What follows belongs to an exercise in optimizing a design on an open flow for small area, a short achievable clock period and few clock cycles per item; a production flow would make more cautious choices.
Only simulation tests tie the RTL to the original design; equivalence was not proved.
Some runs may be left out. An edit can pass the tests and still lose a function that they never use.

<file path="design/flow/design.v">
module VITERBIDECODER (Reset, CLOCK, Active, Code, Ready, DecodeOut, DecodeValid);
input Reset, CLOCK, Active;
input [1:0] Code;
output Ready;
output DecodeOut;
output DecodeValid;
localparam W = 6;
localparam D = 24;
assign Ready = 1'b1;
reg vR;
reg [3:0] d0R, d1R;
wire [3:0] d0N, d1N;
genvar e;
generate
for (e = 0; e < 4; e = e + 1) begin : bm
  wire [1:0] x = Code ^ e[1:0];
  assign d0N[e] = ~x[1] & ~x[0];
  assign d1N[e] = x[1] ^ x[0];
end
endgenerate
reg [5:0] Count;  
wire Compare = |Count[5:3];
always @(posedge CLOCK or negedge Reset)
begin
if (~Reset) begin
  vR <= 0; Count <= 0;
end
else begin
  vR <= Active;
  if (vR & ~Count[5]) Count <= Count + 1;
end
end
always @(posedge CLOCK)
begin
  d0R <= d0N; d1R <= d1N;
end
reg [W*256-1:0] PM;
reg [D*256-1:0] RE;
genvar u;
generate
for (u = 0; u < 128; u = u + 1) begin : bf
  localparam [8:0] R = {1'b0, u[6:0], 1'b0};
  localparam [1:0] E = {^(R & 9'b110101111), ^(R & 9'b100011101)};
  wire z = d0R[E];        
  wire o = d1R[E];        
  wire [1:0] dA = z ? 2'd0 : o ? 2'd1 : 2'd2;  
  wire [1:0] dB = 2'd2 - dA;                   
  wire [W-1:0] pm0 = PM[W*(2*u) +: W];
  wire [W-1:0] pm1 = PM[W*(2*u+1) +: W];
  wire [D-2:0] re0 = RE[D*(2*u) +: D-1];
  wire [D-2:0] re1 = RE[D*(2*u+1) +: D-1];
  wire [W-1:0] df = pm1 - pm0;
  wire [W-1:0] dm2 = df + 2;
  wire [W-1:0] dp2 = df - 2;
  wire le_m2 = dm2[W-1] | (dm2 == 0);
  wire le_0 = df[W-1] | (df == 0);
  wire le_p2 = dp2[W-1] | (dp2 == 0);
  wire s0 = Compare & (z ? le_m2 : o ? le_0 : le_p2);
  wire s1 = Compare & (z ? le_p2 : o ? le_0 : le_m2);
  wire [W-1:0] n0 = (s0 ? pm1 : pm0) + (s0 ? dB : dA);
  wire [W-1:0] n1 = (s1 ? pm1 : pm0) + (s1 ? dA : dB);
  wire [D-1:0] r0 = {(s0 ? re1 : re0), s0};
  wire [D-1:0] r1 = {(s1 ? re1 : re0), s1};
  always @(posedge CLOCK)
  if (vR) begin
    PM[W*u +: W] <= n0; PM[W*(u+128) +: W] <= n1;
    RE[D*u +: D] <= r0; RE[D*(u+128) +: D] <= r1;
  end
end
endgenerate
localparam NW = W + 1;  
localparam SB = 256 >> 4;  
wire [NW*512-1:0] T;
reg [NW*SB-1:0] SPLIT;
genvar n;
generate
for (n = 0; n < 256; n = n + 1) begin : leaf
  assign T[NW*(256+n) +: NW] = {PM[W*n +: W], RE[D*n+D-1]};
end
for (n = 1; n < 256; n = n + 1) begin : nd
  wire [NW-1:0] a, b;
  if (n >= SB/2 && n < SB) begin : fromreg
    assign a = SPLIT[NW*(2*n-SB) +: NW];
    assign b = SPLIT[NW*(2*n+1-SB) +: NW];
  end else begin : fromwire
    assign a = T[NW*(2*n) +: NW];
    assign b = T[NW*(2*n+1) +: NW];
  end
  wire [W-1:0] df = b[NW-1:1] - a[NW-1:1];  
  wire ble = df[W-1] | (df == 0);            
  wire blt = df[W-1];                        
  wire takeb = (n >= 64) ? ble : blt;        
  assign T[NW*n +: NW] = takeb ? b : a;
end
endgenerate
always @(posedge CLOCK) SPLIT <= T[NW*SB +: NW*SB];
reg DecodeOut, DecodeValid, V1;
always @(posedge CLOCK) DecodeOut <= T[NW];
always @(posedge CLOCK or negedge Reset)
begin
if (~Reset) begin
  V1 <= 0; DecodeValid <= 0;
end
else begin
  V1 <= vR & Count[5];
  DecodeValid <= V1;
end
end
endmodule
</file>
<file path="design/flow/constraint.sdc">
create_clock -name core_clock -period 20.0 [get_ports {CLOCK}]
set_input_delay 4.0000 -clock core_clock [delete_from_list [all_inputs] [get_ports {CLOCK}]]
set_output_delay 4.0000 -clock core_clock [all_outputs]
set_load 0.01 [all_outputs]
</file>
<file path="design/flow/run.sh">
#!/bin/bash
# synth_recipe.tcl (not shown) runs the flow's synth.tcl, then flattens the netlist and writes it again
# the make line also repeats each setting of config.mk as NAME=value (left out here)
make -C /OpenROAD-flow-scripts/flow DESIGN_CONFIG=/design/flow/config.mk WORK_HOME=/design/flow/orfs CLKGATE_MAP_FILE= SYNTH_SCRIPT=/design/flow/synth_recipe.tcl finish
</file>
<file path="design/flow/config.mk">
export PLATFORM = sky130hd
export DESIGN_NAME = VITERBIDECODER
export DESIGN_NICKNAME = VITERBIDECODER
export VERILOG_FILES = /design/flow/design.v
export SDC_FILE = /design/flow/constraint.sdc
export NUM_CORES = 8
export LEC_CHECK = 0
export CAP_MARGIN = 20
export CORE_MARGIN = 2
export CORE_UTILIZATION = 45
export SLEW_MARGIN = 20
export SYNTH_MEMORY_MAX_BITS = 16384
</file>
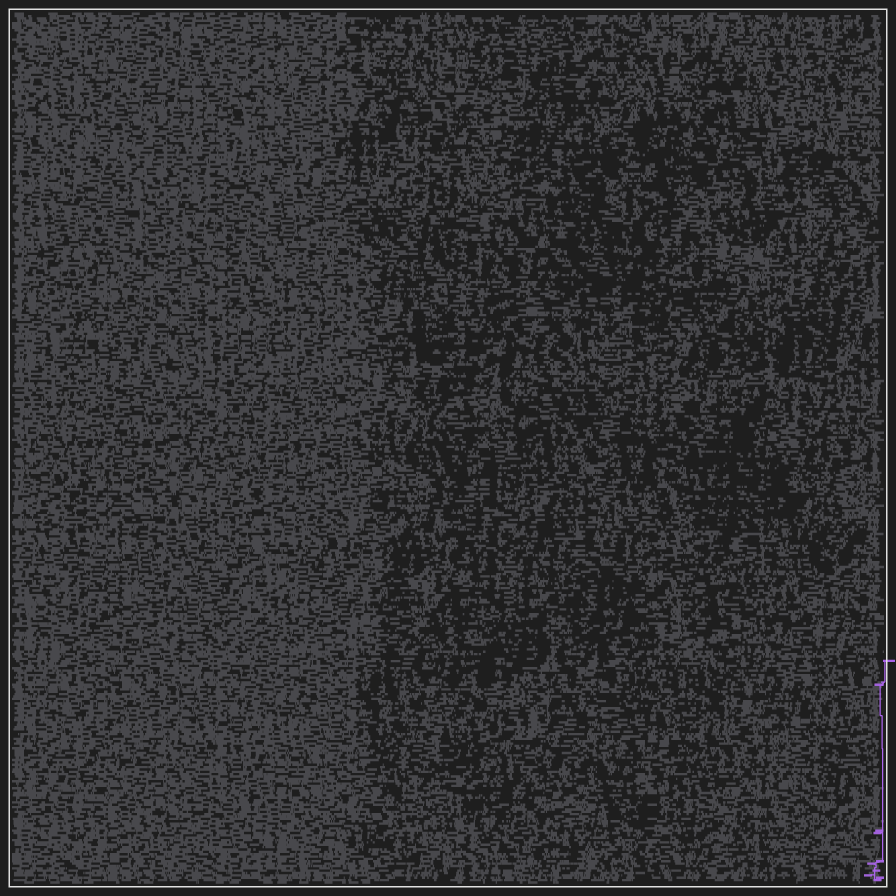
Run 1: I/O nets highlighted
- `Reset`: purple (bits 1; direction input; end cells 9; wire 287 um)

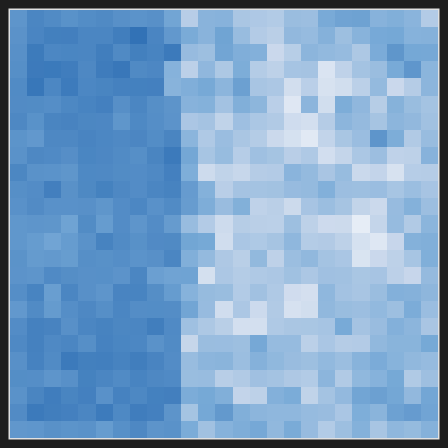
Run 1: placement density heat map
25 x 25 tiles, from white (low) to dark blue (high), 0 to 100% covered.
- emptiest ninth of the die: middle right
- mean over tiles: 48%
- fullest tile: 73%

==> results.json, run 1 <==
{
  "design_area_um2": 508000,
  "timing.critical_path.mode_cell": "inv_1",
  "outcome": "no timing/DRC/antenna violations",
  "cts_sinks": 7808,
  "dp_cells": 53420,
  "drtAntennaViolNets": 0,
  "clock_path_buffers": 5,
  "die-area_um2": 1020000,
  "h-tree-depth": 6,
  "hold_class": "reg -> reg",
  "yosysSeqAreaShare_pct": 51.0,
  "firstDrtPassIters": 9,
  "layout_min_cycle_time_ps": 10490,
  "synthMuxAreaShare_pct": 15.0,
  "placed_cell_area_um2": 478000,
  "hold_viol_final": 0,
  "start_util_pct": 45.1,
  "async_reset_ff_share_pct": 0.115,
  "synth_compound_area_share_pct": 7.93,
  "post-route-period-util_pct": 52.5,
  "vias_per_cell": 6.21,
  "fp-row-count": 370,
  "rsz0062_at_grt": "no",
  "synth_top_family_by_area": "multiplexers",
  "grt_max_degree": 185,
  "numCtsBuffers": 856,
  "ys.flop_type": "edfxtp_1",
  "yosysWarnings": 1,
  "path_buf_inv": 5,
  "gr-usage-all-layers_pct": 42.3,
  "post_cts_buffers": 0,
  "synth.top_cell.area_share_pct": 50.4,
  "synth-seq-cells": 7808
}
Testbench counts for the RTL of run 1, summed over its fixed seeds: cycles 5,144, items 4,864.
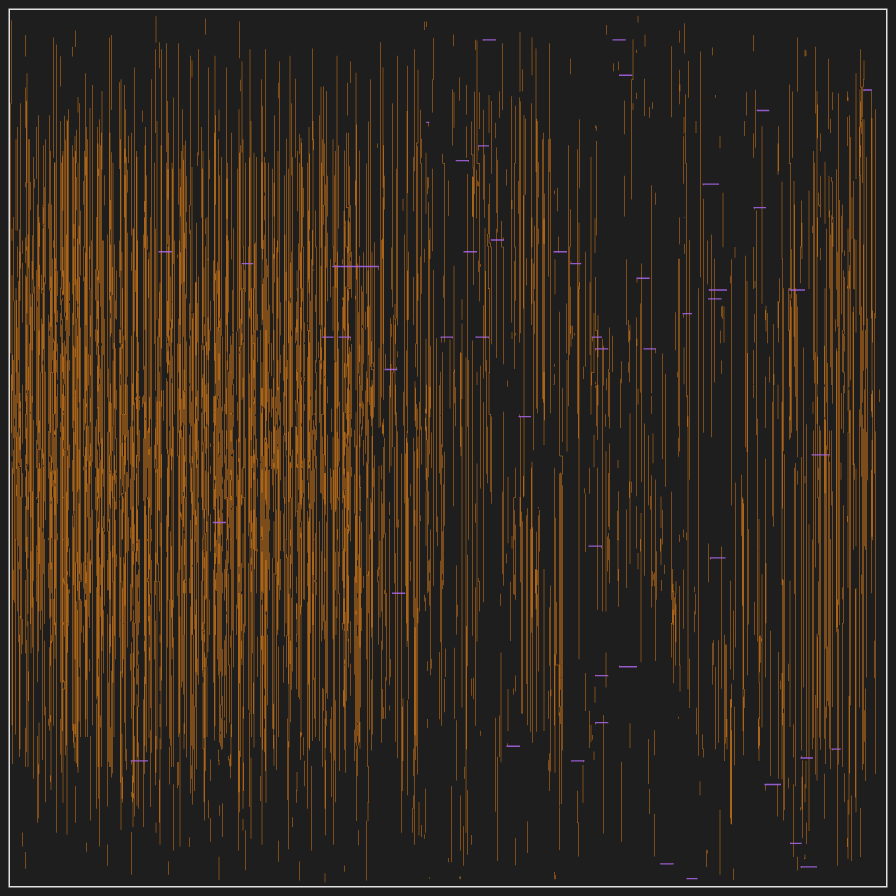
Run 1: metal layers overlaid
Only two layers are drawn.
- M5: purple (wire length 700 um)
- M4: orange (wire length 238 mm)

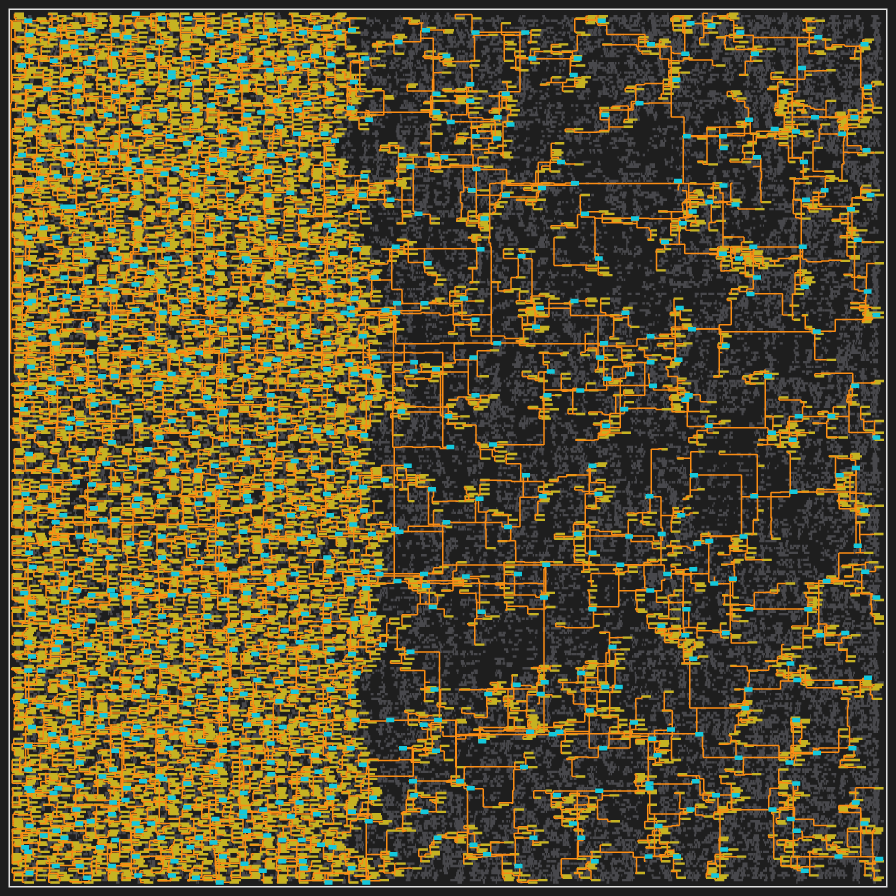
Run 1: routed clock nets over the placement
- clock-net drivers: cyan (count 856)
- flip-flops: yellow (count 7808)
- clock wires: orange (length 107 mm)
- flops lie: spread over the die

-- run 1: cell usage after synthesis, types with 379 or more instances --
cell and number:
o21ai_0 1152, nand3_1 701, nor3_1 379, xor2_1 887, edfxtp_1 7680, a21oi_1 1909
nor2_1 2450, mux2_2 4519, fa_1 432, inv_1 2753, xnor2_1 1117, ha_1 1920
mux2i_1 1753, clkbuf_1 1164, nand2_1 7121
-- run 1: kinds of logic after synthesis --
group | after synthesis
and+or+nand+nor | 12255
DFF | 7808
muxes | 6281
AOI/OAI and AO/OA | 5641
buffers and inverters | 4146
adders and majority gates | 2441
xor gates and xnor gates | 2034
other | 1
-- run 1: final cells by class --
type                    count  area, um2
flip-flops and latches   7808     233000
clock inverters           550       5850
inverters                2782      10500
fillers                 89351     506000
multi-input cells       28653     211000
clock buffers            1033      22300
repair buffers            804       6710
well taps               13392      16800
diodes                    605       1510
-- run 1: layer usage --
metal  vias up  GRT usage (%)  part of all wire, %
li1     147085              -                    -
met1    171950           52.3                   37
met2     21588           61.8                   43
met3      4927           9.76                  9.5
met4        98           37.9                   11
met5         -              0                0.032
-- run 1: metrics by stage --
step,util (%),setup slack [ps]
after floorplan,-,-34860
after global placement,47.1,9650
after detailed placement,47.1,9740
after CTS,49.9,9660
after global routing,50.0,9150
final,50.1,9510
-- run 1: path summary, 6_finish.rpt --
path                                   start               endpoint  slack [ps]  depth (start not counted)
min in group asynchronous              Reset           vR$_DFF_PN0_        3150                          1
hold reg to reg                 V1$_DFF_PN0_  DecodeValid$_DFF_PN0_         360                          0
setup reg to reg           PM[258]$_DFFE_PP_      SPLIT[16]$_DFF_P_        9510                         34
max in group asynchronous              Reset           vR$_DFF_PN0_       16400                          1
setup / recovery           PM[258]$_DFFE_PP_      SPLIT[16]$_DFF_P_        9510                         34
hold / removal                  V1$_DFF_PN0_  DecodeValid$_DFF_PN0_         360                          0
-- run 1: registers in the layout, indices dropped and copies added, names as in the netlist --
name	cells
RE	6144
SPLIT	112
DecodeValid	1
vR	1
d0R	4
PM	1536
DecodeOut	1
Count	6
d1R	2
V1	1
-- run 1: layout by cell type (no fill, tap or decap), types with 875 or more instances in the layout --
cell type     n
edfxtp_1   7680
nand2_1    7107
mux2_2     4519
inv_1      2741
nor2_1     2330
ha_1       1920
a21oi_1    1903
mux2i_1    1730
o21ai_0    1136
xnor2_1    1092
xor2_1      875
Run 1, top view of the die:
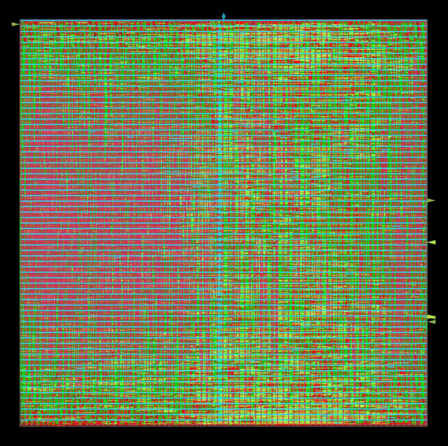

## Run 2: files that changed since run 1, shown whole
removed: design/flow/run.sh
==> design/flow/design.v <==
module VITERBIDECODER (Reset, CLOCK, Active, Code, Ready, DecodeOut, DecodeValid);
input Reset, CLOCK, Active;
input [1:0] Code;
output Ready;
output DecodeOut;
output DecodeValid;
localparam W = 4;
localparam D = 24;
assign Ready = 1'b1;
reg vR, OutR, First;
reg [5:0] Count;
reg [3:0] Z, O, T, ZC, OC, TC;
reg [7:0] RM;
wire Cmp = |Count[5:3];
always @(posedge CLOCK or negedge Reset)
begin
if (~Reset) begin
  vR <= 0; OutR <= 0; Count <= 0;
end
else begin
  vR <= Active;
  OutR <= Active & Count[5];   
  if (Active & ~Count[5]) Count <= Count + 1;
end
end
genvar e;
generate
for (e = 0; e < 4; e = e + 1) begin : bm
  wire [1:0] x = Code ^ e[1:0];
  always @(posedge CLOCK)
  begin
    Z[e] <= ~x[1] & ~x[0];
    O[e] <= x[1] ^ x[0];
    T[e] <= x[1] & x[0];
    ZC[e] <= Active & Cmp & ~x[1] & ~x[0];
    OC[e] <= Active & Cmp & (x[1] ^ x[0]);
    TC[e] <= Active & Cmp & x[1] & x[0];
  end
  always @(posedge CLOCK)
  begin
    RM[2*e] <= Count >= 8 - 2*e;
    RM[2*e+1] <= Count >= 7 - 2*e;
  end
end
endgenerate
always @(posedge CLOCK) First <= Count == 0;
reg [W*256-1:0] PM;
reg [D*256-1:0] RE;
reg Inv;
wire Hold = ~vR;
always @(posedge CLOCK) if (Hold) Inv <= ~Inv;
wire [255:0] ZF;
wire Dl = ~(|ZF) & ~First;
genvar t;
generate
for (t = 0; t < 256; t = t + 1) begin : zf
  localparam integer TZ = (t == 0) ? 8 : (t % 2) ? 0 : (t % 4) ? 1 : (t % 8) ? 2 :
                          (t % 16) ? 3 : (t % 32) ? 4 : (t % 64) ? 5 : (t % 128) ? 6 : 7;
  wire reach;
  if (TZ == 8) begin : s0
    assign reach = 1'b1;
  end else begin : sn
    assign reach = RM[TZ];
  end
  assign ZF[t] = reach & (PM[W*t +: W] == 0);
end
endgenerate
wire [3:0] AA [0:3];
wire [3:0] AB [0:3];
generate
for (e = 0; e < 4; e = e + 1) begin : bmd
  assign AA[e] = {2'b00, T[e], O[e]} - {3'b000, Dl};
  assign AB[e] = {2'b00, Z[e], O[e]} - {3'b000, Dl};
end
endgenerate
genvar u, j;
generate
for (u = 0; u < 128; u = u + 1) begin : bf
  localparam [8:0] R = {1'b0, u[6:0], 1'b0};
  localparam [1:0] E = {^(R & 9'b110101111), ^(R & 9'b100011101)};
  wire [W-1:0] p, q;
  if (u == 0) begin : u0
    assign p = First ? {W{1'b0}} : PM[0 +: W];
  end else begin : un
    assign p = PM[W*(2*u) +: W];
  end
  assign q = PM[W*(2*u+1) +: W];
  wire c1 = p[0] | ~q[0];
  wire c2 = p[1] & ~q[1] | (p[1] | ~q[1]) & c1;
  wire c3 = p[2] & ~q[2] | (p[2] | ~q[2]) & c2;
  wire c4 = p[3] & ~q[3] | (p[3] | ~q[3]) & c3;
  wire [4:1] x = {~c4, (p[3:1] ^ ~q[3:1]) ^ {c3, c2, c1}};
  wire ge_0 = ~x[4];                      
  wire ge_p2 = ~(x[4] ^ (x[3:1] == 0));   
  wire ge_m2 = ~(x[4] ^ (&x[3:1]));       
  wire s0 = ZC[E] & ge_p2 | OC[E] & ge_0 | TC[E] & ge_m2;
  wire s1 = ZC[E] & ge_m2 | OC[E] & ge_0 | TC[E] & ge_p2;
  wire [W-1:0] n0 = (s0 ? q : p) + (s0 ? AB[E] : AA[E]);
  wire [W-1:0] n1 = (s1 ? q : p) + (s1 ? AA[E] : AB[E]);
  always @(posedge CLOCK)
  if (vR) begin
    PM[W*u +: W] <= n0; PM[W*(u+128) +: W] <= n1;
  end
  wire b0 = ~(s0 | Hold), b1 = ~(s1 | Hold);
  for (j = 0; j < D; j = j + 1) begin : rb
    wire r0, r1;
    if (j == 0) begin : newbit
      SEL3N x0 (.c1(s0), .a(Inv), .c0(b0), .b(~Inv), .h(Hold), .q(RE[D*u]), .y(r0));
      SEL3N x1 (.c1(s1), .a(Inv), .c0(b1), .b(~Inv), .h(Hold), .q(RE[D*(u+128)]), .y(r1));
    end else begin : older
      SEL3N x0 (.c1(s0), .a(RE[D*(2*u+1)+j-1]), .c0(b0), .b(RE[D*(2*u)+j-1]), .h(Hold), .q(RE[D*u+j]), .y(r0));
      SEL3N x1 (.c1(s1), .a(RE[D*(2*u+1)+j-1]), .c0(b1), .b(RE[D*(2*u)+j-1]), .h(Hold), .q(RE[D*(u+128)+j]), .y(r1));
    end
    always @(posedge CLOCK)
    begin
      RE[D*u+j] <= r0; RE[D*(u+128)+j] <= r1;
    end
  end
end
endgenerate
wire [2*512-1:0] TR;
reg [2*32-1:0] P1;
genvar n;
generate
for (n = 0; n < 256; n = n + 1) begin : leaf
  assign TR[2*(256+n) +: 2] = {PM[W*n +: W] == {{(W-1){1'b0}}, Dl}, RE[D*n+D-1]};
end
for (n = 1; n < 256; n = n + 1) begin : nd
  wire [1:0] a, b;
  if (n >= 16 && n < 32) begin : fromp1
    assign a = P1[2*(2*n-32) +: 2];
    assign b = P1[2*(2*n+1-32) +: 2];
  end else begin : fromwire
    assign a = TR[2*(2*n) +: 2];
    assign b = TR[2*(2*n+1) +: 2];
  end
  wire takeb = (n >= 64) ? b[1] : ~a[1];
  assign TR[2*n +: 2] = {a[1] | b[1], takeb ? b[0] : a[0]};
end
endgenerate
always @(posedge CLOCK) P1 <= TR[2*32 +: 2*32];
reg DecodeOut, DecodeValid, V1, InvP1;
always @(posedge CLOCK) InvP1 <= Inv;
always @(posedge CLOCK) DecodeOut <= TR[2] ^ ~InvP1;   
always @(posedge CLOCK or negedge Reset)
begin
if (~Reset) begin
  V1 <= 0; DecodeValid <= 0;
end
else begin
  V1 <= OutR;
  DecodeValid <= V1;
end
end
endmodule
module SEL3N (c1, a, c0, b, h, q, y);
input c1, a, c0, b, h, q;
output y;
assign y = ~((c1 & a) | (c0 & b) | (h & q));
endmodule
==> design/flow/flow/run.sh <==
#!/bin/bash
# Own layout flow: the standard flow (standard.sh: unchanged synthesis,
# floorplan, power grid and steps), with
#  - the resizer's setup repair aimed at a 14.3 ns margin on the 20 ns clock,
#    so that it keeps shortening paths that already meet the clock,
#  - the ports buffered with buf_4,
#  - clock tree synthesis with larger sink clusters and no dummy loads.
# Floorplan runs first without the margin (its pre-placement repair cannot
# use it). Each make run's whole output goes to its own log in the work
# folder; ORFS keeps each step's log under orfs/logs/.
set -euo pipefail
bash standard.sh floorplan > flow_make_floorplan.log 2>&1
bash standard.sh \
  SETUP_SLACK_MARGIN=14.3 \
  "BUFFER_PORTS_ARGS=-buffer_cell sky130_fd_sc_hd__buf_4" \
  "CTS_ARGS=-sink_clustering_enable -repair_clock_nets -dont_use_dummy_load -sink_clustering_size 25 -sink_clustering_max_diameter 80" \
  finish > flow_make_finish.log 2>&1
==> design/flow/standard.sh <==
#!/bin/bash
# synth_recipe.tcl (not shown) runs the flow's synth.tcl, then flattens the netlist and writes it again
# the make line also repeats each setting of config.mk as NAME=value (left out here)
make -C /OpenROAD-flow-scripts/flow DESIGN_CONFIG=/design/flow/config.mk WORK_HOME=/design/flow/orfs CLKGATE_MAP_FILE= SYNTH_SCRIPT=/design/flow/synth_recipe.tcl "${@:-finish}"
==> design/flow/config.mk <==
export PLATFORM = sky130hd
export DESIGN_NAME = VITERBIDECODER
export DESIGN_NICKNAME = VITERBIDECODER
export VERILOG_FILES = /design/flow/design.v
export SDC_FILE = /design/flow/constraint.sdc
export NUM_CORES = 8
export LEC_CHECK = 0
export CAP_MARGIN = 20
export CORE_MARGIN = 2
export CORE_UTILIZATION = 40
export PLACE_DENSITY = 0.5
export SLEW_MARGIN = 20
export SYNTH_HIERARCHICAL = 1
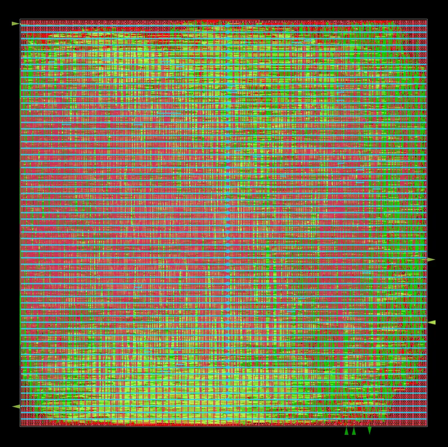
Run 2: top view of the die
Design Area, Final: 328000 um2
# rows: 314
Final Core Density: 44.9%
Die Y-Extent: 860 um
IO Pins: 8

==> results.json, run 2 <==
{
  "yosysMostFrequentCell": "a222oi_1",
  "vias_per_cell": 7.89,
  "r2r_start": "PM[129]$_DFFE_PP_",
  "largest_reg_flops": 6144,
  "hold_viol_final": 0,
  "largest-register": "RE",
  "regArea_um2": 156000,
  "async_reset_ff_share_pct": 0.138,
  "fillerInstances": 67217,
  "numCtsBuffers": 452,
  "most-common-layout-cells": "6400 x a222oi_1, 6218 x dfxtp_1, 1391 x inv_1",
  "whs_endpoint": "DecodeValid$_DFF_PN0_",
  "multi_input_area_um2": 133000,
  "gr-usage-all-layers_pct": 49.4,
  "die-area_um2": 740000,
  "layout_commonest_cell": "a222oi_1",
  "hold_start": "V1$_DFF_PN0_",
  "synth-seq-cells": 7265,
  "h-tree-depth": 5,
  "yosysWarnings": 7,
  "ys.flop_type": "dfxtp_1",
  "placed_cell_area_um2": 314000,
  "yosysSeqAreaShare_pct": 53.1,
  "cts_sinks": 7265,
  "rsz0062_at_grt": "yes",
  "outcome": "no timing/DRC/antenna violations",
  "synth.top_cell.area_share_pct": 42.5,
  "start_util_pct": 40.1
}
Testbench counts for the RTL of run 2, summed over its fixed seeds: cycles 5,144, items 4,864.
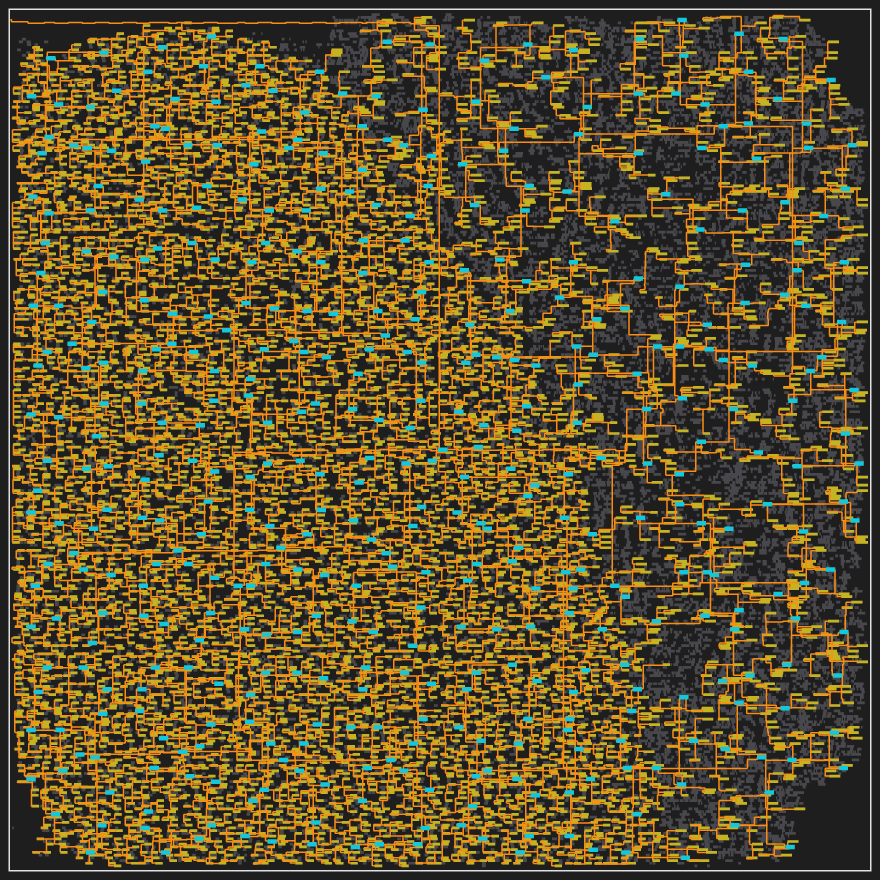
Run 2: routed clock nets over the placement
Drawn at 1 px/um.
- flip-flops: yellow (count 7265)
- clock wires: orange (length 88.5 mm)
- clock-net drivers: cyan (count 452)
- routed clock nets: 453
- flops lie: spread over the die

==> run 2: changes by cell type after synthesis, sizes merged, moves of 1135 or more <==
| cell | change |
|---|---|
| edfxtp | -6655 |
| nand2 | -6440 |
| a222oi | +6400 |
| dfxtp | +6111 |
| mux2 | -3871 |
| nor2 | -1991 |
| a21oi | -1631 |
| inv | -1360 |
| mux2i | -1155 |
| ha | -1135 |
==> run 2: how the worst max path moves through the flow <==
stage / startpoint / end / cells after the start
global placement: PM[889]$_DFFE_PP_ / PM[555]$_DFFE_PP_ / 19
finish: PM[129]$_DFFE_PP_ / P1[39]$_DFF_P_ / 13
CTS: PM[603]$_DFFE_PP_ / PM[335]$_DFFE_PP_ / 22
global route: PM[328]$_DFFE_PP_ / PM[579]$_DFFE_PP_ / 21
detailed placement: PM[143]$_DFFE_PP_ / PM[855]$_DFFE_PP_ / 19
floorplan: vR$_DFF_PN0_ / RE[1200]$_DFF_P_ / 4
==> run 2: Yosys stat by module, one instance, submodules excluded <==
module | flops+latches | cells inside
SEL3N | 0 | 1
VITERBIDECODER | 7265 | 16794
==> run 2: final cells by class <==
class                           instances  share of cell area [%]
Inverter                             1403                    1.63
Sequential cell                      7265                    47.4
Timing Repair inverter                  1                 0.00267
Multi-Input combinational cell      13696                    40.6
Tap cell                             9638                    3.67
Timing Repair Buffer                 1142                    3.08
Clock buffer                          452                    3.44
Antenna cell                          165                   0.126
==> run 2: cells by family after synthesis <==
kind of cell / after synthesis / synth area share [%]
AOI/OAI and AO/OA: 7851 / 25.3
xor gates and xnor gates: 1126 / 3.36
adders and majority gates: 1425 / 7.72
buffers and inverters: 1978 / 2.59
DFF: 7265 / 53.1
muxes: 1251 / 4.55
other: 1 / 0.00128
and+or+nand+nor: 2041 / 3.37
==> run 2: metal layers <==
metal  global-route usage (%)  vias up  part of all wire (%)
li1                         -   102181                     -
met4                     45.5       60                    12
met5                  0.00640        -                 0.024
met2                     67.4    23146                    39
met1                     59.4   136367                    34
met3                     19.0     4730                    15
==> run 2: timing repair <==
item / CTS / global route
resized for setup: 226 / 44
gates cloned: 15 / 1
pin swaps: 31 / 11
setup buffers: 65 / 27
setup endpoints to repair: 2309 / 1087
hold endpoints to repair: 0 / 0
==> run 2: stage by stage <==
stage | hold WS (ps) | std cells | setup WS [ps] | utilization, %
finish | 370 | 33762 | 13960 | 44.9
detailed placement | 349 | 33026 | 10730 | 42.9
CTS | 373 | 33558 | 14270 | 44.8
global route | 389 | 33641 | 14190 | 44.9
global placement | 343 | 32978 | 10600 | 42.8
floorplan | 331 | 22938 | 624 | -
Run 2, metal layers overlaid:
Drawn at 1 px/um. Only two layers are drawn.
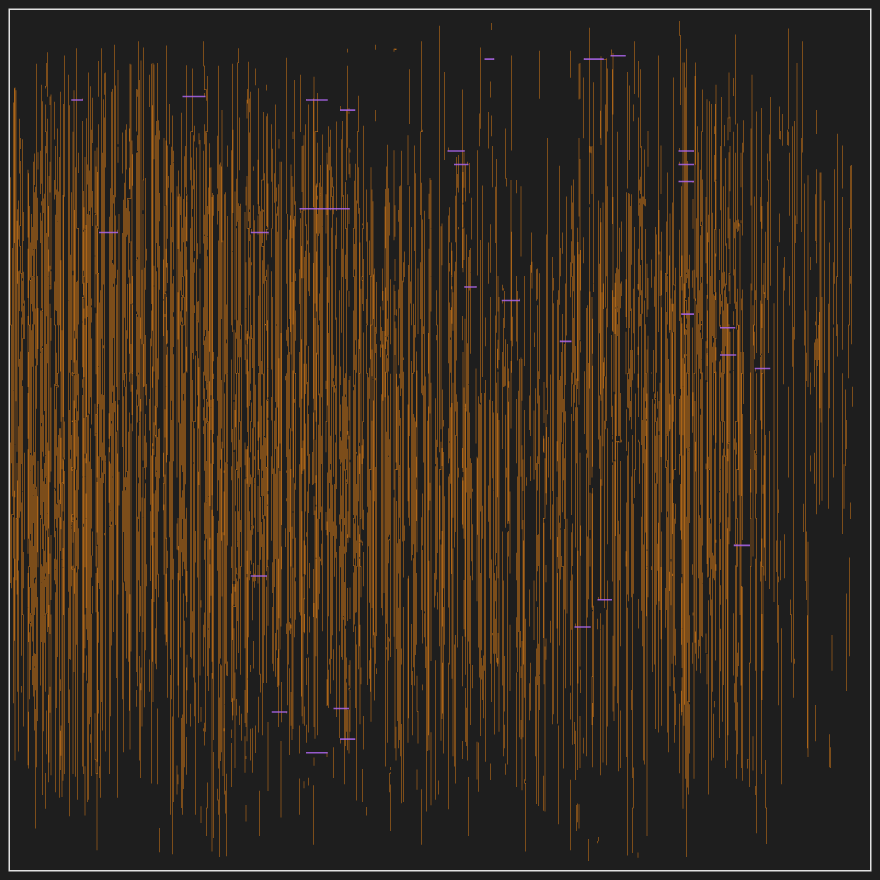

==> run 3: a larger rewrite; changed files in full <==
==> design/flow/design.v <==
module VITERBIDECODER (Reset, CLOCK, Active, Code, Ready, DecodeOut, DecodeValid);
input Reset, CLOCK, Active;
input [1:0] Code;
output Ready;
output DecodeOut;
output DecodeValid;
localparam W = 4;
localparam D = 24;
assign Ready = 1'b1;
reg vR, OutR, First;
reg [5:0] Count;
reg [3:0] Z, O, T, ZC, OC, TC;
reg [7:0] RM;
wire Cmp = |Count[5:3];
always @(posedge CLOCK or negedge Reset)
begin
if (~Reset) begin
  vR <= 0; OutR <= 0; Count <= 0;
end
else begin
  vR <= Active;
  OutR <= Active & Count[5];   
  if (Active & ~Count[5]) Count <= Count + 1;
end
end
genvar e;
generate
for (e = 0; e < 4; e = e + 1) begin : bm
  wire [1:0] x = Code ^ e[1:0];
  always @(posedge CLOCK)
  begin
    Z[e] <= ~x[1] & ~x[0];
    O[e] <= x[1] ^ x[0];
    T[e] <= x[1] & x[0];
    ZC[e] <= Active & Cmp & ~x[1] & ~x[0];
    OC[e] <= Active & Cmp & (x[1] ^ x[0]);
    TC[e] <= Active & Cmp & x[1] & x[0];
  end
  always @(posedge CLOCK)
  begin
    RM[2*e] <= Count >= 8 - 2*e;
    RM[2*e+1] <= Count >= 7 - 2*e;
  end
end
endgenerate
always @(posedge CLOCK) First <= Count == 0;
reg [W*256-1:0] PM;
reg [D*256-1:0] RE;
reg Inv;
wire Hold = ~vR;
always @(posedge CLOCK) if (Hold) Inv <= ~Inv;
wire [255:0] ZF, OF;
wire AnyZ = |ZF;
wire AnyO = |OF;
wire [1:0] Mu = AnyZ ? 2'd0 : AnyO ? 2'd1 : 2'd2;
reg [1:0] MR, DR;
reg vR1;
wire [1:0] Dn = First ? 2'd0 : vR1 ? MR - DR : MR;
always @(posedge CLOCK)
begin
  MR <= Mu; DR <= Dn; vR1 <= vR;
end
genvar t;
generate
for (t = 0; t < 256; t = t + 1) begin : zf
  localparam integer TZ = (t == 0) ? 8 : (t % 2) ? 0 : (t % 4) ? 1 : (t % 8) ? 2 :
                          (t % 16) ? 3 : (t % 32) ? 4 : (t % 64) ? 5 : (t % 128) ? 6 : 7;
  wire reach;
  if (TZ == 8) begin : s0
    assign reach = 1'b1;
  end else begin : sn
    assign reach = RM[TZ];
  end
  wire [W-1:0] v = PM[W*t +: W];
  if (t == 0) begin : first
    assign ZF[t] = First | (v == 0);
    assign OF[t] = ~First & (v == 1);
  end else begin : other
    assign ZF[t] = reach & (v == 0);
    assign OF[t] = reach & (v == 1);
  end
end
endgenerate
wire [3:0] FLIP, E1A, E1B, SA, SB, G0, G1;
generate
for (e = 0; e < 4; e = e + 1) begin : bmd
  wire [2:0] dA = {1'b0, T[e], O[e]};
  wire [2:0] dB = {1'b0, Z[e], O[e]};
  wire [2:0] eA = dA - {1'b0, Dn};
  wire [2:0] eB = dB - {1'b0, Dn};
  assign FLIP[e] = eA[0];
  assign E1A[e] = eA[1];
  assign E1B[e] = eB[1];
  assign SA[e] = eA[2];
  assign SB[e] = eB[2];
  assign G0[e] = OC[e] | TC[e];
  assign G1[e] = ZC[e] | OC[e];
end
endgenerate
genvar u, j;
generate
for (u = 0; u < 128; u = u + 1) begin : bf
  localparam [8:0] R = {1'b0, u[6:0], 1'b0};
  localparam [1:0] E = {^(R & 9'b110101111), ^(R & 9'b100011101)};
  wire [W-1:0] p, q;
  if (u == 0) begin : u0
    assign p = First ? {W{1'b0}} : PM[0 +: W];
  end else begin : un
    assign p = PM[W*(2*u) +: W];
  end
  assign q = PM[W*(2*u+1) +: W];
  wire s0, s1, b0, b1;
  wire [W-1:0] n0, n1;
  wire c1 = p[0] | ~q[0];
  wire c2 = p[1] & ~q[1] | (p[1] | ~q[1]) & c1;
  wire c3 = p[2] & ~q[2] | (p[2] | ~q[2]) & c2;
  wire c4 = p[3] & ~q[3] | (p[3] | ~q[3]) & c3;
  wire [3:1] x = (p[3:1] ^ ~q[3:1]) ^ {c3, c2, c1};
  wire tt = c4 & (|x);
  wire a3 = &x;
  assign s0 = ZC[E] & tt | G0[E] & c4 | TC[E] & a3;
  assign s1 = G1[E] & c4 | ZC[E] & a3 | TC[E] & tt;
  assign b0 = ~(s0 | Hold);
  assign b1 = ~(s1 | Hold);
  wire [3:0] m0 = s0 ? q : p;
  wire [3:0] m1 = s1 ? q : p;
  wire e0 = s0 ? E1B[E] : E1A[E], g0 = s0 ? SB[E] : SA[E];
  wire e1 = s1 ? E1A[E] : E1B[E], g1 = s1 ? SA[E] : SB[E];
  assign n0 = m0 + {g0, g0, e0, FLIP[E]};
  assign n1 = m1 + {g1, g1, e1, FLIP[E]};
  always @(posedge CLOCK)
  if (vR) begin
    PM[W*u +: W] <= n0; PM[W*(u+128) +: W] <= n1;
  end
  for (j = 0; j < D; j = j + 1) begin : rb
    wire r0, r1;
    if (j == 0) begin : newbit
      SEL3N x0 (.c1(s0), .a(Inv), .c0(b0), .b(~Inv), .h(Hold), .q(RE[D*u]), .y(r0));
      SEL3N x1 (.c1(s1), .a(Inv), .c0(b1), .b(~Inv), .h(Hold), .q(RE[D*(u+128)]), .y(r1));
    end else begin : older
      SEL3N x0 (.c1(s0), .a(RE[D*(2*u+1)+j-1]), .c0(b0), .b(RE[D*(2*u)+j-1]), .h(Hold), .q(RE[D*u+j]), .y(r0));
      SEL3N x1 (.c1(s1), .a(RE[D*(2*u+1)+j-1]), .c0(b1), .b(RE[D*(2*u)+j-1]), .h(Hold), .q(RE[D*(u+128)+j]), .y(r1));
    end
    always @(posedge CLOCK)
    begin
      RE[D*u+j] <= r0; RE[D*(u+128)+j] <= r1;
    end
  end
end
endgenerate
wire [2*512-1:0] TR;
reg [2*64-1:0] P1;
reg [2*8-1:0] P2;
genvar n;
generate
for (n = 0; n < 256; n = n + 1) begin : leaf
  assign TR[2*(256+n) +: 2] = {PM[W*n +: W] == {{(W-2){1'b0}}, Mu}, RE[D*n+D-1]};
end
for (n = 1; n < 256; n = n + 1) begin : nd
  wire [1:0] a, b;
  if (n >= 32 && n < 64) begin : fromp1
    assign a = P1[2*(2*n-64) +: 2];
    assign b = P1[2*(2*n+1-64) +: 2];
  end else if (n >= 4 && n < 8) begin : fromp2
    assign a = P2[2*(2*n-8) +: 2];
    assign b = P2[2*(2*n+1-8) +: 2];
  end else begin : fromwire
    assign a = TR[2*(2*n) +: 2];
    assign b = TR[2*(2*n+1) +: 2];
  end
  wire takeb = (n >= 64) ? b[1] : ~a[1];
  assign TR[2*n +: 2] = {a[1] | b[1], takeb ? b[0] : a[0]};
end
endgenerate
always @(posedge CLOCK)
begin
  P1 <= TR[2*64 +: 2*64];
  P2 <= TR[2*8 +: 2*8];
end
reg DecodeOut, DecodeValid, V1, V2, InvP1, InvP2;
always @(posedge CLOCK)
begin
  InvP1 <= Inv; InvP2 <= InvP1;
end
always @(posedge CLOCK) DecodeOut <= TR[2] ^ ~InvP2;   
always @(posedge CLOCK or negedge Reset)
begin
if (~Reset) begin
  V1 <= 0; V2 <= 0;
end
else begin
  V1 <= OutR; V2 <= V1;
end
end
always @(posedge CLOCK) DecodeValid <= V2;
endmodule
module SEL3N (c1, a, c0, b, h, q, y);
input c1, a, c0, b, h, q;
output y;
assign y = ~((c1 & a) | (c0 & b) | (h & q));
endmodule
==> design/flow/flow/run.sh <==
#!/bin/bash
# Own layout flow: the standard flow (standard.sh: its synthesis,
# floorplan, power grid and steps, all unchanged) with
#  - the resizer's setup repair aimed at a 14.5 ns margin on the 20 ns clock,
#    so that it keeps shortening paths that already meet the clock,
#  - the ports buffered with buf_4,
#  - clock tree synthesis with larger sink clusters and no dummy loads.
# Floorplan runs first without the margin (its pre-placement repair cannot
# use it). Each make run's whole output goes to its own log in the work
# folder; ORFS keeps each step's log under orfs/logs/.
set -euo pipefail
bash standard.sh floorplan > flow_make_floorplan.log 2>&1
bash standard.sh \
  SETUP_SLACK_MARGIN=14.5 \
  "BUFFER_PORTS_ARGS=-buffer_cell sky130_fd_sc_hd__buf_4" \
  "CTS_ARGS=-sink_clustering_enable -repair_clock_nets -dont_use_dummy_load -sink_clustering_size 25 -sink_clustering_max_diameter 80" \
  finish > flow_make_finish.log 2>&1
==> design/flow/config.mk <==
export PLATFORM = sky130hd
export DESIGN_NAME = VITERBIDECODER
export DESIGN_NICKNAME = VITERBIDECODER
export VERILOG_FILES = /design/flow/design.v
export SDC_FILE = /design/flow/constraint.sdc
export NUM_CORES = 8
export LEC_CHECK = 0
export CAP_MARGIN = 35
export CELL_PAD_IN_SITES_DETAIL_PLACEMENT = 1
export CELL_PAD_IN_SITES_GLOBAL_PLACEMENT = 1
export CORE_MARGIN = 2
export CORE_UTILIZATION = 40
export PLACE_DENSITY = 0.5
export SLEW_MARGIN = 35
export SYNTH_HIERARCHICAL = 1
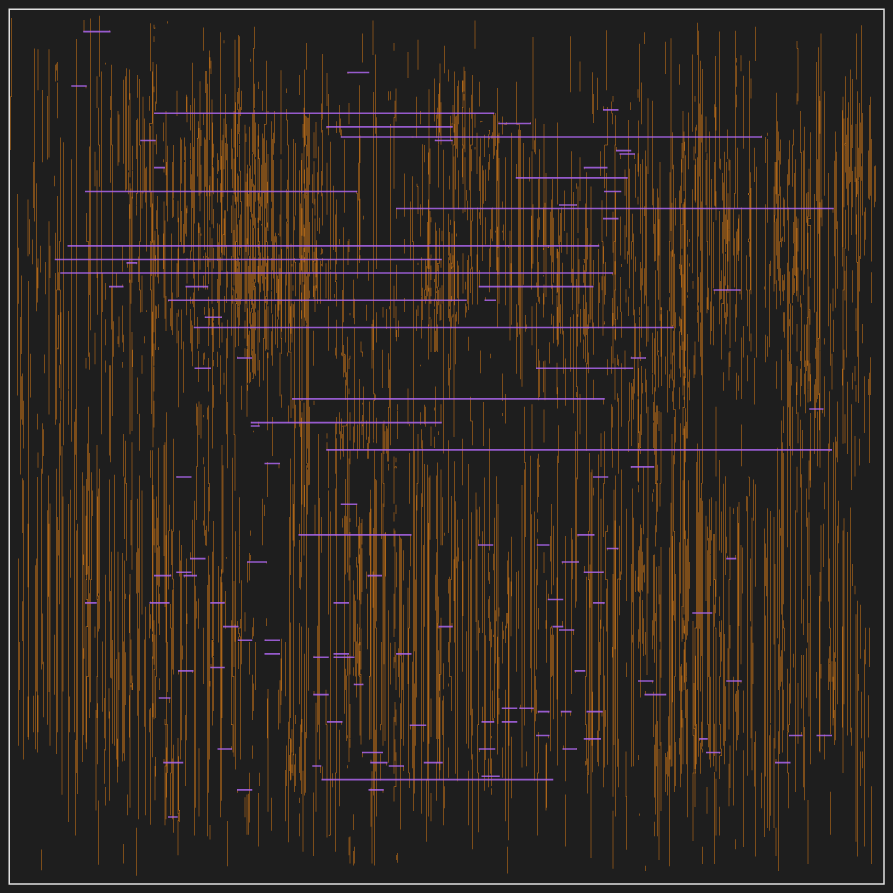
Run 3: metal layers overlaid
Drawn at 1 px/um. Only two layers are drawn.
- M5: purple (wire length 6900 um)
- M4: orange (wire length 147 mm)

==> results.json, run 3 <==
{
  "outcome": "no timing/DRC/antenna violations",
  "ios": 8,
  "synthSimpleGateAreaFrac_pct": 6.21,
  "gr-usage-all-layers_pct": 52.3,
  "cts_sinks": 7351,
  "yosys.area_share.adder_pct": 7.51,
  "post-route-period-util_pct": 29.9,
  "ys.flop_type": "dfxtp_1",
  "fillerInstances": 78636,
  "synth.top_cell.area_share_pct": 41.8,
  "top_regs": "RE x6144, PM x1024, P1 x127",
  "start_util_pct": 40.1,
  "path_buf_inv": 4,
  "numCtsBuffers": 450,
  "synthMuxAreaShare_pct": 3.08,
  "synthesis.area_um2": 302000,
  "layout_commonest_cell": "dfxtp_1",
  "utilization_pct": 45.0,
  "grt_max_degree": 205,
  "yosysSeqAreaShare_pct": 52.1,
  "largest-register": "RE",
  "path_cells": "nor4b_2, buf_4, nor4_1, nand4_1, nor3_1, a41oi_1, nor4_4, buf_6, nand2_8, inv_1, buf_4, nand3_1, a211oi_1, or3_1",
  "firstDrtPassIters": 17,
  "synth-seq-cells": 7351,
  "synth_compound_area_share_pct": 26.0,
  "async_reset_ff_share_pct": 0.136,
  "synth_top_family_by_area": "compound AO/OA/AOI/OAI gates",
  "die-area_um2": 763000,
  "drtAntennaViolNets": 0,
  "largest_reg_flops": 6144,
  "postSynthCellCount": 25360,
  "yosysWarnings": 7,
  "vias_per_cell": 8.11,
  "hold_viol_final": 0,
  "arrival_ps": 7010,
  "yosysMostFrequentCell": "dfxtp_1",
  "fp-row-count": 319,
  "die_h_um": 873,
  "h-tree-depth": 5,
  "synth_commonest_cells": "6316 x dfxtp_1, 6144 x a222oi_1, 1852 x inv_1, 1126 x nand2_1, 1025 x edfxtp_1",
  "synth_xor_area_share_pct": 2.25,
  "clock_path_buffers": 4,
  "hold_class": "reg -> reg",
  "layout_min_cycle_time_ps": 5970,
  "most-common-layout-cells": "6227 x dfxtp_1, 6144 x a222oi_1, 1792 x inv_1",
  "rsz0062_at_grt": "yes"
}
Testbench counts for the RTL of run 3, summed over its fixed seeds: cycles 5,152, items 4,864.
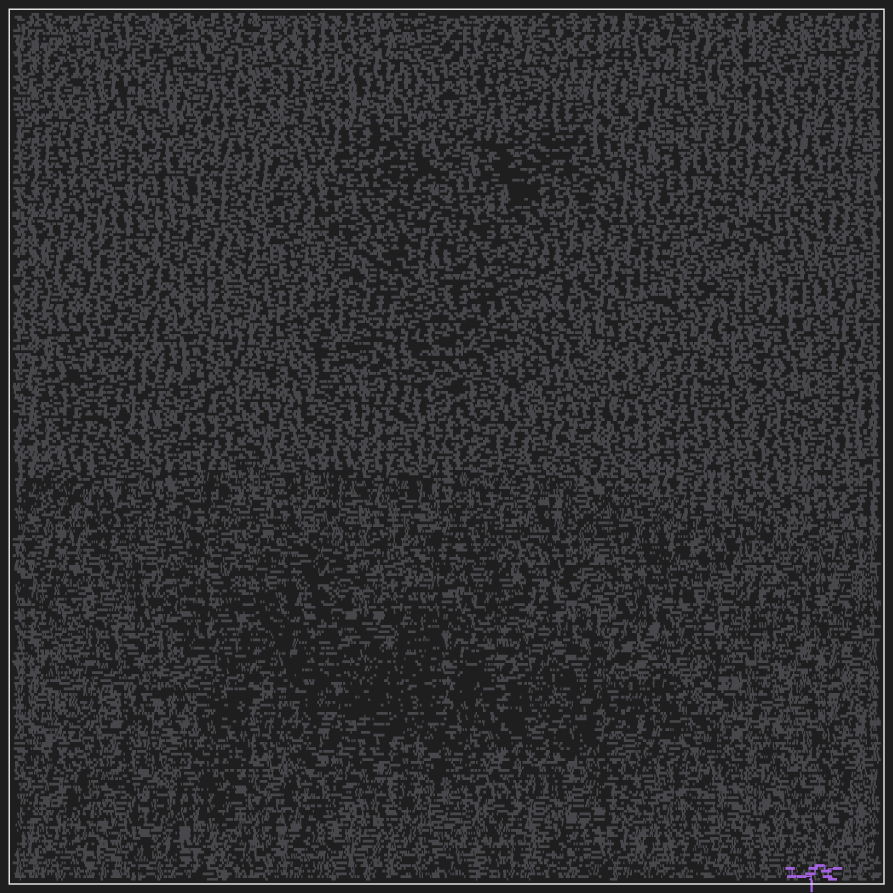
Run 3: I/O nets highlighted
Drawn at 1 px/um.
- `Reset`: purple (bits 1; direction input; end cells 10; wire 75.6 um)

run 3: worst register-to-register path, delay by kind of cell (launching register included):
| family | cells | cell delay [ps] |
|---|---|---|
| flip-flops | 1 | 470 |
| AND/OR/NAND/NOR | 8 | 2990 |
| AO/OA/AOI/OAI | 2 | 1010 |
| buffers and inverters | 4 | 1450 |
run 3: kinds of logic after synthesis:
group / Yosys count
xor gates and xnor gates: 776
muxes: 882
buffers and inverters: 2296
adders and majority gates: 1426
other: 1
DFF: 7351
and+or+nand+nor: 3705
AOI/OAI and AO/OA: 8923
run 3: routing by layer:
metal | vias up | global-route usage (%) | wire length, um
met2 | 27367 | 68.7 | 786000
met3 | 5030 | 31.0 | 390000
li1 | 110755 | - | -
met5 | - | 4.90 | 6900
met1 | 155352 | 66.2 | 780000
met4 | 234 | 26.7 | 147000
run 3: what timing repair did:
item / in CTS / in global routing
setup endpoints to repair: 940 / 773
cloned: 6 / 3
hold buffers: 0 / 0
buffers inserted: 22 / 18
gates resized for setup: 117 / 74
pin swaps: 12 / 10
run 3: cell type report:
cell class                 count  area, um2  area share [%]
timing repair buffer        1190      10500            3.09
antenna                      340        851           0.251
multi-input combinational  15716     140000            41.2
clock buffer                 450      11300            3.32
tap                         9951      12500            3.67
inverter                    1856       7050            2.07
sequential                  7351     158000            46.4
run 3: Yosys stat by module (local to each module, per instance):
module | times used | area, um2 | flip-flops and latches | cells inside
SEL3N | 6144 | 10.0 | 0 | 1
VITERBIDECODER | 1 | 241000 | 7351 | 19216
run 3: path summary, 6_finish.rpt:
check | from | to | slack [ps] | cells past startpoint
worst max-delay path | PM[268]$_DFFE_PP_ | P1[91]$_DFF_P_ | 14030 | 14
worst min register to register | OutR$_DFF_PN0_ | V1$_DFF_PN0_ | 330 | 0
max in group asynchronous | Reset | OutR$_DFF_PN0_ | 17160 | 1
worst max register to register | PM[268]$_DFFE_PP_ | P1[91]$_DFF_P_ | 14030 | 14
worst min-delay path | OutR$_DFF_PN0_ | V1$_DFF_PN0_ | 330 | 0
min in group asynchronous | Reset | vR$_DFF_PN0_ | 2680 | 1
run 3: stage by stage:
step           hold slack (ps)  setup WS (ps)  cells  cell area [um2]
4_1_cts                    334          14290  36480           338000
3_3_place_gp               312          10630  35934           324000
5_1_grt                    347          14320  36552           339000
2_1_floorplan              310            622  25360           302000
6_report                   330          14030  36854           340000
3_5_place_dp               319          12860  36002           326000
Run 3, top view of the die:
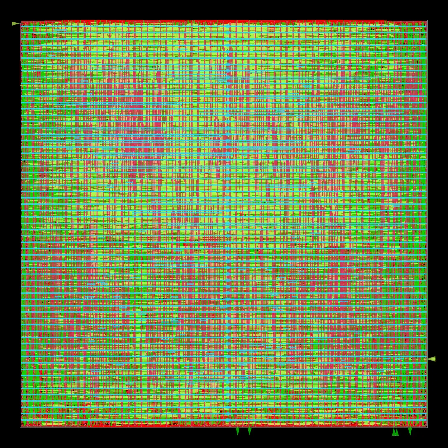

## Run 4: files that changed since run 3, shown whole
==> design/flow/design.v <==
module VITERBIDECODER (Reset, CLOCK, Active, Code, Ready, DecodeOut, DecodeValid);
input Reset, CLOCK, Active;
input [1:0] Code;
output Ready;
output DecodeOut;
output DecodeValid;
localparam W = 4;
localparam D = 24;
assign Ready = 1'b1;
reg vR, OutR, First;
reg [5:0] Count;
reg [3:0] Z, O, T, ZC, OC, TC;
reg [7:0] RM;
wire Cmp = |Count[5:3];
always @(posedge CLOCK or negedge Reset)
begin
if (~Reset) begin
  vR <= 0; OutR <= 0; Count <= 0;
end
else begin
  vR <= Active;
  OutR <= Active & Count[5];   
  if (Active & ~Count[5]) Count <= Count + 1;
end
end
genvar e;
generate
for (e = 0; e < 4; e = e + 1) begin : bm
  wire [1:0] x = Code ^ e[1:0];
  always @(posedge CLOCK)
  begin
    Z[e] <= ~x[1] & ~x[0];
    O[e] <= x[1] ^ x[0];
    T[e] <= x[1] & x[0];
    ZC[e] <= Active & Cmp & ~x[1] & ~x[0];
    OC[e] <= Active & Cmp & (x[1] ^ x[0]);
    TC[e] <= Active & Cmp & x[1] & x[0];
  end
  always @(posedge CLOCK)
  begin
    RM[2*e] <= Count >= 8 - 2*e;
    RM[2*e+1] <= Count >= 7 - 2*e;
  end
end
endgenerate
always @(posedge CLOCK) First <= Count == 0;
reg [W*256-1:0] PM;
reg [D*256-1:0] RE;
reg Inv;
wire Hold = ~vR;
always @(posedge CLOCK) if (Hold) Inv <= ~Inv;
wire [255:0] ZF, OF;
wire AnyZ = |ZF;
wire AnyO = |OF;
wire [1:0] Mu = AnyZ ? 2'd0 : AnyO ? 2'd1 : 2'd2;
reg [1:0] MR, DR;
reg vR1;
wire [1:0] Dn = First ? 2'd0 : vR1 ? MR - DR : MR;
always @(posedge CLOCK)
begin
  MR <= Mu; DR <= Dn; vR1 <= vR;
end
genvar t;
generate
for (t = 0; t < 256; t = t + 1) begin : zf
  localparam integer TZ = (t == 0) ? 8 : (t % 2) ? 0 : (t % 4) ? 1 : (t % 8) ? 2 :
                          (t % 16) ? 3 : (t % 32) ? 4 : (t % 64) ? 5 : (t % 128) ? 6 : 7;
  wire reach;
  if (TZ == 8) begin : s0
    assign reach = 1'b1;
  end else begin : sn
    assign reach = RM[TZ];
  end
  wire [W-1:0] v = PM[W*t +: W];
  if (t == 0) begin : first
    assign ZF[t] = First | (v == 0);
    assign OF[t] = ~First & (v == 1);
  end else begin : other
    assign ZF[t] = reach & (v == 0);
    assign OF[t] = reach & (v == 1);
  end
end
endgenerate
wire [3:0] FLIP, E1A, E1B, SA, SB, G0, G1;
generate
for (e = 0; e < 4; e = e + 1) begin : bmd
  wire [2:0] dA = {1'b0, T[e], O[e]};
  wire [2:0] dB = {1'b0, Z[e], O[e]};
  wire [2:0] eA = dA - {1'b0, Dn};
  wire [2:0] eB = dB - {1'b0, Dn};
  assign FLIP[e] = eA[0];
  assign E1A[e] = eA[1];
  assign E1B[e] = eB[1];
  assign SA[e] = eA[2];
  assign SB[e] = eB[2];
  assign G0[e] = OC[e] | TC[e];
  assign G1[e] = ZC[e] | OC[e];
end
endgenerate
genvar u, j;
generate
for (u = 0; u < 128; u = u + 1) begin : bf
  localparam [8:0] R = {1'b0, u[6:0], 1'b0};
  localparam [1:0] E = {^(R & 9'b110101111), ^(R & 9'b100011101)};
  wire [W-1:0] p, q;
  if (u == 0) begin : u0
    assign p = First ? {W{1'b0}} : PM[0 +: W];
  end else begin : un
    assign p = PM[W*(2*u) +: W];
  end
  assign q = PM[W*(2*u+1) +: W];
  wire s0, s1, b0, b1;
  wire [W-1:0] n0, n1;
  BFLY acs (.p(p), .q(q), .Kz(ZC[E]), .Kt(TC[E]), .G0(G0[E]), .G1(G1[E]), .FLIP(FLIP[E]),
            .E1A(E1A[E]), .E1B(E1B[E]), .SA(SA[E]), .SB(SB[E]), .Hold(Hold),
            .s0(s0), .s1(s1), .b0(b0), .b1(b1), .n0(n0), .n1(n1));
  always @(posedge CLOCK)
  if (vR) begin
    PM[W*u +: W] <= n0; PM[W*(u+128) +: W] <= n1;
  end
  for (j = 0; j < D; j = j + 1) begin : rb
    wire r0, r1;
    if (j == 0) begin : newbit
      SEL3N x0 (.c1(s0), .a(Inv), .c0(b0), .b(~Inv), .h(Hold), .q(RE[D*u]), .y(r0));
      SEL3N x1 (.c1(s1), .a(Inv), .c0(b1), .b(~Inv), .h(Hold), .q(RE[D*(u+128)]), .y(r1));
    end else begin : older
      SEL3N x0 (.c1(s0), .a(RE[D*(2*u+1)+j-1]), .c0(b0), .b(RE[D*(2*u)+j-1]), .h(Hold), .q(RE[D*u+j]), .y(r0));
      SEL3N x1 (.c1(s1), .a(RE[D*(2*u+1)+j-1]), .c0(b1), .b(RE[D*(2*u)+j-1]), .h(Hold), .q(RE[D*(u+128)+j]), .y(r1));
    end
    always @(posedge CLOCK)
    begin
      RE[D*u+j] <= r0; RE[D*(u+128)+j] <= r1;
    end
  end
end
endgenerate
wire [2*512-1:0] TR;
reg [2*64-1:0] P1;
reg [2*8-1:0] P2;
genvar n;
generate
for (n = 0; n < 256; n = n + 1) begin : leaf
  assign TR[2*(256+n) +: 2] = {PM[W*n +: W] == {{(W-2){1'b0}}, Mu}, RE[D*n+D-1]};
end
for (n = 1; n < 256; n = n + 1) begin : nd
  wire [1:0] a, b;
  if (n >= 32 && n < 64) begin : fromp1
    assign a = P1[2*(2*n-64) +: 2];
    assign b = P1[2*(2*n+1-64) +: 2];
  end else if (n >= 4 && n < 8) begin : fromp2
    assign a = P2[2*(2*n-8) +: 2];
    assign b = P2[2*(2*n+1-8) +: 2];
  end else begin : fromwire
    assign a = TR[2*(2*n) +: 2];
    assign b = TR[2*(2*n+1) +: 2];
  end
  wire takeb = (n >= 64) ? b[1] : ~a[1];
  assign TR[2*n +: 2] = {a[1] | b[1], takeb ? b[0] : a[0]};
end
endgenerate
always @(posedge CLOCK)
begin
  P1 <= TR[2*64 +: 2*64];
  P2 <= TR[2*8 +: 2*8];
end
reg DecodeOut, DecodeValid, V1, V2, InvP1, InvP2;
always @(posedge CLOCK)
begin
  InvP1 <= Inv; InvP2 <= InvP1;
end
always @(posedge CLOCK) DecodeOut <= TR[2] ^ ~InvP2;   
always @(posedge CLOCK or negedge Reset)
begin
if (~Reset) begin
  V1 <= 0; V2 <= 0;
end
else begin
  V1 <= OutR; V2 <= V1;
end
end
always @(posedge CLOCK) DecodeValid <= V2;
endmodule
module BFLY (p, q, Kz, Kt, G0, G1, FLIP, E1A, E1B, SA, SB, Hold, s0, s1, b0, b1, n0, n1);
input [3:0] p, q;
input Kz, Kt, G0, G1, FLIP, E1A, E1B, SA, SB, Hold;
output s0, s1, b0, b1;
output [3:0] n0, n1;
wire c1 = p[0] | ~q[0];
wire c2 = p[1] & ~q[1] | (p[1] | ~q[1]) & c1;
wire c3 = p[2] & ~q[2] | (p[2] | ~q[2]) & c2;
wire c4 = p[3] & ~q[3] | (p[3] | ~q[3]) & c3;
wire [3:1] x = (p[3:1] ^ ~q[3:1]) ^ {c3, c2, c1};
wire t = c4 & (|x);    
wire a3 = &x;          
assign s0 = Kz & t | G0 & c4 | Kt & a3;
assign s1 = G1 & c4 | Kz & a3 | Kt & t;
assign b0 = ~(s0 | Hold);
assign b1 = ~(s1 | Hold);
wire [3:0] m0 = s0 ? q : p;
wire [3:0] m1 = s1 ? q : p;
wire e0 = s0 ? E1B : E1A, g0 = s0 ? SB : SA;
wire e1 = s1 ? E1A : E1B, g1 = s1 ? SA : SB;
assign n0 = m0 + {g0, g0, e0, FLIP};
assign n1 = m1 + {g1, g1, e1, FLIP};
endmodule
module SEL3N (c1, a, c0, b, h, q, y);
input c1, a, c0, b, h, q;
output y;
assign y = ~((c1 & a) | (c0 & b) | (h & q));
endmodule
==> design/flow/flow/run.sh <==
#!/bin/bash
# Own layout flow: the standard flow (standard.sh: its floorplan, power
# grid and steps) with
#  - synthesis by synth_hand.tcl: the standard synthesis with the
#    add-compare-select module BFLY mapped by hand (bfly_cells.v),
#  - the resizer's setup repair aimed at a 14.5 ns margin on the 20 ns clock,
#    so that it keeps shortening paths that already meet the clock,
#  - the ports buffered with buf_4,
#  - clock tree synthesis with larger sink clusters and no dummy loads.
# Floorplan runs first without the margin (its pre-placement repair cannot
# use it). Each make run's whole output goes to its own log in the work
# folder; ORFS keeps each step's log under orfs/logs/.
set -euo pipefail
W=$(pwd)
sed "s#@FLOW@#$W/flow#g" flow/synth_hand.tcl > synth_hand.tcl
bash standard.sh "SYNTH_SCRIPT=$W/synth_hand.tcl" floorplan > flow_make_floorplan.log 2>&1
bash standard.sh "SYNTH_SCRIPT=$W/synth_hand.tcl" \
  SETUP_SLACK_MARGIN=14.5 \
  "BUFFER_PORTS_ARGS=-buffer_cell sky130_fd_sc_hd__buf_4" \
  "CTS_ARGS=-sink_clustering_enable -repair_clock_nets -dont_use_dummy_load -sink_clustering_size 25 -sink_clustering_max_diameter 80" \
  finish > flow_make_finish.log 2>&1
==> design/flow/flow/bfly_cells.v <==
// BFLY mapped by hand to sky130_fd_sc_hd cells (same function as BFLY in
// rtl/decoder.v); the own flow's synthesis puts it in place of Yosys's mapping.
module BFLY (p, q, Kz, Kt, G0, G1, FLIP, E1A, E1B, SA, SB, Hold, s0, s1, b0, b1, n0, n1);
input [3:0] p, q;
input Kz, Kt, G0, G1, FLIP, E1A, E1B, SA, SB, Hold;
output s0, s1, b0, b1;
output [3:0] n0, n1;
wire nq1, nq2, nq3, c1, c2, c3, c4, x1, x2, x3, z3, a3, t, sn0, sn1;
// x = p - q: carries of p + ~q + 1
sky130_fd_sc_hd__inv_1 iq1 (.A(q[1]), .Y(nq1));
sky130_fd_sc_hd__inv_1 iq2 (.A(q[2]), .Y(nq2));
sky130_fd_sc_hd__inv_1 iq3 (.A(q[3]), .Y(nq3));
sky130_fd_sc_hd__nand2b_1 cc1 (.A_N(p[0]), .B(q[0]), .Y(c1));
sky130_fd_sc_hd__fa_1 cx1 (.A(p[1]), .B(nq1), .CIN(c1), .COUT(c2), .SUM(x1));
sky130_fd_sc_hd__fa_1 cx2 (.A(p[2]), .B(nq2), .CIN(c2), .COUT(c3), .SUM(x2));
sky130_fd_sc_hd__fa_1 cx3 (.A(p[3]), .B(nq3), .CIN(c3), .COUT(c4), .SUM(x3));
sky130_fd_sc_hd__nor3_1 fz (.A(x1), .B(x2), .C(x3), .Y(z3));
sky130_fd_sc_hd__and3_1 fa3 (.A(x1), .B(x2), .C(x3), .X(a3));
sky130_fd_sc_hd__nor2b_1 ft (.A(z3), .B_N(c4), .Y(t));
sky130_fd_sc_hd__a222oi_1 ss0 (.A1(Kz), .A2(t), .B1(G0), .B2(c4), .C1(Kt), .C2(a3), .Y(sn0));
sky130_fd_sc_hd__a222oi_1 ss1 (.A1(G1), .A2(c4), .B1(Kz), .B2(a3), .C1(Kt), .C2(t), .Y(sn1));
// state {0,u}
wire [3:0] m0; wire e0, g0, k01, k02, k03, h0;
sky130_fd_sc_hd__inv_1 is0 (.A(sn0), .Y(s0));
sky130_fd_sc_hd__nor2b_1 ib0 (.A(Hold), .B_N(sn0), .Y(b0));
sky130_fd_sc_hd__a22o_1 mm00 (.A1(sn0), .A2(p[0]), .B1(s0), .B2(q[0]), .X(m0[0]));
sky130_fd_sc_hd__a22o_1 mm01 (.A1(sn0), .A2(p[1]), .B1(s0), .B2(q[1]), .X(m0[1]));
sky130_fd_sc_hd__a22o_1 mm02 (.A1(sn0), .A2(p[2]), .B1(s0), .B2(q[2]), .X(m0[2]));
sky130_fd_sc_hd__a22o_1 mm03 (.A1(sn0), .A2(p[3]), .B1(s0), .B2(q[3]), .X(m0[3]));
sky130_fd_sc_hd__a22o_1 me0 (.A1(sn0), .A2(E1A), .B1(s0), .B2(E1B), .X(e0));
sky130_fd_sc_hd__a22o_1 mg0 (.A1(sn0), .A2(SA), .B1(s0), .B2(SB), .X(g0));
sky130_fd_sc_hd__ha_1 ad00 (.A(m0[0]), .B(FLIP), .COUT(k01), .SUM(n0[0]));
sky130_fd_sc_hd__fa_1 ad01 (.A(m0[1]), .B(e0), .CIN(k01), .COUT(k02), .SUM(n0[1]));
sky130_fd_sc_hd__fa_1 ad02 (.A(m0[2]), .B(g0), .CIN(k02), .COUT(k03), .SUM(n0[2]));
sky130_fd_sc_hd__xor2_1 ad03a (.A(m0[3]), .B(g0), .X(h0));
sky130_fd_sc_hd__xor2_1 ad03b (.A(h0), .B(k03), .X(n0[3]));
// state {1,u}
wire [3:0] m1; wire e1, g1, k11, k12, k13, h1;
sky130_fd_sc_hd__inv_1 is1 (.A(sn1), .Y(s1));
sky130_fd_sc_hd__nor2b_1 ib1 (.A(Hold), .B_N(sn1), .Y(b1));
sky130_fd_sc_hd__a22o_1 mm10 (.A1(sn1), .A2(p[0]), .B1(s1), .B2(q[0]), .X(m1[0]));
sky130_fd_sc_hd__a22o_1 mm11 (.A1(sn1), .A2(p[1]), .B1(s1), .B2(q[1]), .X(m1[1]));
sky130_fd_sc_hd__a22o_1 mm12 (.A1(sn1), .A2(p[2]), .B1(s1), .B2(q[2]), .X(m1[2]));
sky130_fd_sc_hd__a22o_1 mm13 (.A1(sn1), .A2(p[3]), .B1(s1), .B2(q[3]), .X(m1[3]));
sky130_fd_sc_hd__a22o_1 me1 (.A1(sn1), .A2(E1B), .B1(s1), .B2(E1A), .X(e1));
sky130_fd_sc_hd__a22o_1 mg1 (.A1(sn1), .A2(SB), .B1(s1), .B2(SA), .X(g1));
sky130_fd_sc_hd__ha_1 ad10 (.A(m1[0]), .B(FLIP), .COUT(k11), .SUM(n1[0]));
sky130_fd_sc_hd__fa_1 ad11 (.A(m1[1]), .B(e1), .CIN(k11), .COUT(k12), .SUM(n1[1]));
sky130_fd_sc_hd__fa_1 ad12 (.A(m1[2]), .B(g1), .CIN(k12), .COUT(k13), .SUM(n1[2]));
sky130_fd_sc_hd__xor2_1 ad13a (.A(m1[3]), .B(g1), .X(h1));
sky130_fd_sc_hd__xor2_1 ad13b (.A(h1), .B(k13), .X(n1[3]));
endmodule
==> design/flow/flow/synth_hand.tcl <==
# The standard synthesis (synth_recipe.tcl), with one change: the cells Yosys
# mapped module BFLY to are replaced by the hand mapping in bfly_cells.v
# (the same function, checked equal with a SAT proof). BFLY holds no
# register, so the registers are the standard synthesis's.
proc synth {args} { yosys synth -nofsm -noshare {*}$args }
source $::env(SCRIPTS_DIR)/synth.tcl
yosys delete BFLY
yosys read_verilog @FLOW@/bfly_cells.v
yosys hierarchy -check -top $::env(DESIGN_NAME)
# left out here: clear keep_hierarchy, flatten, clean up, hide names made inside functions, write 1_2_yosys.v
==> design/flow/config.mk <==
export PLATFORM = sky130hd
export DESIGN_NAME = VITERBIDECODER
export DESIGN_NICKNAME = VITERBIDECODER
export VERILOG_FILES = /design/flow/design.v
export SDC_FILE = /design/flow/constraint.sdc
export NUM_CORES = 8
export LEC_CHECK = 0
export CAP_MARGIN = 20
export CELL_PAD_IN_SITES_DETAIL_PLACEMENT = 1
export CELL_PAD_IN_SITES_GLOBAL_PLACEMENT = 1
export CORE_MARGIN = 2
export CORE_UTILIZATION = 40
export PLACE_DENSITY = 0.5
export SLEW_MARGIN = 20
export SYNTH_HIERARCHICAL = 1
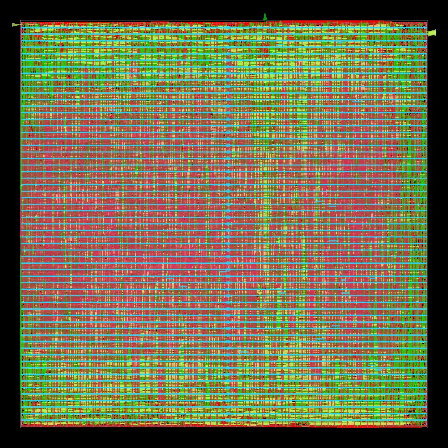
Run 4: top view of the die
Final Core Density: 45.2%
Die Y-Extent: 847 um
Design Area, Final: 320000 um2

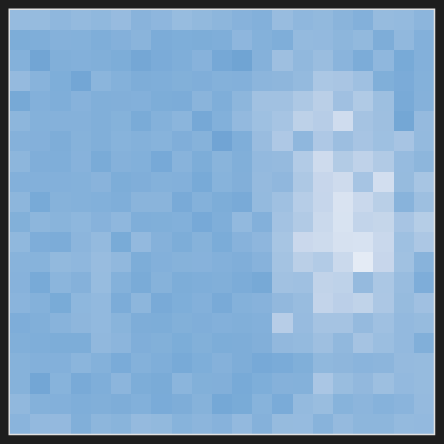
Run 4: placement density heat map
Drawn at 0.5 px/um. 21 x 21 tiles, from white (low) to dark blue (high), 0 to 100% covered.
core outline area: 709000 um2
starting density of the core: 40.2%

==> results.json, run 4 <==
{
  "gr-usage-all-layers_pct": 50.9,
  "worst_setup_path_start_kind": "flip-flop",
  "drtIter0Drc": 83650,
  "routed-wl-met2_um": 767000,
  "fillerInstances": 71503,
  "dr.max_layer_used": "met5",
  "firstDrtPassIters": 17,
  "h-tree-depth": 5,
  "hold_viol_final": 0,
  "postSynthCellCount": 20939,
  "cts_sinks": 7351,
  "die-area_um2": 718000,
  "path_buf_inv": 2,
  "layout_min_cycle_time_ps": 5800,
  "dp_cells": 31388,
  "arrival_ps": 6770,
  "clock_path_buffers": 4,
  "yosysWarnings": 7,
  "most-common-layout-cells": "6401 x a222oi_1, 6294 x dfxtp_1, 1539 x a22o_1",
  "drt-met1-wl_um": 649000,
  "whs_endpoint": "DecodeValid$_DFF_P_",
  "end_kind": "flip-flop",
  "layoutNonFillerInstCount": 32145,
  "largest-register": "RE",
  "vias_per_cell": 8.32,
  "rsz0062_at_grt": "yes",
  "clk_pin_slew_ps": 70,
  "numCtsBuffers": 452,
  "outcome": "no timing/DRC/antenna violations",
  "fin_worst_skew_ps": 175,
  "hold_class": "reg -> reg",
  "layout_commonest_cell": "a222oi_1",
  "post-route-period-util_pct": 29.0,
  "top_regs": "RE x6144, PM x1024, P1 x127",
  "path_cells": "nor4_2, nor4_1, nand4_1, or3_1, o41ai_4, buf_4, nand3_4, buf_4, nand2_1, o211ai_1, mux2i_2, a221oi_1",
  "critical_path_cell_count": 12,
  "rr_endpoint": "P1[80]$_DFF_P_",
  "placed_cell_area_um2": 307000,
  "r2r_slack_ps": 14200,
  "ios": 8,
  "synthesis.area_um2": 285000,
  "syn_area_per_cell_um2": 13.6,
  "min_path_cells": 0,
  "fp-row-count": 309,
  "worstMarginPinSlew_ps": 1420,
  "largest_reg_flops": 6144,
  "max_cap_viol_count": 0,
  "finalMaxSlewViolations": 0,
  "drtAntennaViolNets": 0,
  "r2r_start": "PM[876]$_DFFE_PP_",
  "rr_worst_depth": 12,
  "hold_start": "V2$_DFF_PN0_",
  "dr_wl_met3_um": 243000
}
Testbench counts for the RTL of run 4, summed over its fixed seeds: cycles 5,152, items 4,864.
[run 4: layer usage]
metal / up-vias / global-route usage (%)
met5: - / 0.0727
met2: 23544 / 71.0
li1: 99953 / -
met3: 4940 / 12.2
met4: 38 / 54.0
met1: 139020 / 61.8
[run 4: repair_timing]
item	CTS	global route
endpoints found under the hold margin	0	0
buffers inserted	50	59
pin swaps	37	25
setup endpoints to repair	964	1148
gates cloned	6	0
gates resized for setup	114	29
hold buffers	0	0
[run 4: how the worst max path moves through the flow]
stage | endpoint | start
2_1_floorplan | RE[1344]$_DFF_P_ | vR$_DFF_PN0_
5_1_grt | DecodeOut | DecodeOut$_DFF_P_
3_5_place_dp | P1[15]$_DFF_P_ | PM[732]$_DFFE_PP_
3_3_place_gp | P1[54]$_DFF_P_ | PM[11]$_DFFE_PP_
4_1_cts | DecodeOut | DecodeOut$_DFF_P_
6_report | P1[80]$_DFF_P_ | PM[876]$_DFFE_PP_
[run 4: per-stage QoR]
| stage | hold slack [ps] | worst slack [ps] |
|---|---|---|
| after global placement | 314 | 10570 |
| after CTS | 357 | 14400 |
| final | 354 | 14200 |
| after floorplan | 310 | -171520 |
| after detailed placement | 333 | 12580 |
| after global routing | 360 | 14430 |
[run 4: final cells by class]
| class | instances | area (um2) | area share [%] |
|---|---|---|---|
| Sequential cell | 7351 | 158000 | 49.2 |
| Inverter | 738 | 2840 | 0.888 |
| Tap cell | 9485 | 11900 | 3.71 |
| Multi-Input combinational cell | 12735 | 126000 | 39.5 |
| Timing Repair Buffer | 1210 | 9780 | 3.05 |
| Clock buffer | 452 | 11300 | 3.53 |
| Antenna cell | 174 | 435 | 0.136 |
[run 4: worst register-to-register path: cells and delay by family, from the launching register on]
kind / cells / cell delay, ps
multiplexers: 1 / 640
flip-flops: 1 / 800
AO/OA/AOI/OAI: 3 / 1070
buffers and inverters: 2 / 770
AND/OR/NAND/NOR: 6 / 2360
Run 4, metal layers overlaid:
Drawn at 1 px/um. Only two layers are drawn.
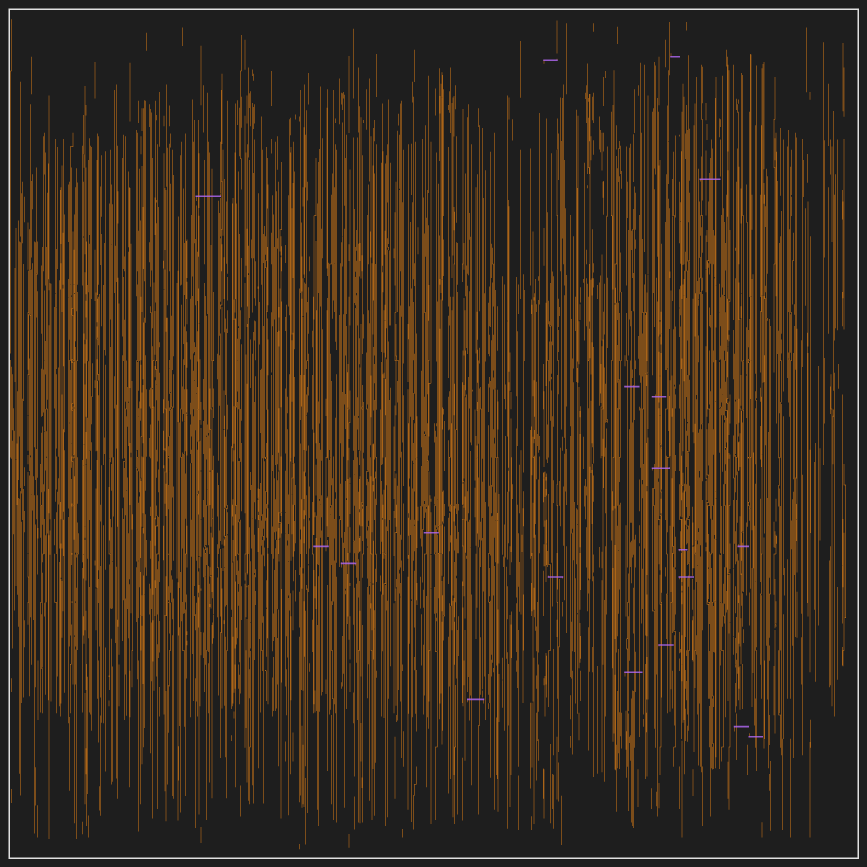

==> run 5, diff against run 4 <==
--- a/design/flow/design.v
+++ b/design/flow/design.v
@@ -135,8 +135,7 @@
 end
 endgenerate
 wire [2*512-1:0] TR;
-reg [2*64-1:0] P1;
-reg [2*8-1:0] P2;
+reg [2*32-1:0] P1;
 genvar n;
 generate
 for (n = 0; n < 256; n = n + 1) begin : leaf
@@ -144,12 +143,9 @@
 end
 for (n = 1; n < 256; n = n + 1) begin : nd
   wire [1:0] a, b;
-  if (n >= 32 && n < 64) begin : fromp1
-    assign a = P1[2*(2*n-64) +: 2];
-    assign b = P1[2*(2*n+1-64) +: 2];
-  end else if (n >= 4 && n < 8) begin : fromp2
-    assign a = P2[2*(2*n-8) +: 2];
-    assign b = P2[2*(2*n+1-8) +: 2];
+  if (n >= 16 && n < 32) begin : fromp1
+    assign a = P1[2*(2*n-32) +: 2];
+    assign b = P1[2*(2*n+1-32) +: 2];
   end else begin : fromwire
     assign a = TR[2*(2*n) +: 2];
     assign b = TR[2*(2*n+1) +: 2];
@@ -158,27 +154,16 @@
   assign TR[2*n +: 2] = {a[1] | b[1], takeb ? b[0] : a[0]};
 end
 endgenerate
-always @(posedge CLOCK)
-begin
-  P1 <= TR[2*64 +: 2*64];
-  P2 <= TR[2*8 +: 2*8];
-end
-reg DecodeOut, DecodeValid, V1, V2, InvP1, InvP2;
-always @(posedge CLOCK)
-begin
-  InvP1 <= Inv; InvP2 <= InvP1;
-end
-always @(posedge CLOCK) DecodeOut <= TR[2] ^ ~InvP2;   
+always @(posedge CLOCK) P1 <= TR[2*32 +: 2*32];
+reg DecodeOut, DecodeValid, V1, InvP1;
+always @(posedge CLOCK) InvP1 <= Inv;
+always @(posedge CLOCK) DecodeOut <= TR[2] ^ ~InvP1;   
 always @(posedge CLOCK or negedge Reset)
 begin
-if (~Reset) begin
-  V1 <= 0; V2 <= 0;
+if (~Reset) V1 <= 0;
+else V1 <= OutR;
 end
-else begin
-  V1 <= OutR; V2 <= V1;
-end
-end
-always @(posedge CLOCK) DecodeValid <= V2;
+always @(posedge CLOCK) DecodeValid <= V1;
 endmodule
 module BFLY (p, q, Kz, Kt, G0, G1, FLIP, E1A, E1B, SA, SB, Hold, s0, s1, b0, b1, n0, n1);
 input [3:0] p, q;
--- a/design/flow/flow/run.sh
+++ b/design/flow/flow/run.sh
@@ -3,7 +3,7 @@
 # grid and steps) with
 #  - synthesis by synth_hand.tcl: the standard synthesis with the
 #    add-compare-select module BFLY mapped by hand (bfly_cells.v),
-#  - the resizer's setup repair aimed at a 14.5 ns margin on the 20 ns clock,
+#  - the resizer's setup repair aimed at a 14.4 ns margin on the 20 ns clock,
 #    so that it keeps shortening paths that already meet the clock,
 #  - the ports buffered with buf_4,
 #  - clock tree synthesis with larger sink clusters and no dummy loads.
@@ -15,7 +15,7 @@
 sed "s#@FLOW@#$W/flow#g" flow/synth_hand.tcl > synth_hand.tcl
 bash standard.sh "SYNTH_SCRIPT=$W/synth_hand.tcl" floorplan > flow_make_floorplan.log 2>&1
 bash standard.sh "SYNTH_SCRIPT=$W/synth_hand.tcl" \
-  SETUP_SLACK_MARGIN=14.5 \
+  SETUP_SLACK_MARGIN=14.4 \
   "BUFFER_PORTS_ARGS=-buffer_cell sky130_fd_sc_hd__buf_4" \
   "CTS_ARGS=-sink_clustering_enable -repair_clock_nets -dont_use_dummy_load -sink_clustering_size 25 -sink_clustering_max_diameter 80" \
   finish > flow_make_finish.log 2>&1
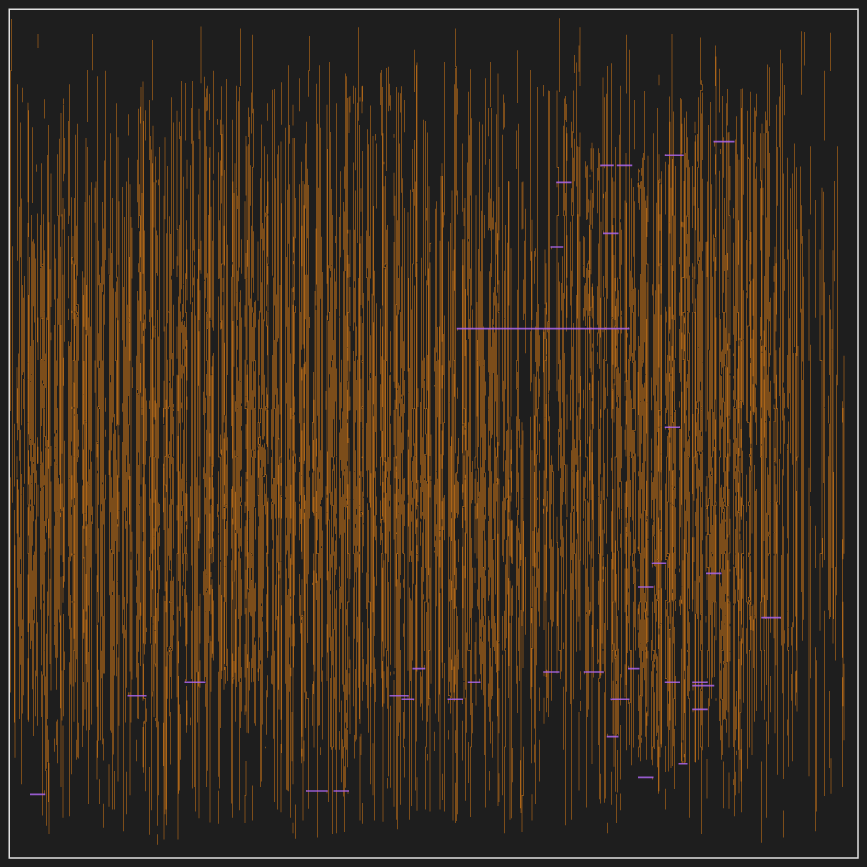
Run 5: metal layers overlaid
Drawn at 1 px/um. Only two layers are drawn.
- M5: purple (wire length 648 um)
- M4: orange (wire length 265 mm)

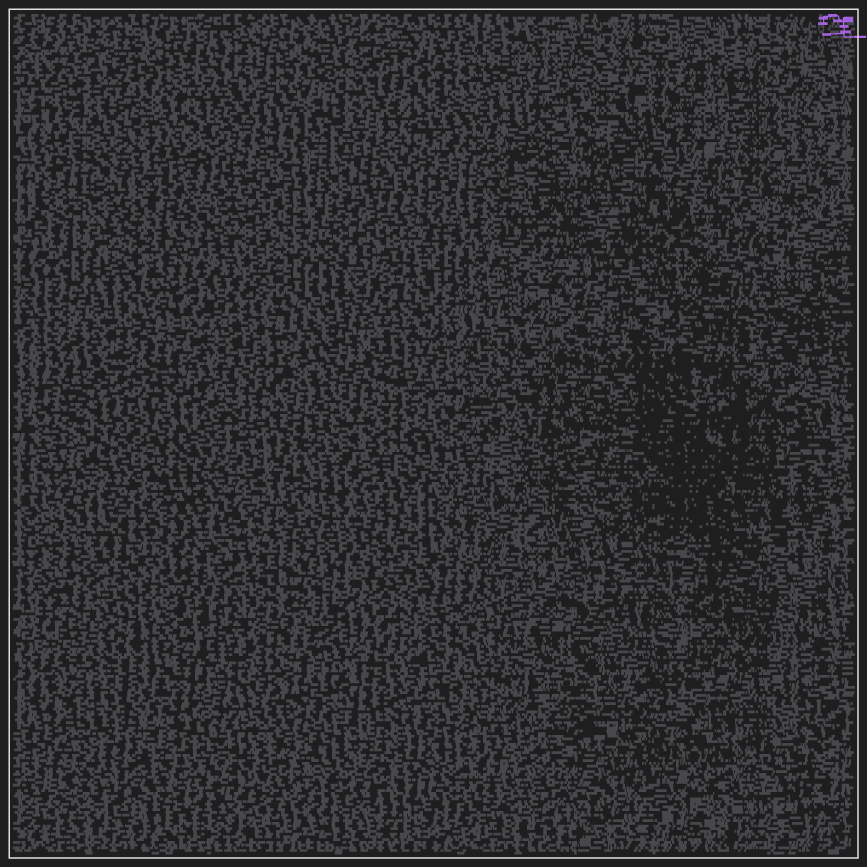
Run 5: I/O nets highlighted
Drawn at 1 px/um.
Buffers on Ports: 6

==> results.json, run 5 <==
{
  "gr-usage-all-layers_pct": 52.3,
  "dp_slack_ps": 12300,
  "hold_viol_final": 0,
  "vias_per_cell": 8.41,
  "placed_cell_area_um2": 307000,
  "top_regs": "RE x6144, PM x1024, P1 x63",
  "start_util_pct": 40.2,
  "ios": 8,
  "drtAntennaViolNets": 0,
  "most-common-layout-cells": "6400 x a222oi_1, 6212 x dfxtp_1, 1562 x a22o_1",
  "grt_max_degree": 241,
  "layoutNonFillerInstCount": 32393,
  "die_h_um": 847,
  "worst_setup_path_start_kind": "flip-flop",
  "cts_sinks": 7270,
  "holdWs_ps": 353,
  "outcome": "no timing/DRC/antenna violations",
  "h-tree-depth": 5,
  "drtIter0Drc": 86163,
  "synthesis.area_um2": 284000,
  "fillerInstances": 71756,
  "max_cap_viol_count": 0,
  "yosysWarnings": 7,
  "setup_slack_ps": 13800,
  "die-area_um2": 718000,
  "numCtsBuffers": 440,
  "core_um2": 708000,
  "end_kind": "flip-flop"
}
Testbench counts for the RTL of run 5, summed over its fixed seeds: cycles 5,144, items 4,864.
[run 5: cell types whose count changed in the layout (fill, tap and decap cells not counted), moves of 33 or more]
cell      change
or4b_2       -33
dfxtp_1      -82
nand4_1      +47
and2_1       -45
a211o_1      -83
a21boi_0     +52
a221oi_1     -72
nand2_1      +36
nor2_1       +38
nand3_1     -110
mux2i_1      -45
nor4b_1      +82
inv_1        +67
nor3_1       +66
[run 5: critical path: cells and delay by family, from the launching register on]
family	cells	cell delay, ps
compound gates	8	3430
xor+xnor	1	170
buf+inv	2	620
flops	1	470
mux	1	1020
simple gates	1	450
[run 5: layout make-up]
class / instances / area [um2] / area share, %
Sequential cell: 7270 / 156000 / 48.7
Timing Repair Buffer: 1248 / 10100 / 3.15
Inverter: 819 / 3170 / 0.991
Clock buffer: 440 / 11000 / 3.44
Antenna cell: 205 / 513 / 0.160
Tap cell: 9485 / 11900 / 3.71
Multi-Input combinational cell: 12926 / 128000 / 39.9
[run 5: worst paths after layout]
kind	depth (start not counted)	slack, ps	start	end
worst min-delay path	0	350	V1$_DFF_PN0_	DecodeValid$_DFF_P_
worst max register to register	13	13800	P1[59]$_DFF_P_	DecodeOut$_DFF_P_
worst max-delay path	13	13800	P1[59]$_DFF_P_	DecodeOut$_DFF_P_
min in group asynchronous	1	2670	Reset	Count[0]$_DFFE_PN0P_
worst min register to register	0	350	V1$_DFF_PN0_	DecodeValid$_DFF_P_
max in group asynchronous	1	17180	Reset	vR$_DFF_PN0_
[run 5: per-layer routing]
| layer | GRT usage [%] | vias up | routed length (um) |
|---|---|---|---|
| met5 | 0.0463 | - | 647 |
| met4 | 55.3 | 68 | 265000 |
| met3 | 15.2 | 5576 | 267000 |
| met2 | 73.0 | 24971 | 784000 |
| met1 | 61.9 | 141137 | 649000 |
| li1 | - | 100793 | - |
[run 5: timing repair]
item                       CTS  global route
gates resized for setup    138            59
hold buffers                 0             0
hold endpoints to repair     0             0
pin swaps                   26            31
setup endpoints to repair  936          1018
cloned                       4             0
setup buffers               45            59

==> layout pictures side by side <==
Routed clock nets over the placement.
Drawn at 1 px/um.
picture 1
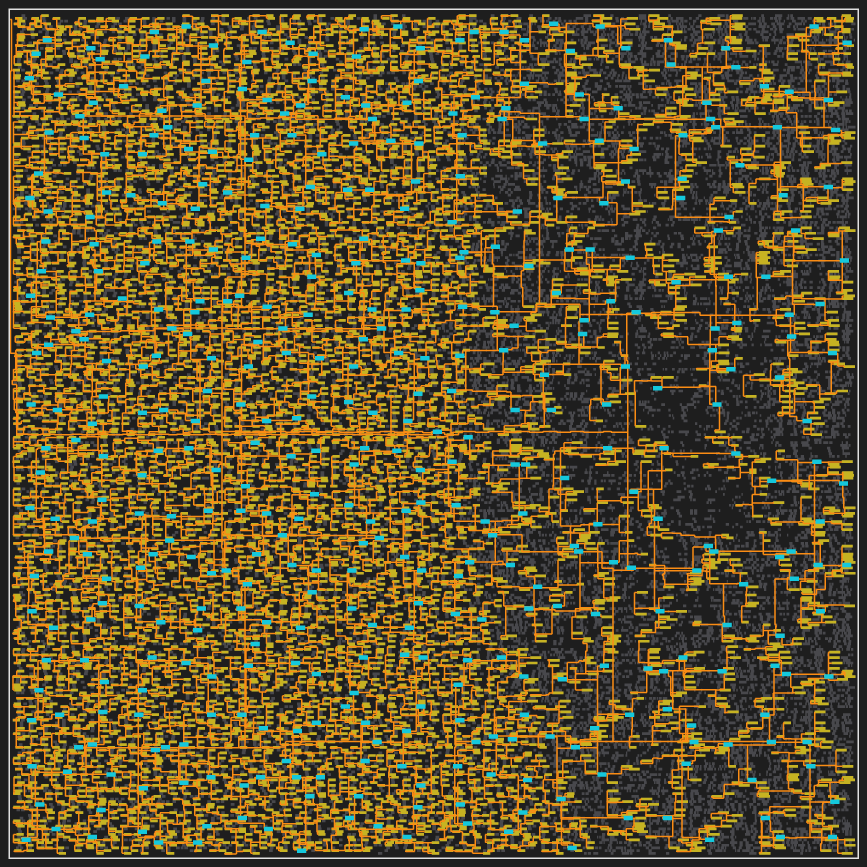
picture 2
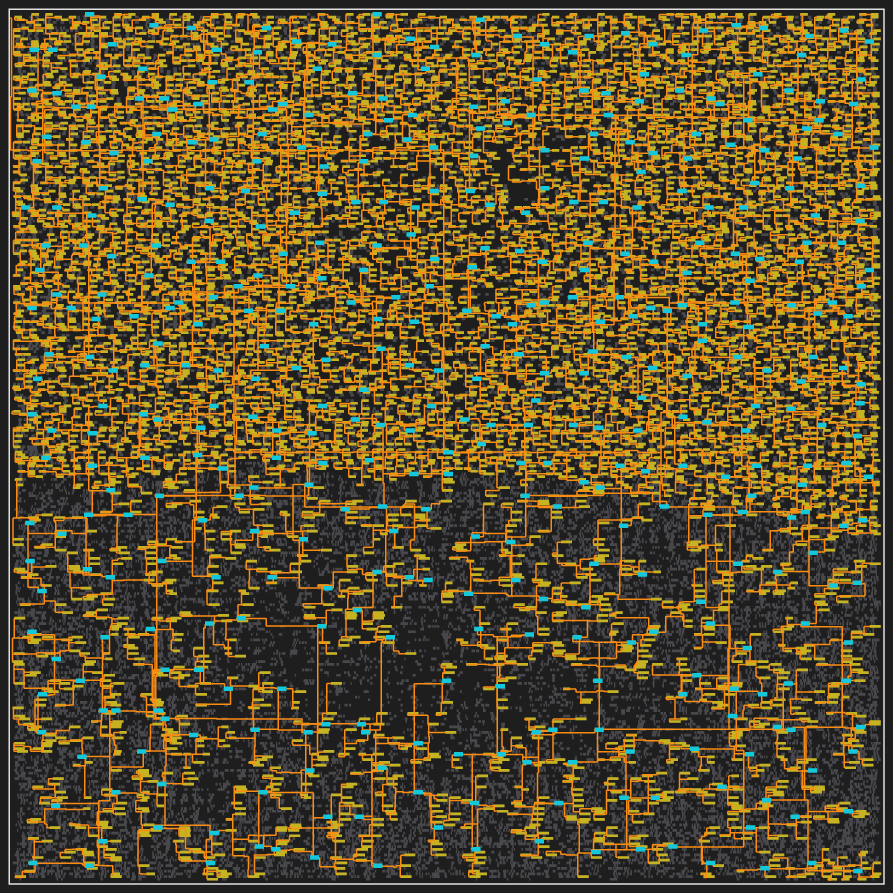
For run 4, see picture 1.
For run 3, see picture 2.


==> notes/layouts.md <==
Pictures saved along the way, in no particular order.

Placement density heat map.
shot_01.png
22 x 22 tiles, from white (low) to dark blue (high), 0 to 100% covered.
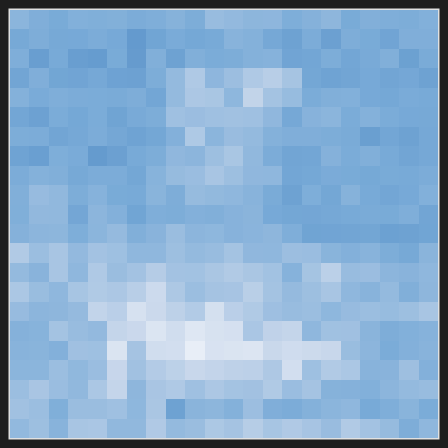
shot_02.png
Drawn at 0.5 px/um. 21 x 21 tiles, from white (low) to dark blue (high), 0 to 100% covered.
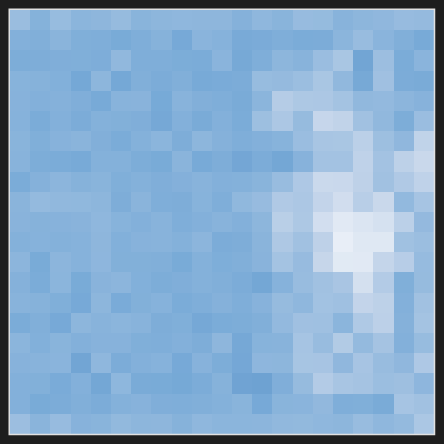
shot_03.png
22 x 22 tiles, from white (low) to dark blue (high), 0 to 100% covered.
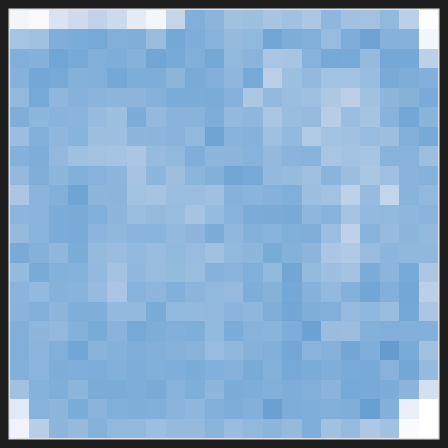
shot_01.png comes from run 3.
shot_02.png comes from run 5.
shot_03.png comes from run 2.

[separate check: timing with driven ports]
Ports are ideal in the flow. The routed layouts listed here were re-timed in OpenROAD. Step 1 (the two cells are an assumption about what drives the block):
set clk [get_ports {CLOCK}]
set_driving_cell -lib_cell sky130_fd_sc_hd__clkbuf_16 $clk
set_driving_cell -lib_cell sky130_fd_sc_hd__buf_2 [delete_from_list [all_inputs] $clk]
Step 2 times the ports against the registers' clock, not the clock port: input delays grow and output delays shrink by t, the midpoint of the rising clock arrivals with the driver on. Three values: ideal ports, drivers, drivers and shift; two values: the first two.
run | shift t [ns] | setup WS [ns] | worst setup path after step 2
run 1 | 1.357 | 9.510 / 9.510 / 9.510 | register to register
run 2 | 1.307 | 13.960 / 13.960 / 13.960 | register to register
run 3 | 1.292 | 14.028 / 14.028 / 14.028 | register to register
run 4 | 1.304 | 14.205 / 14.205 / 14.205 | register to register
run 5 | 1.305 | 13.802 / 13.802 / 13.802 | register to register
After both steps setup and hold are still met in every run listed.
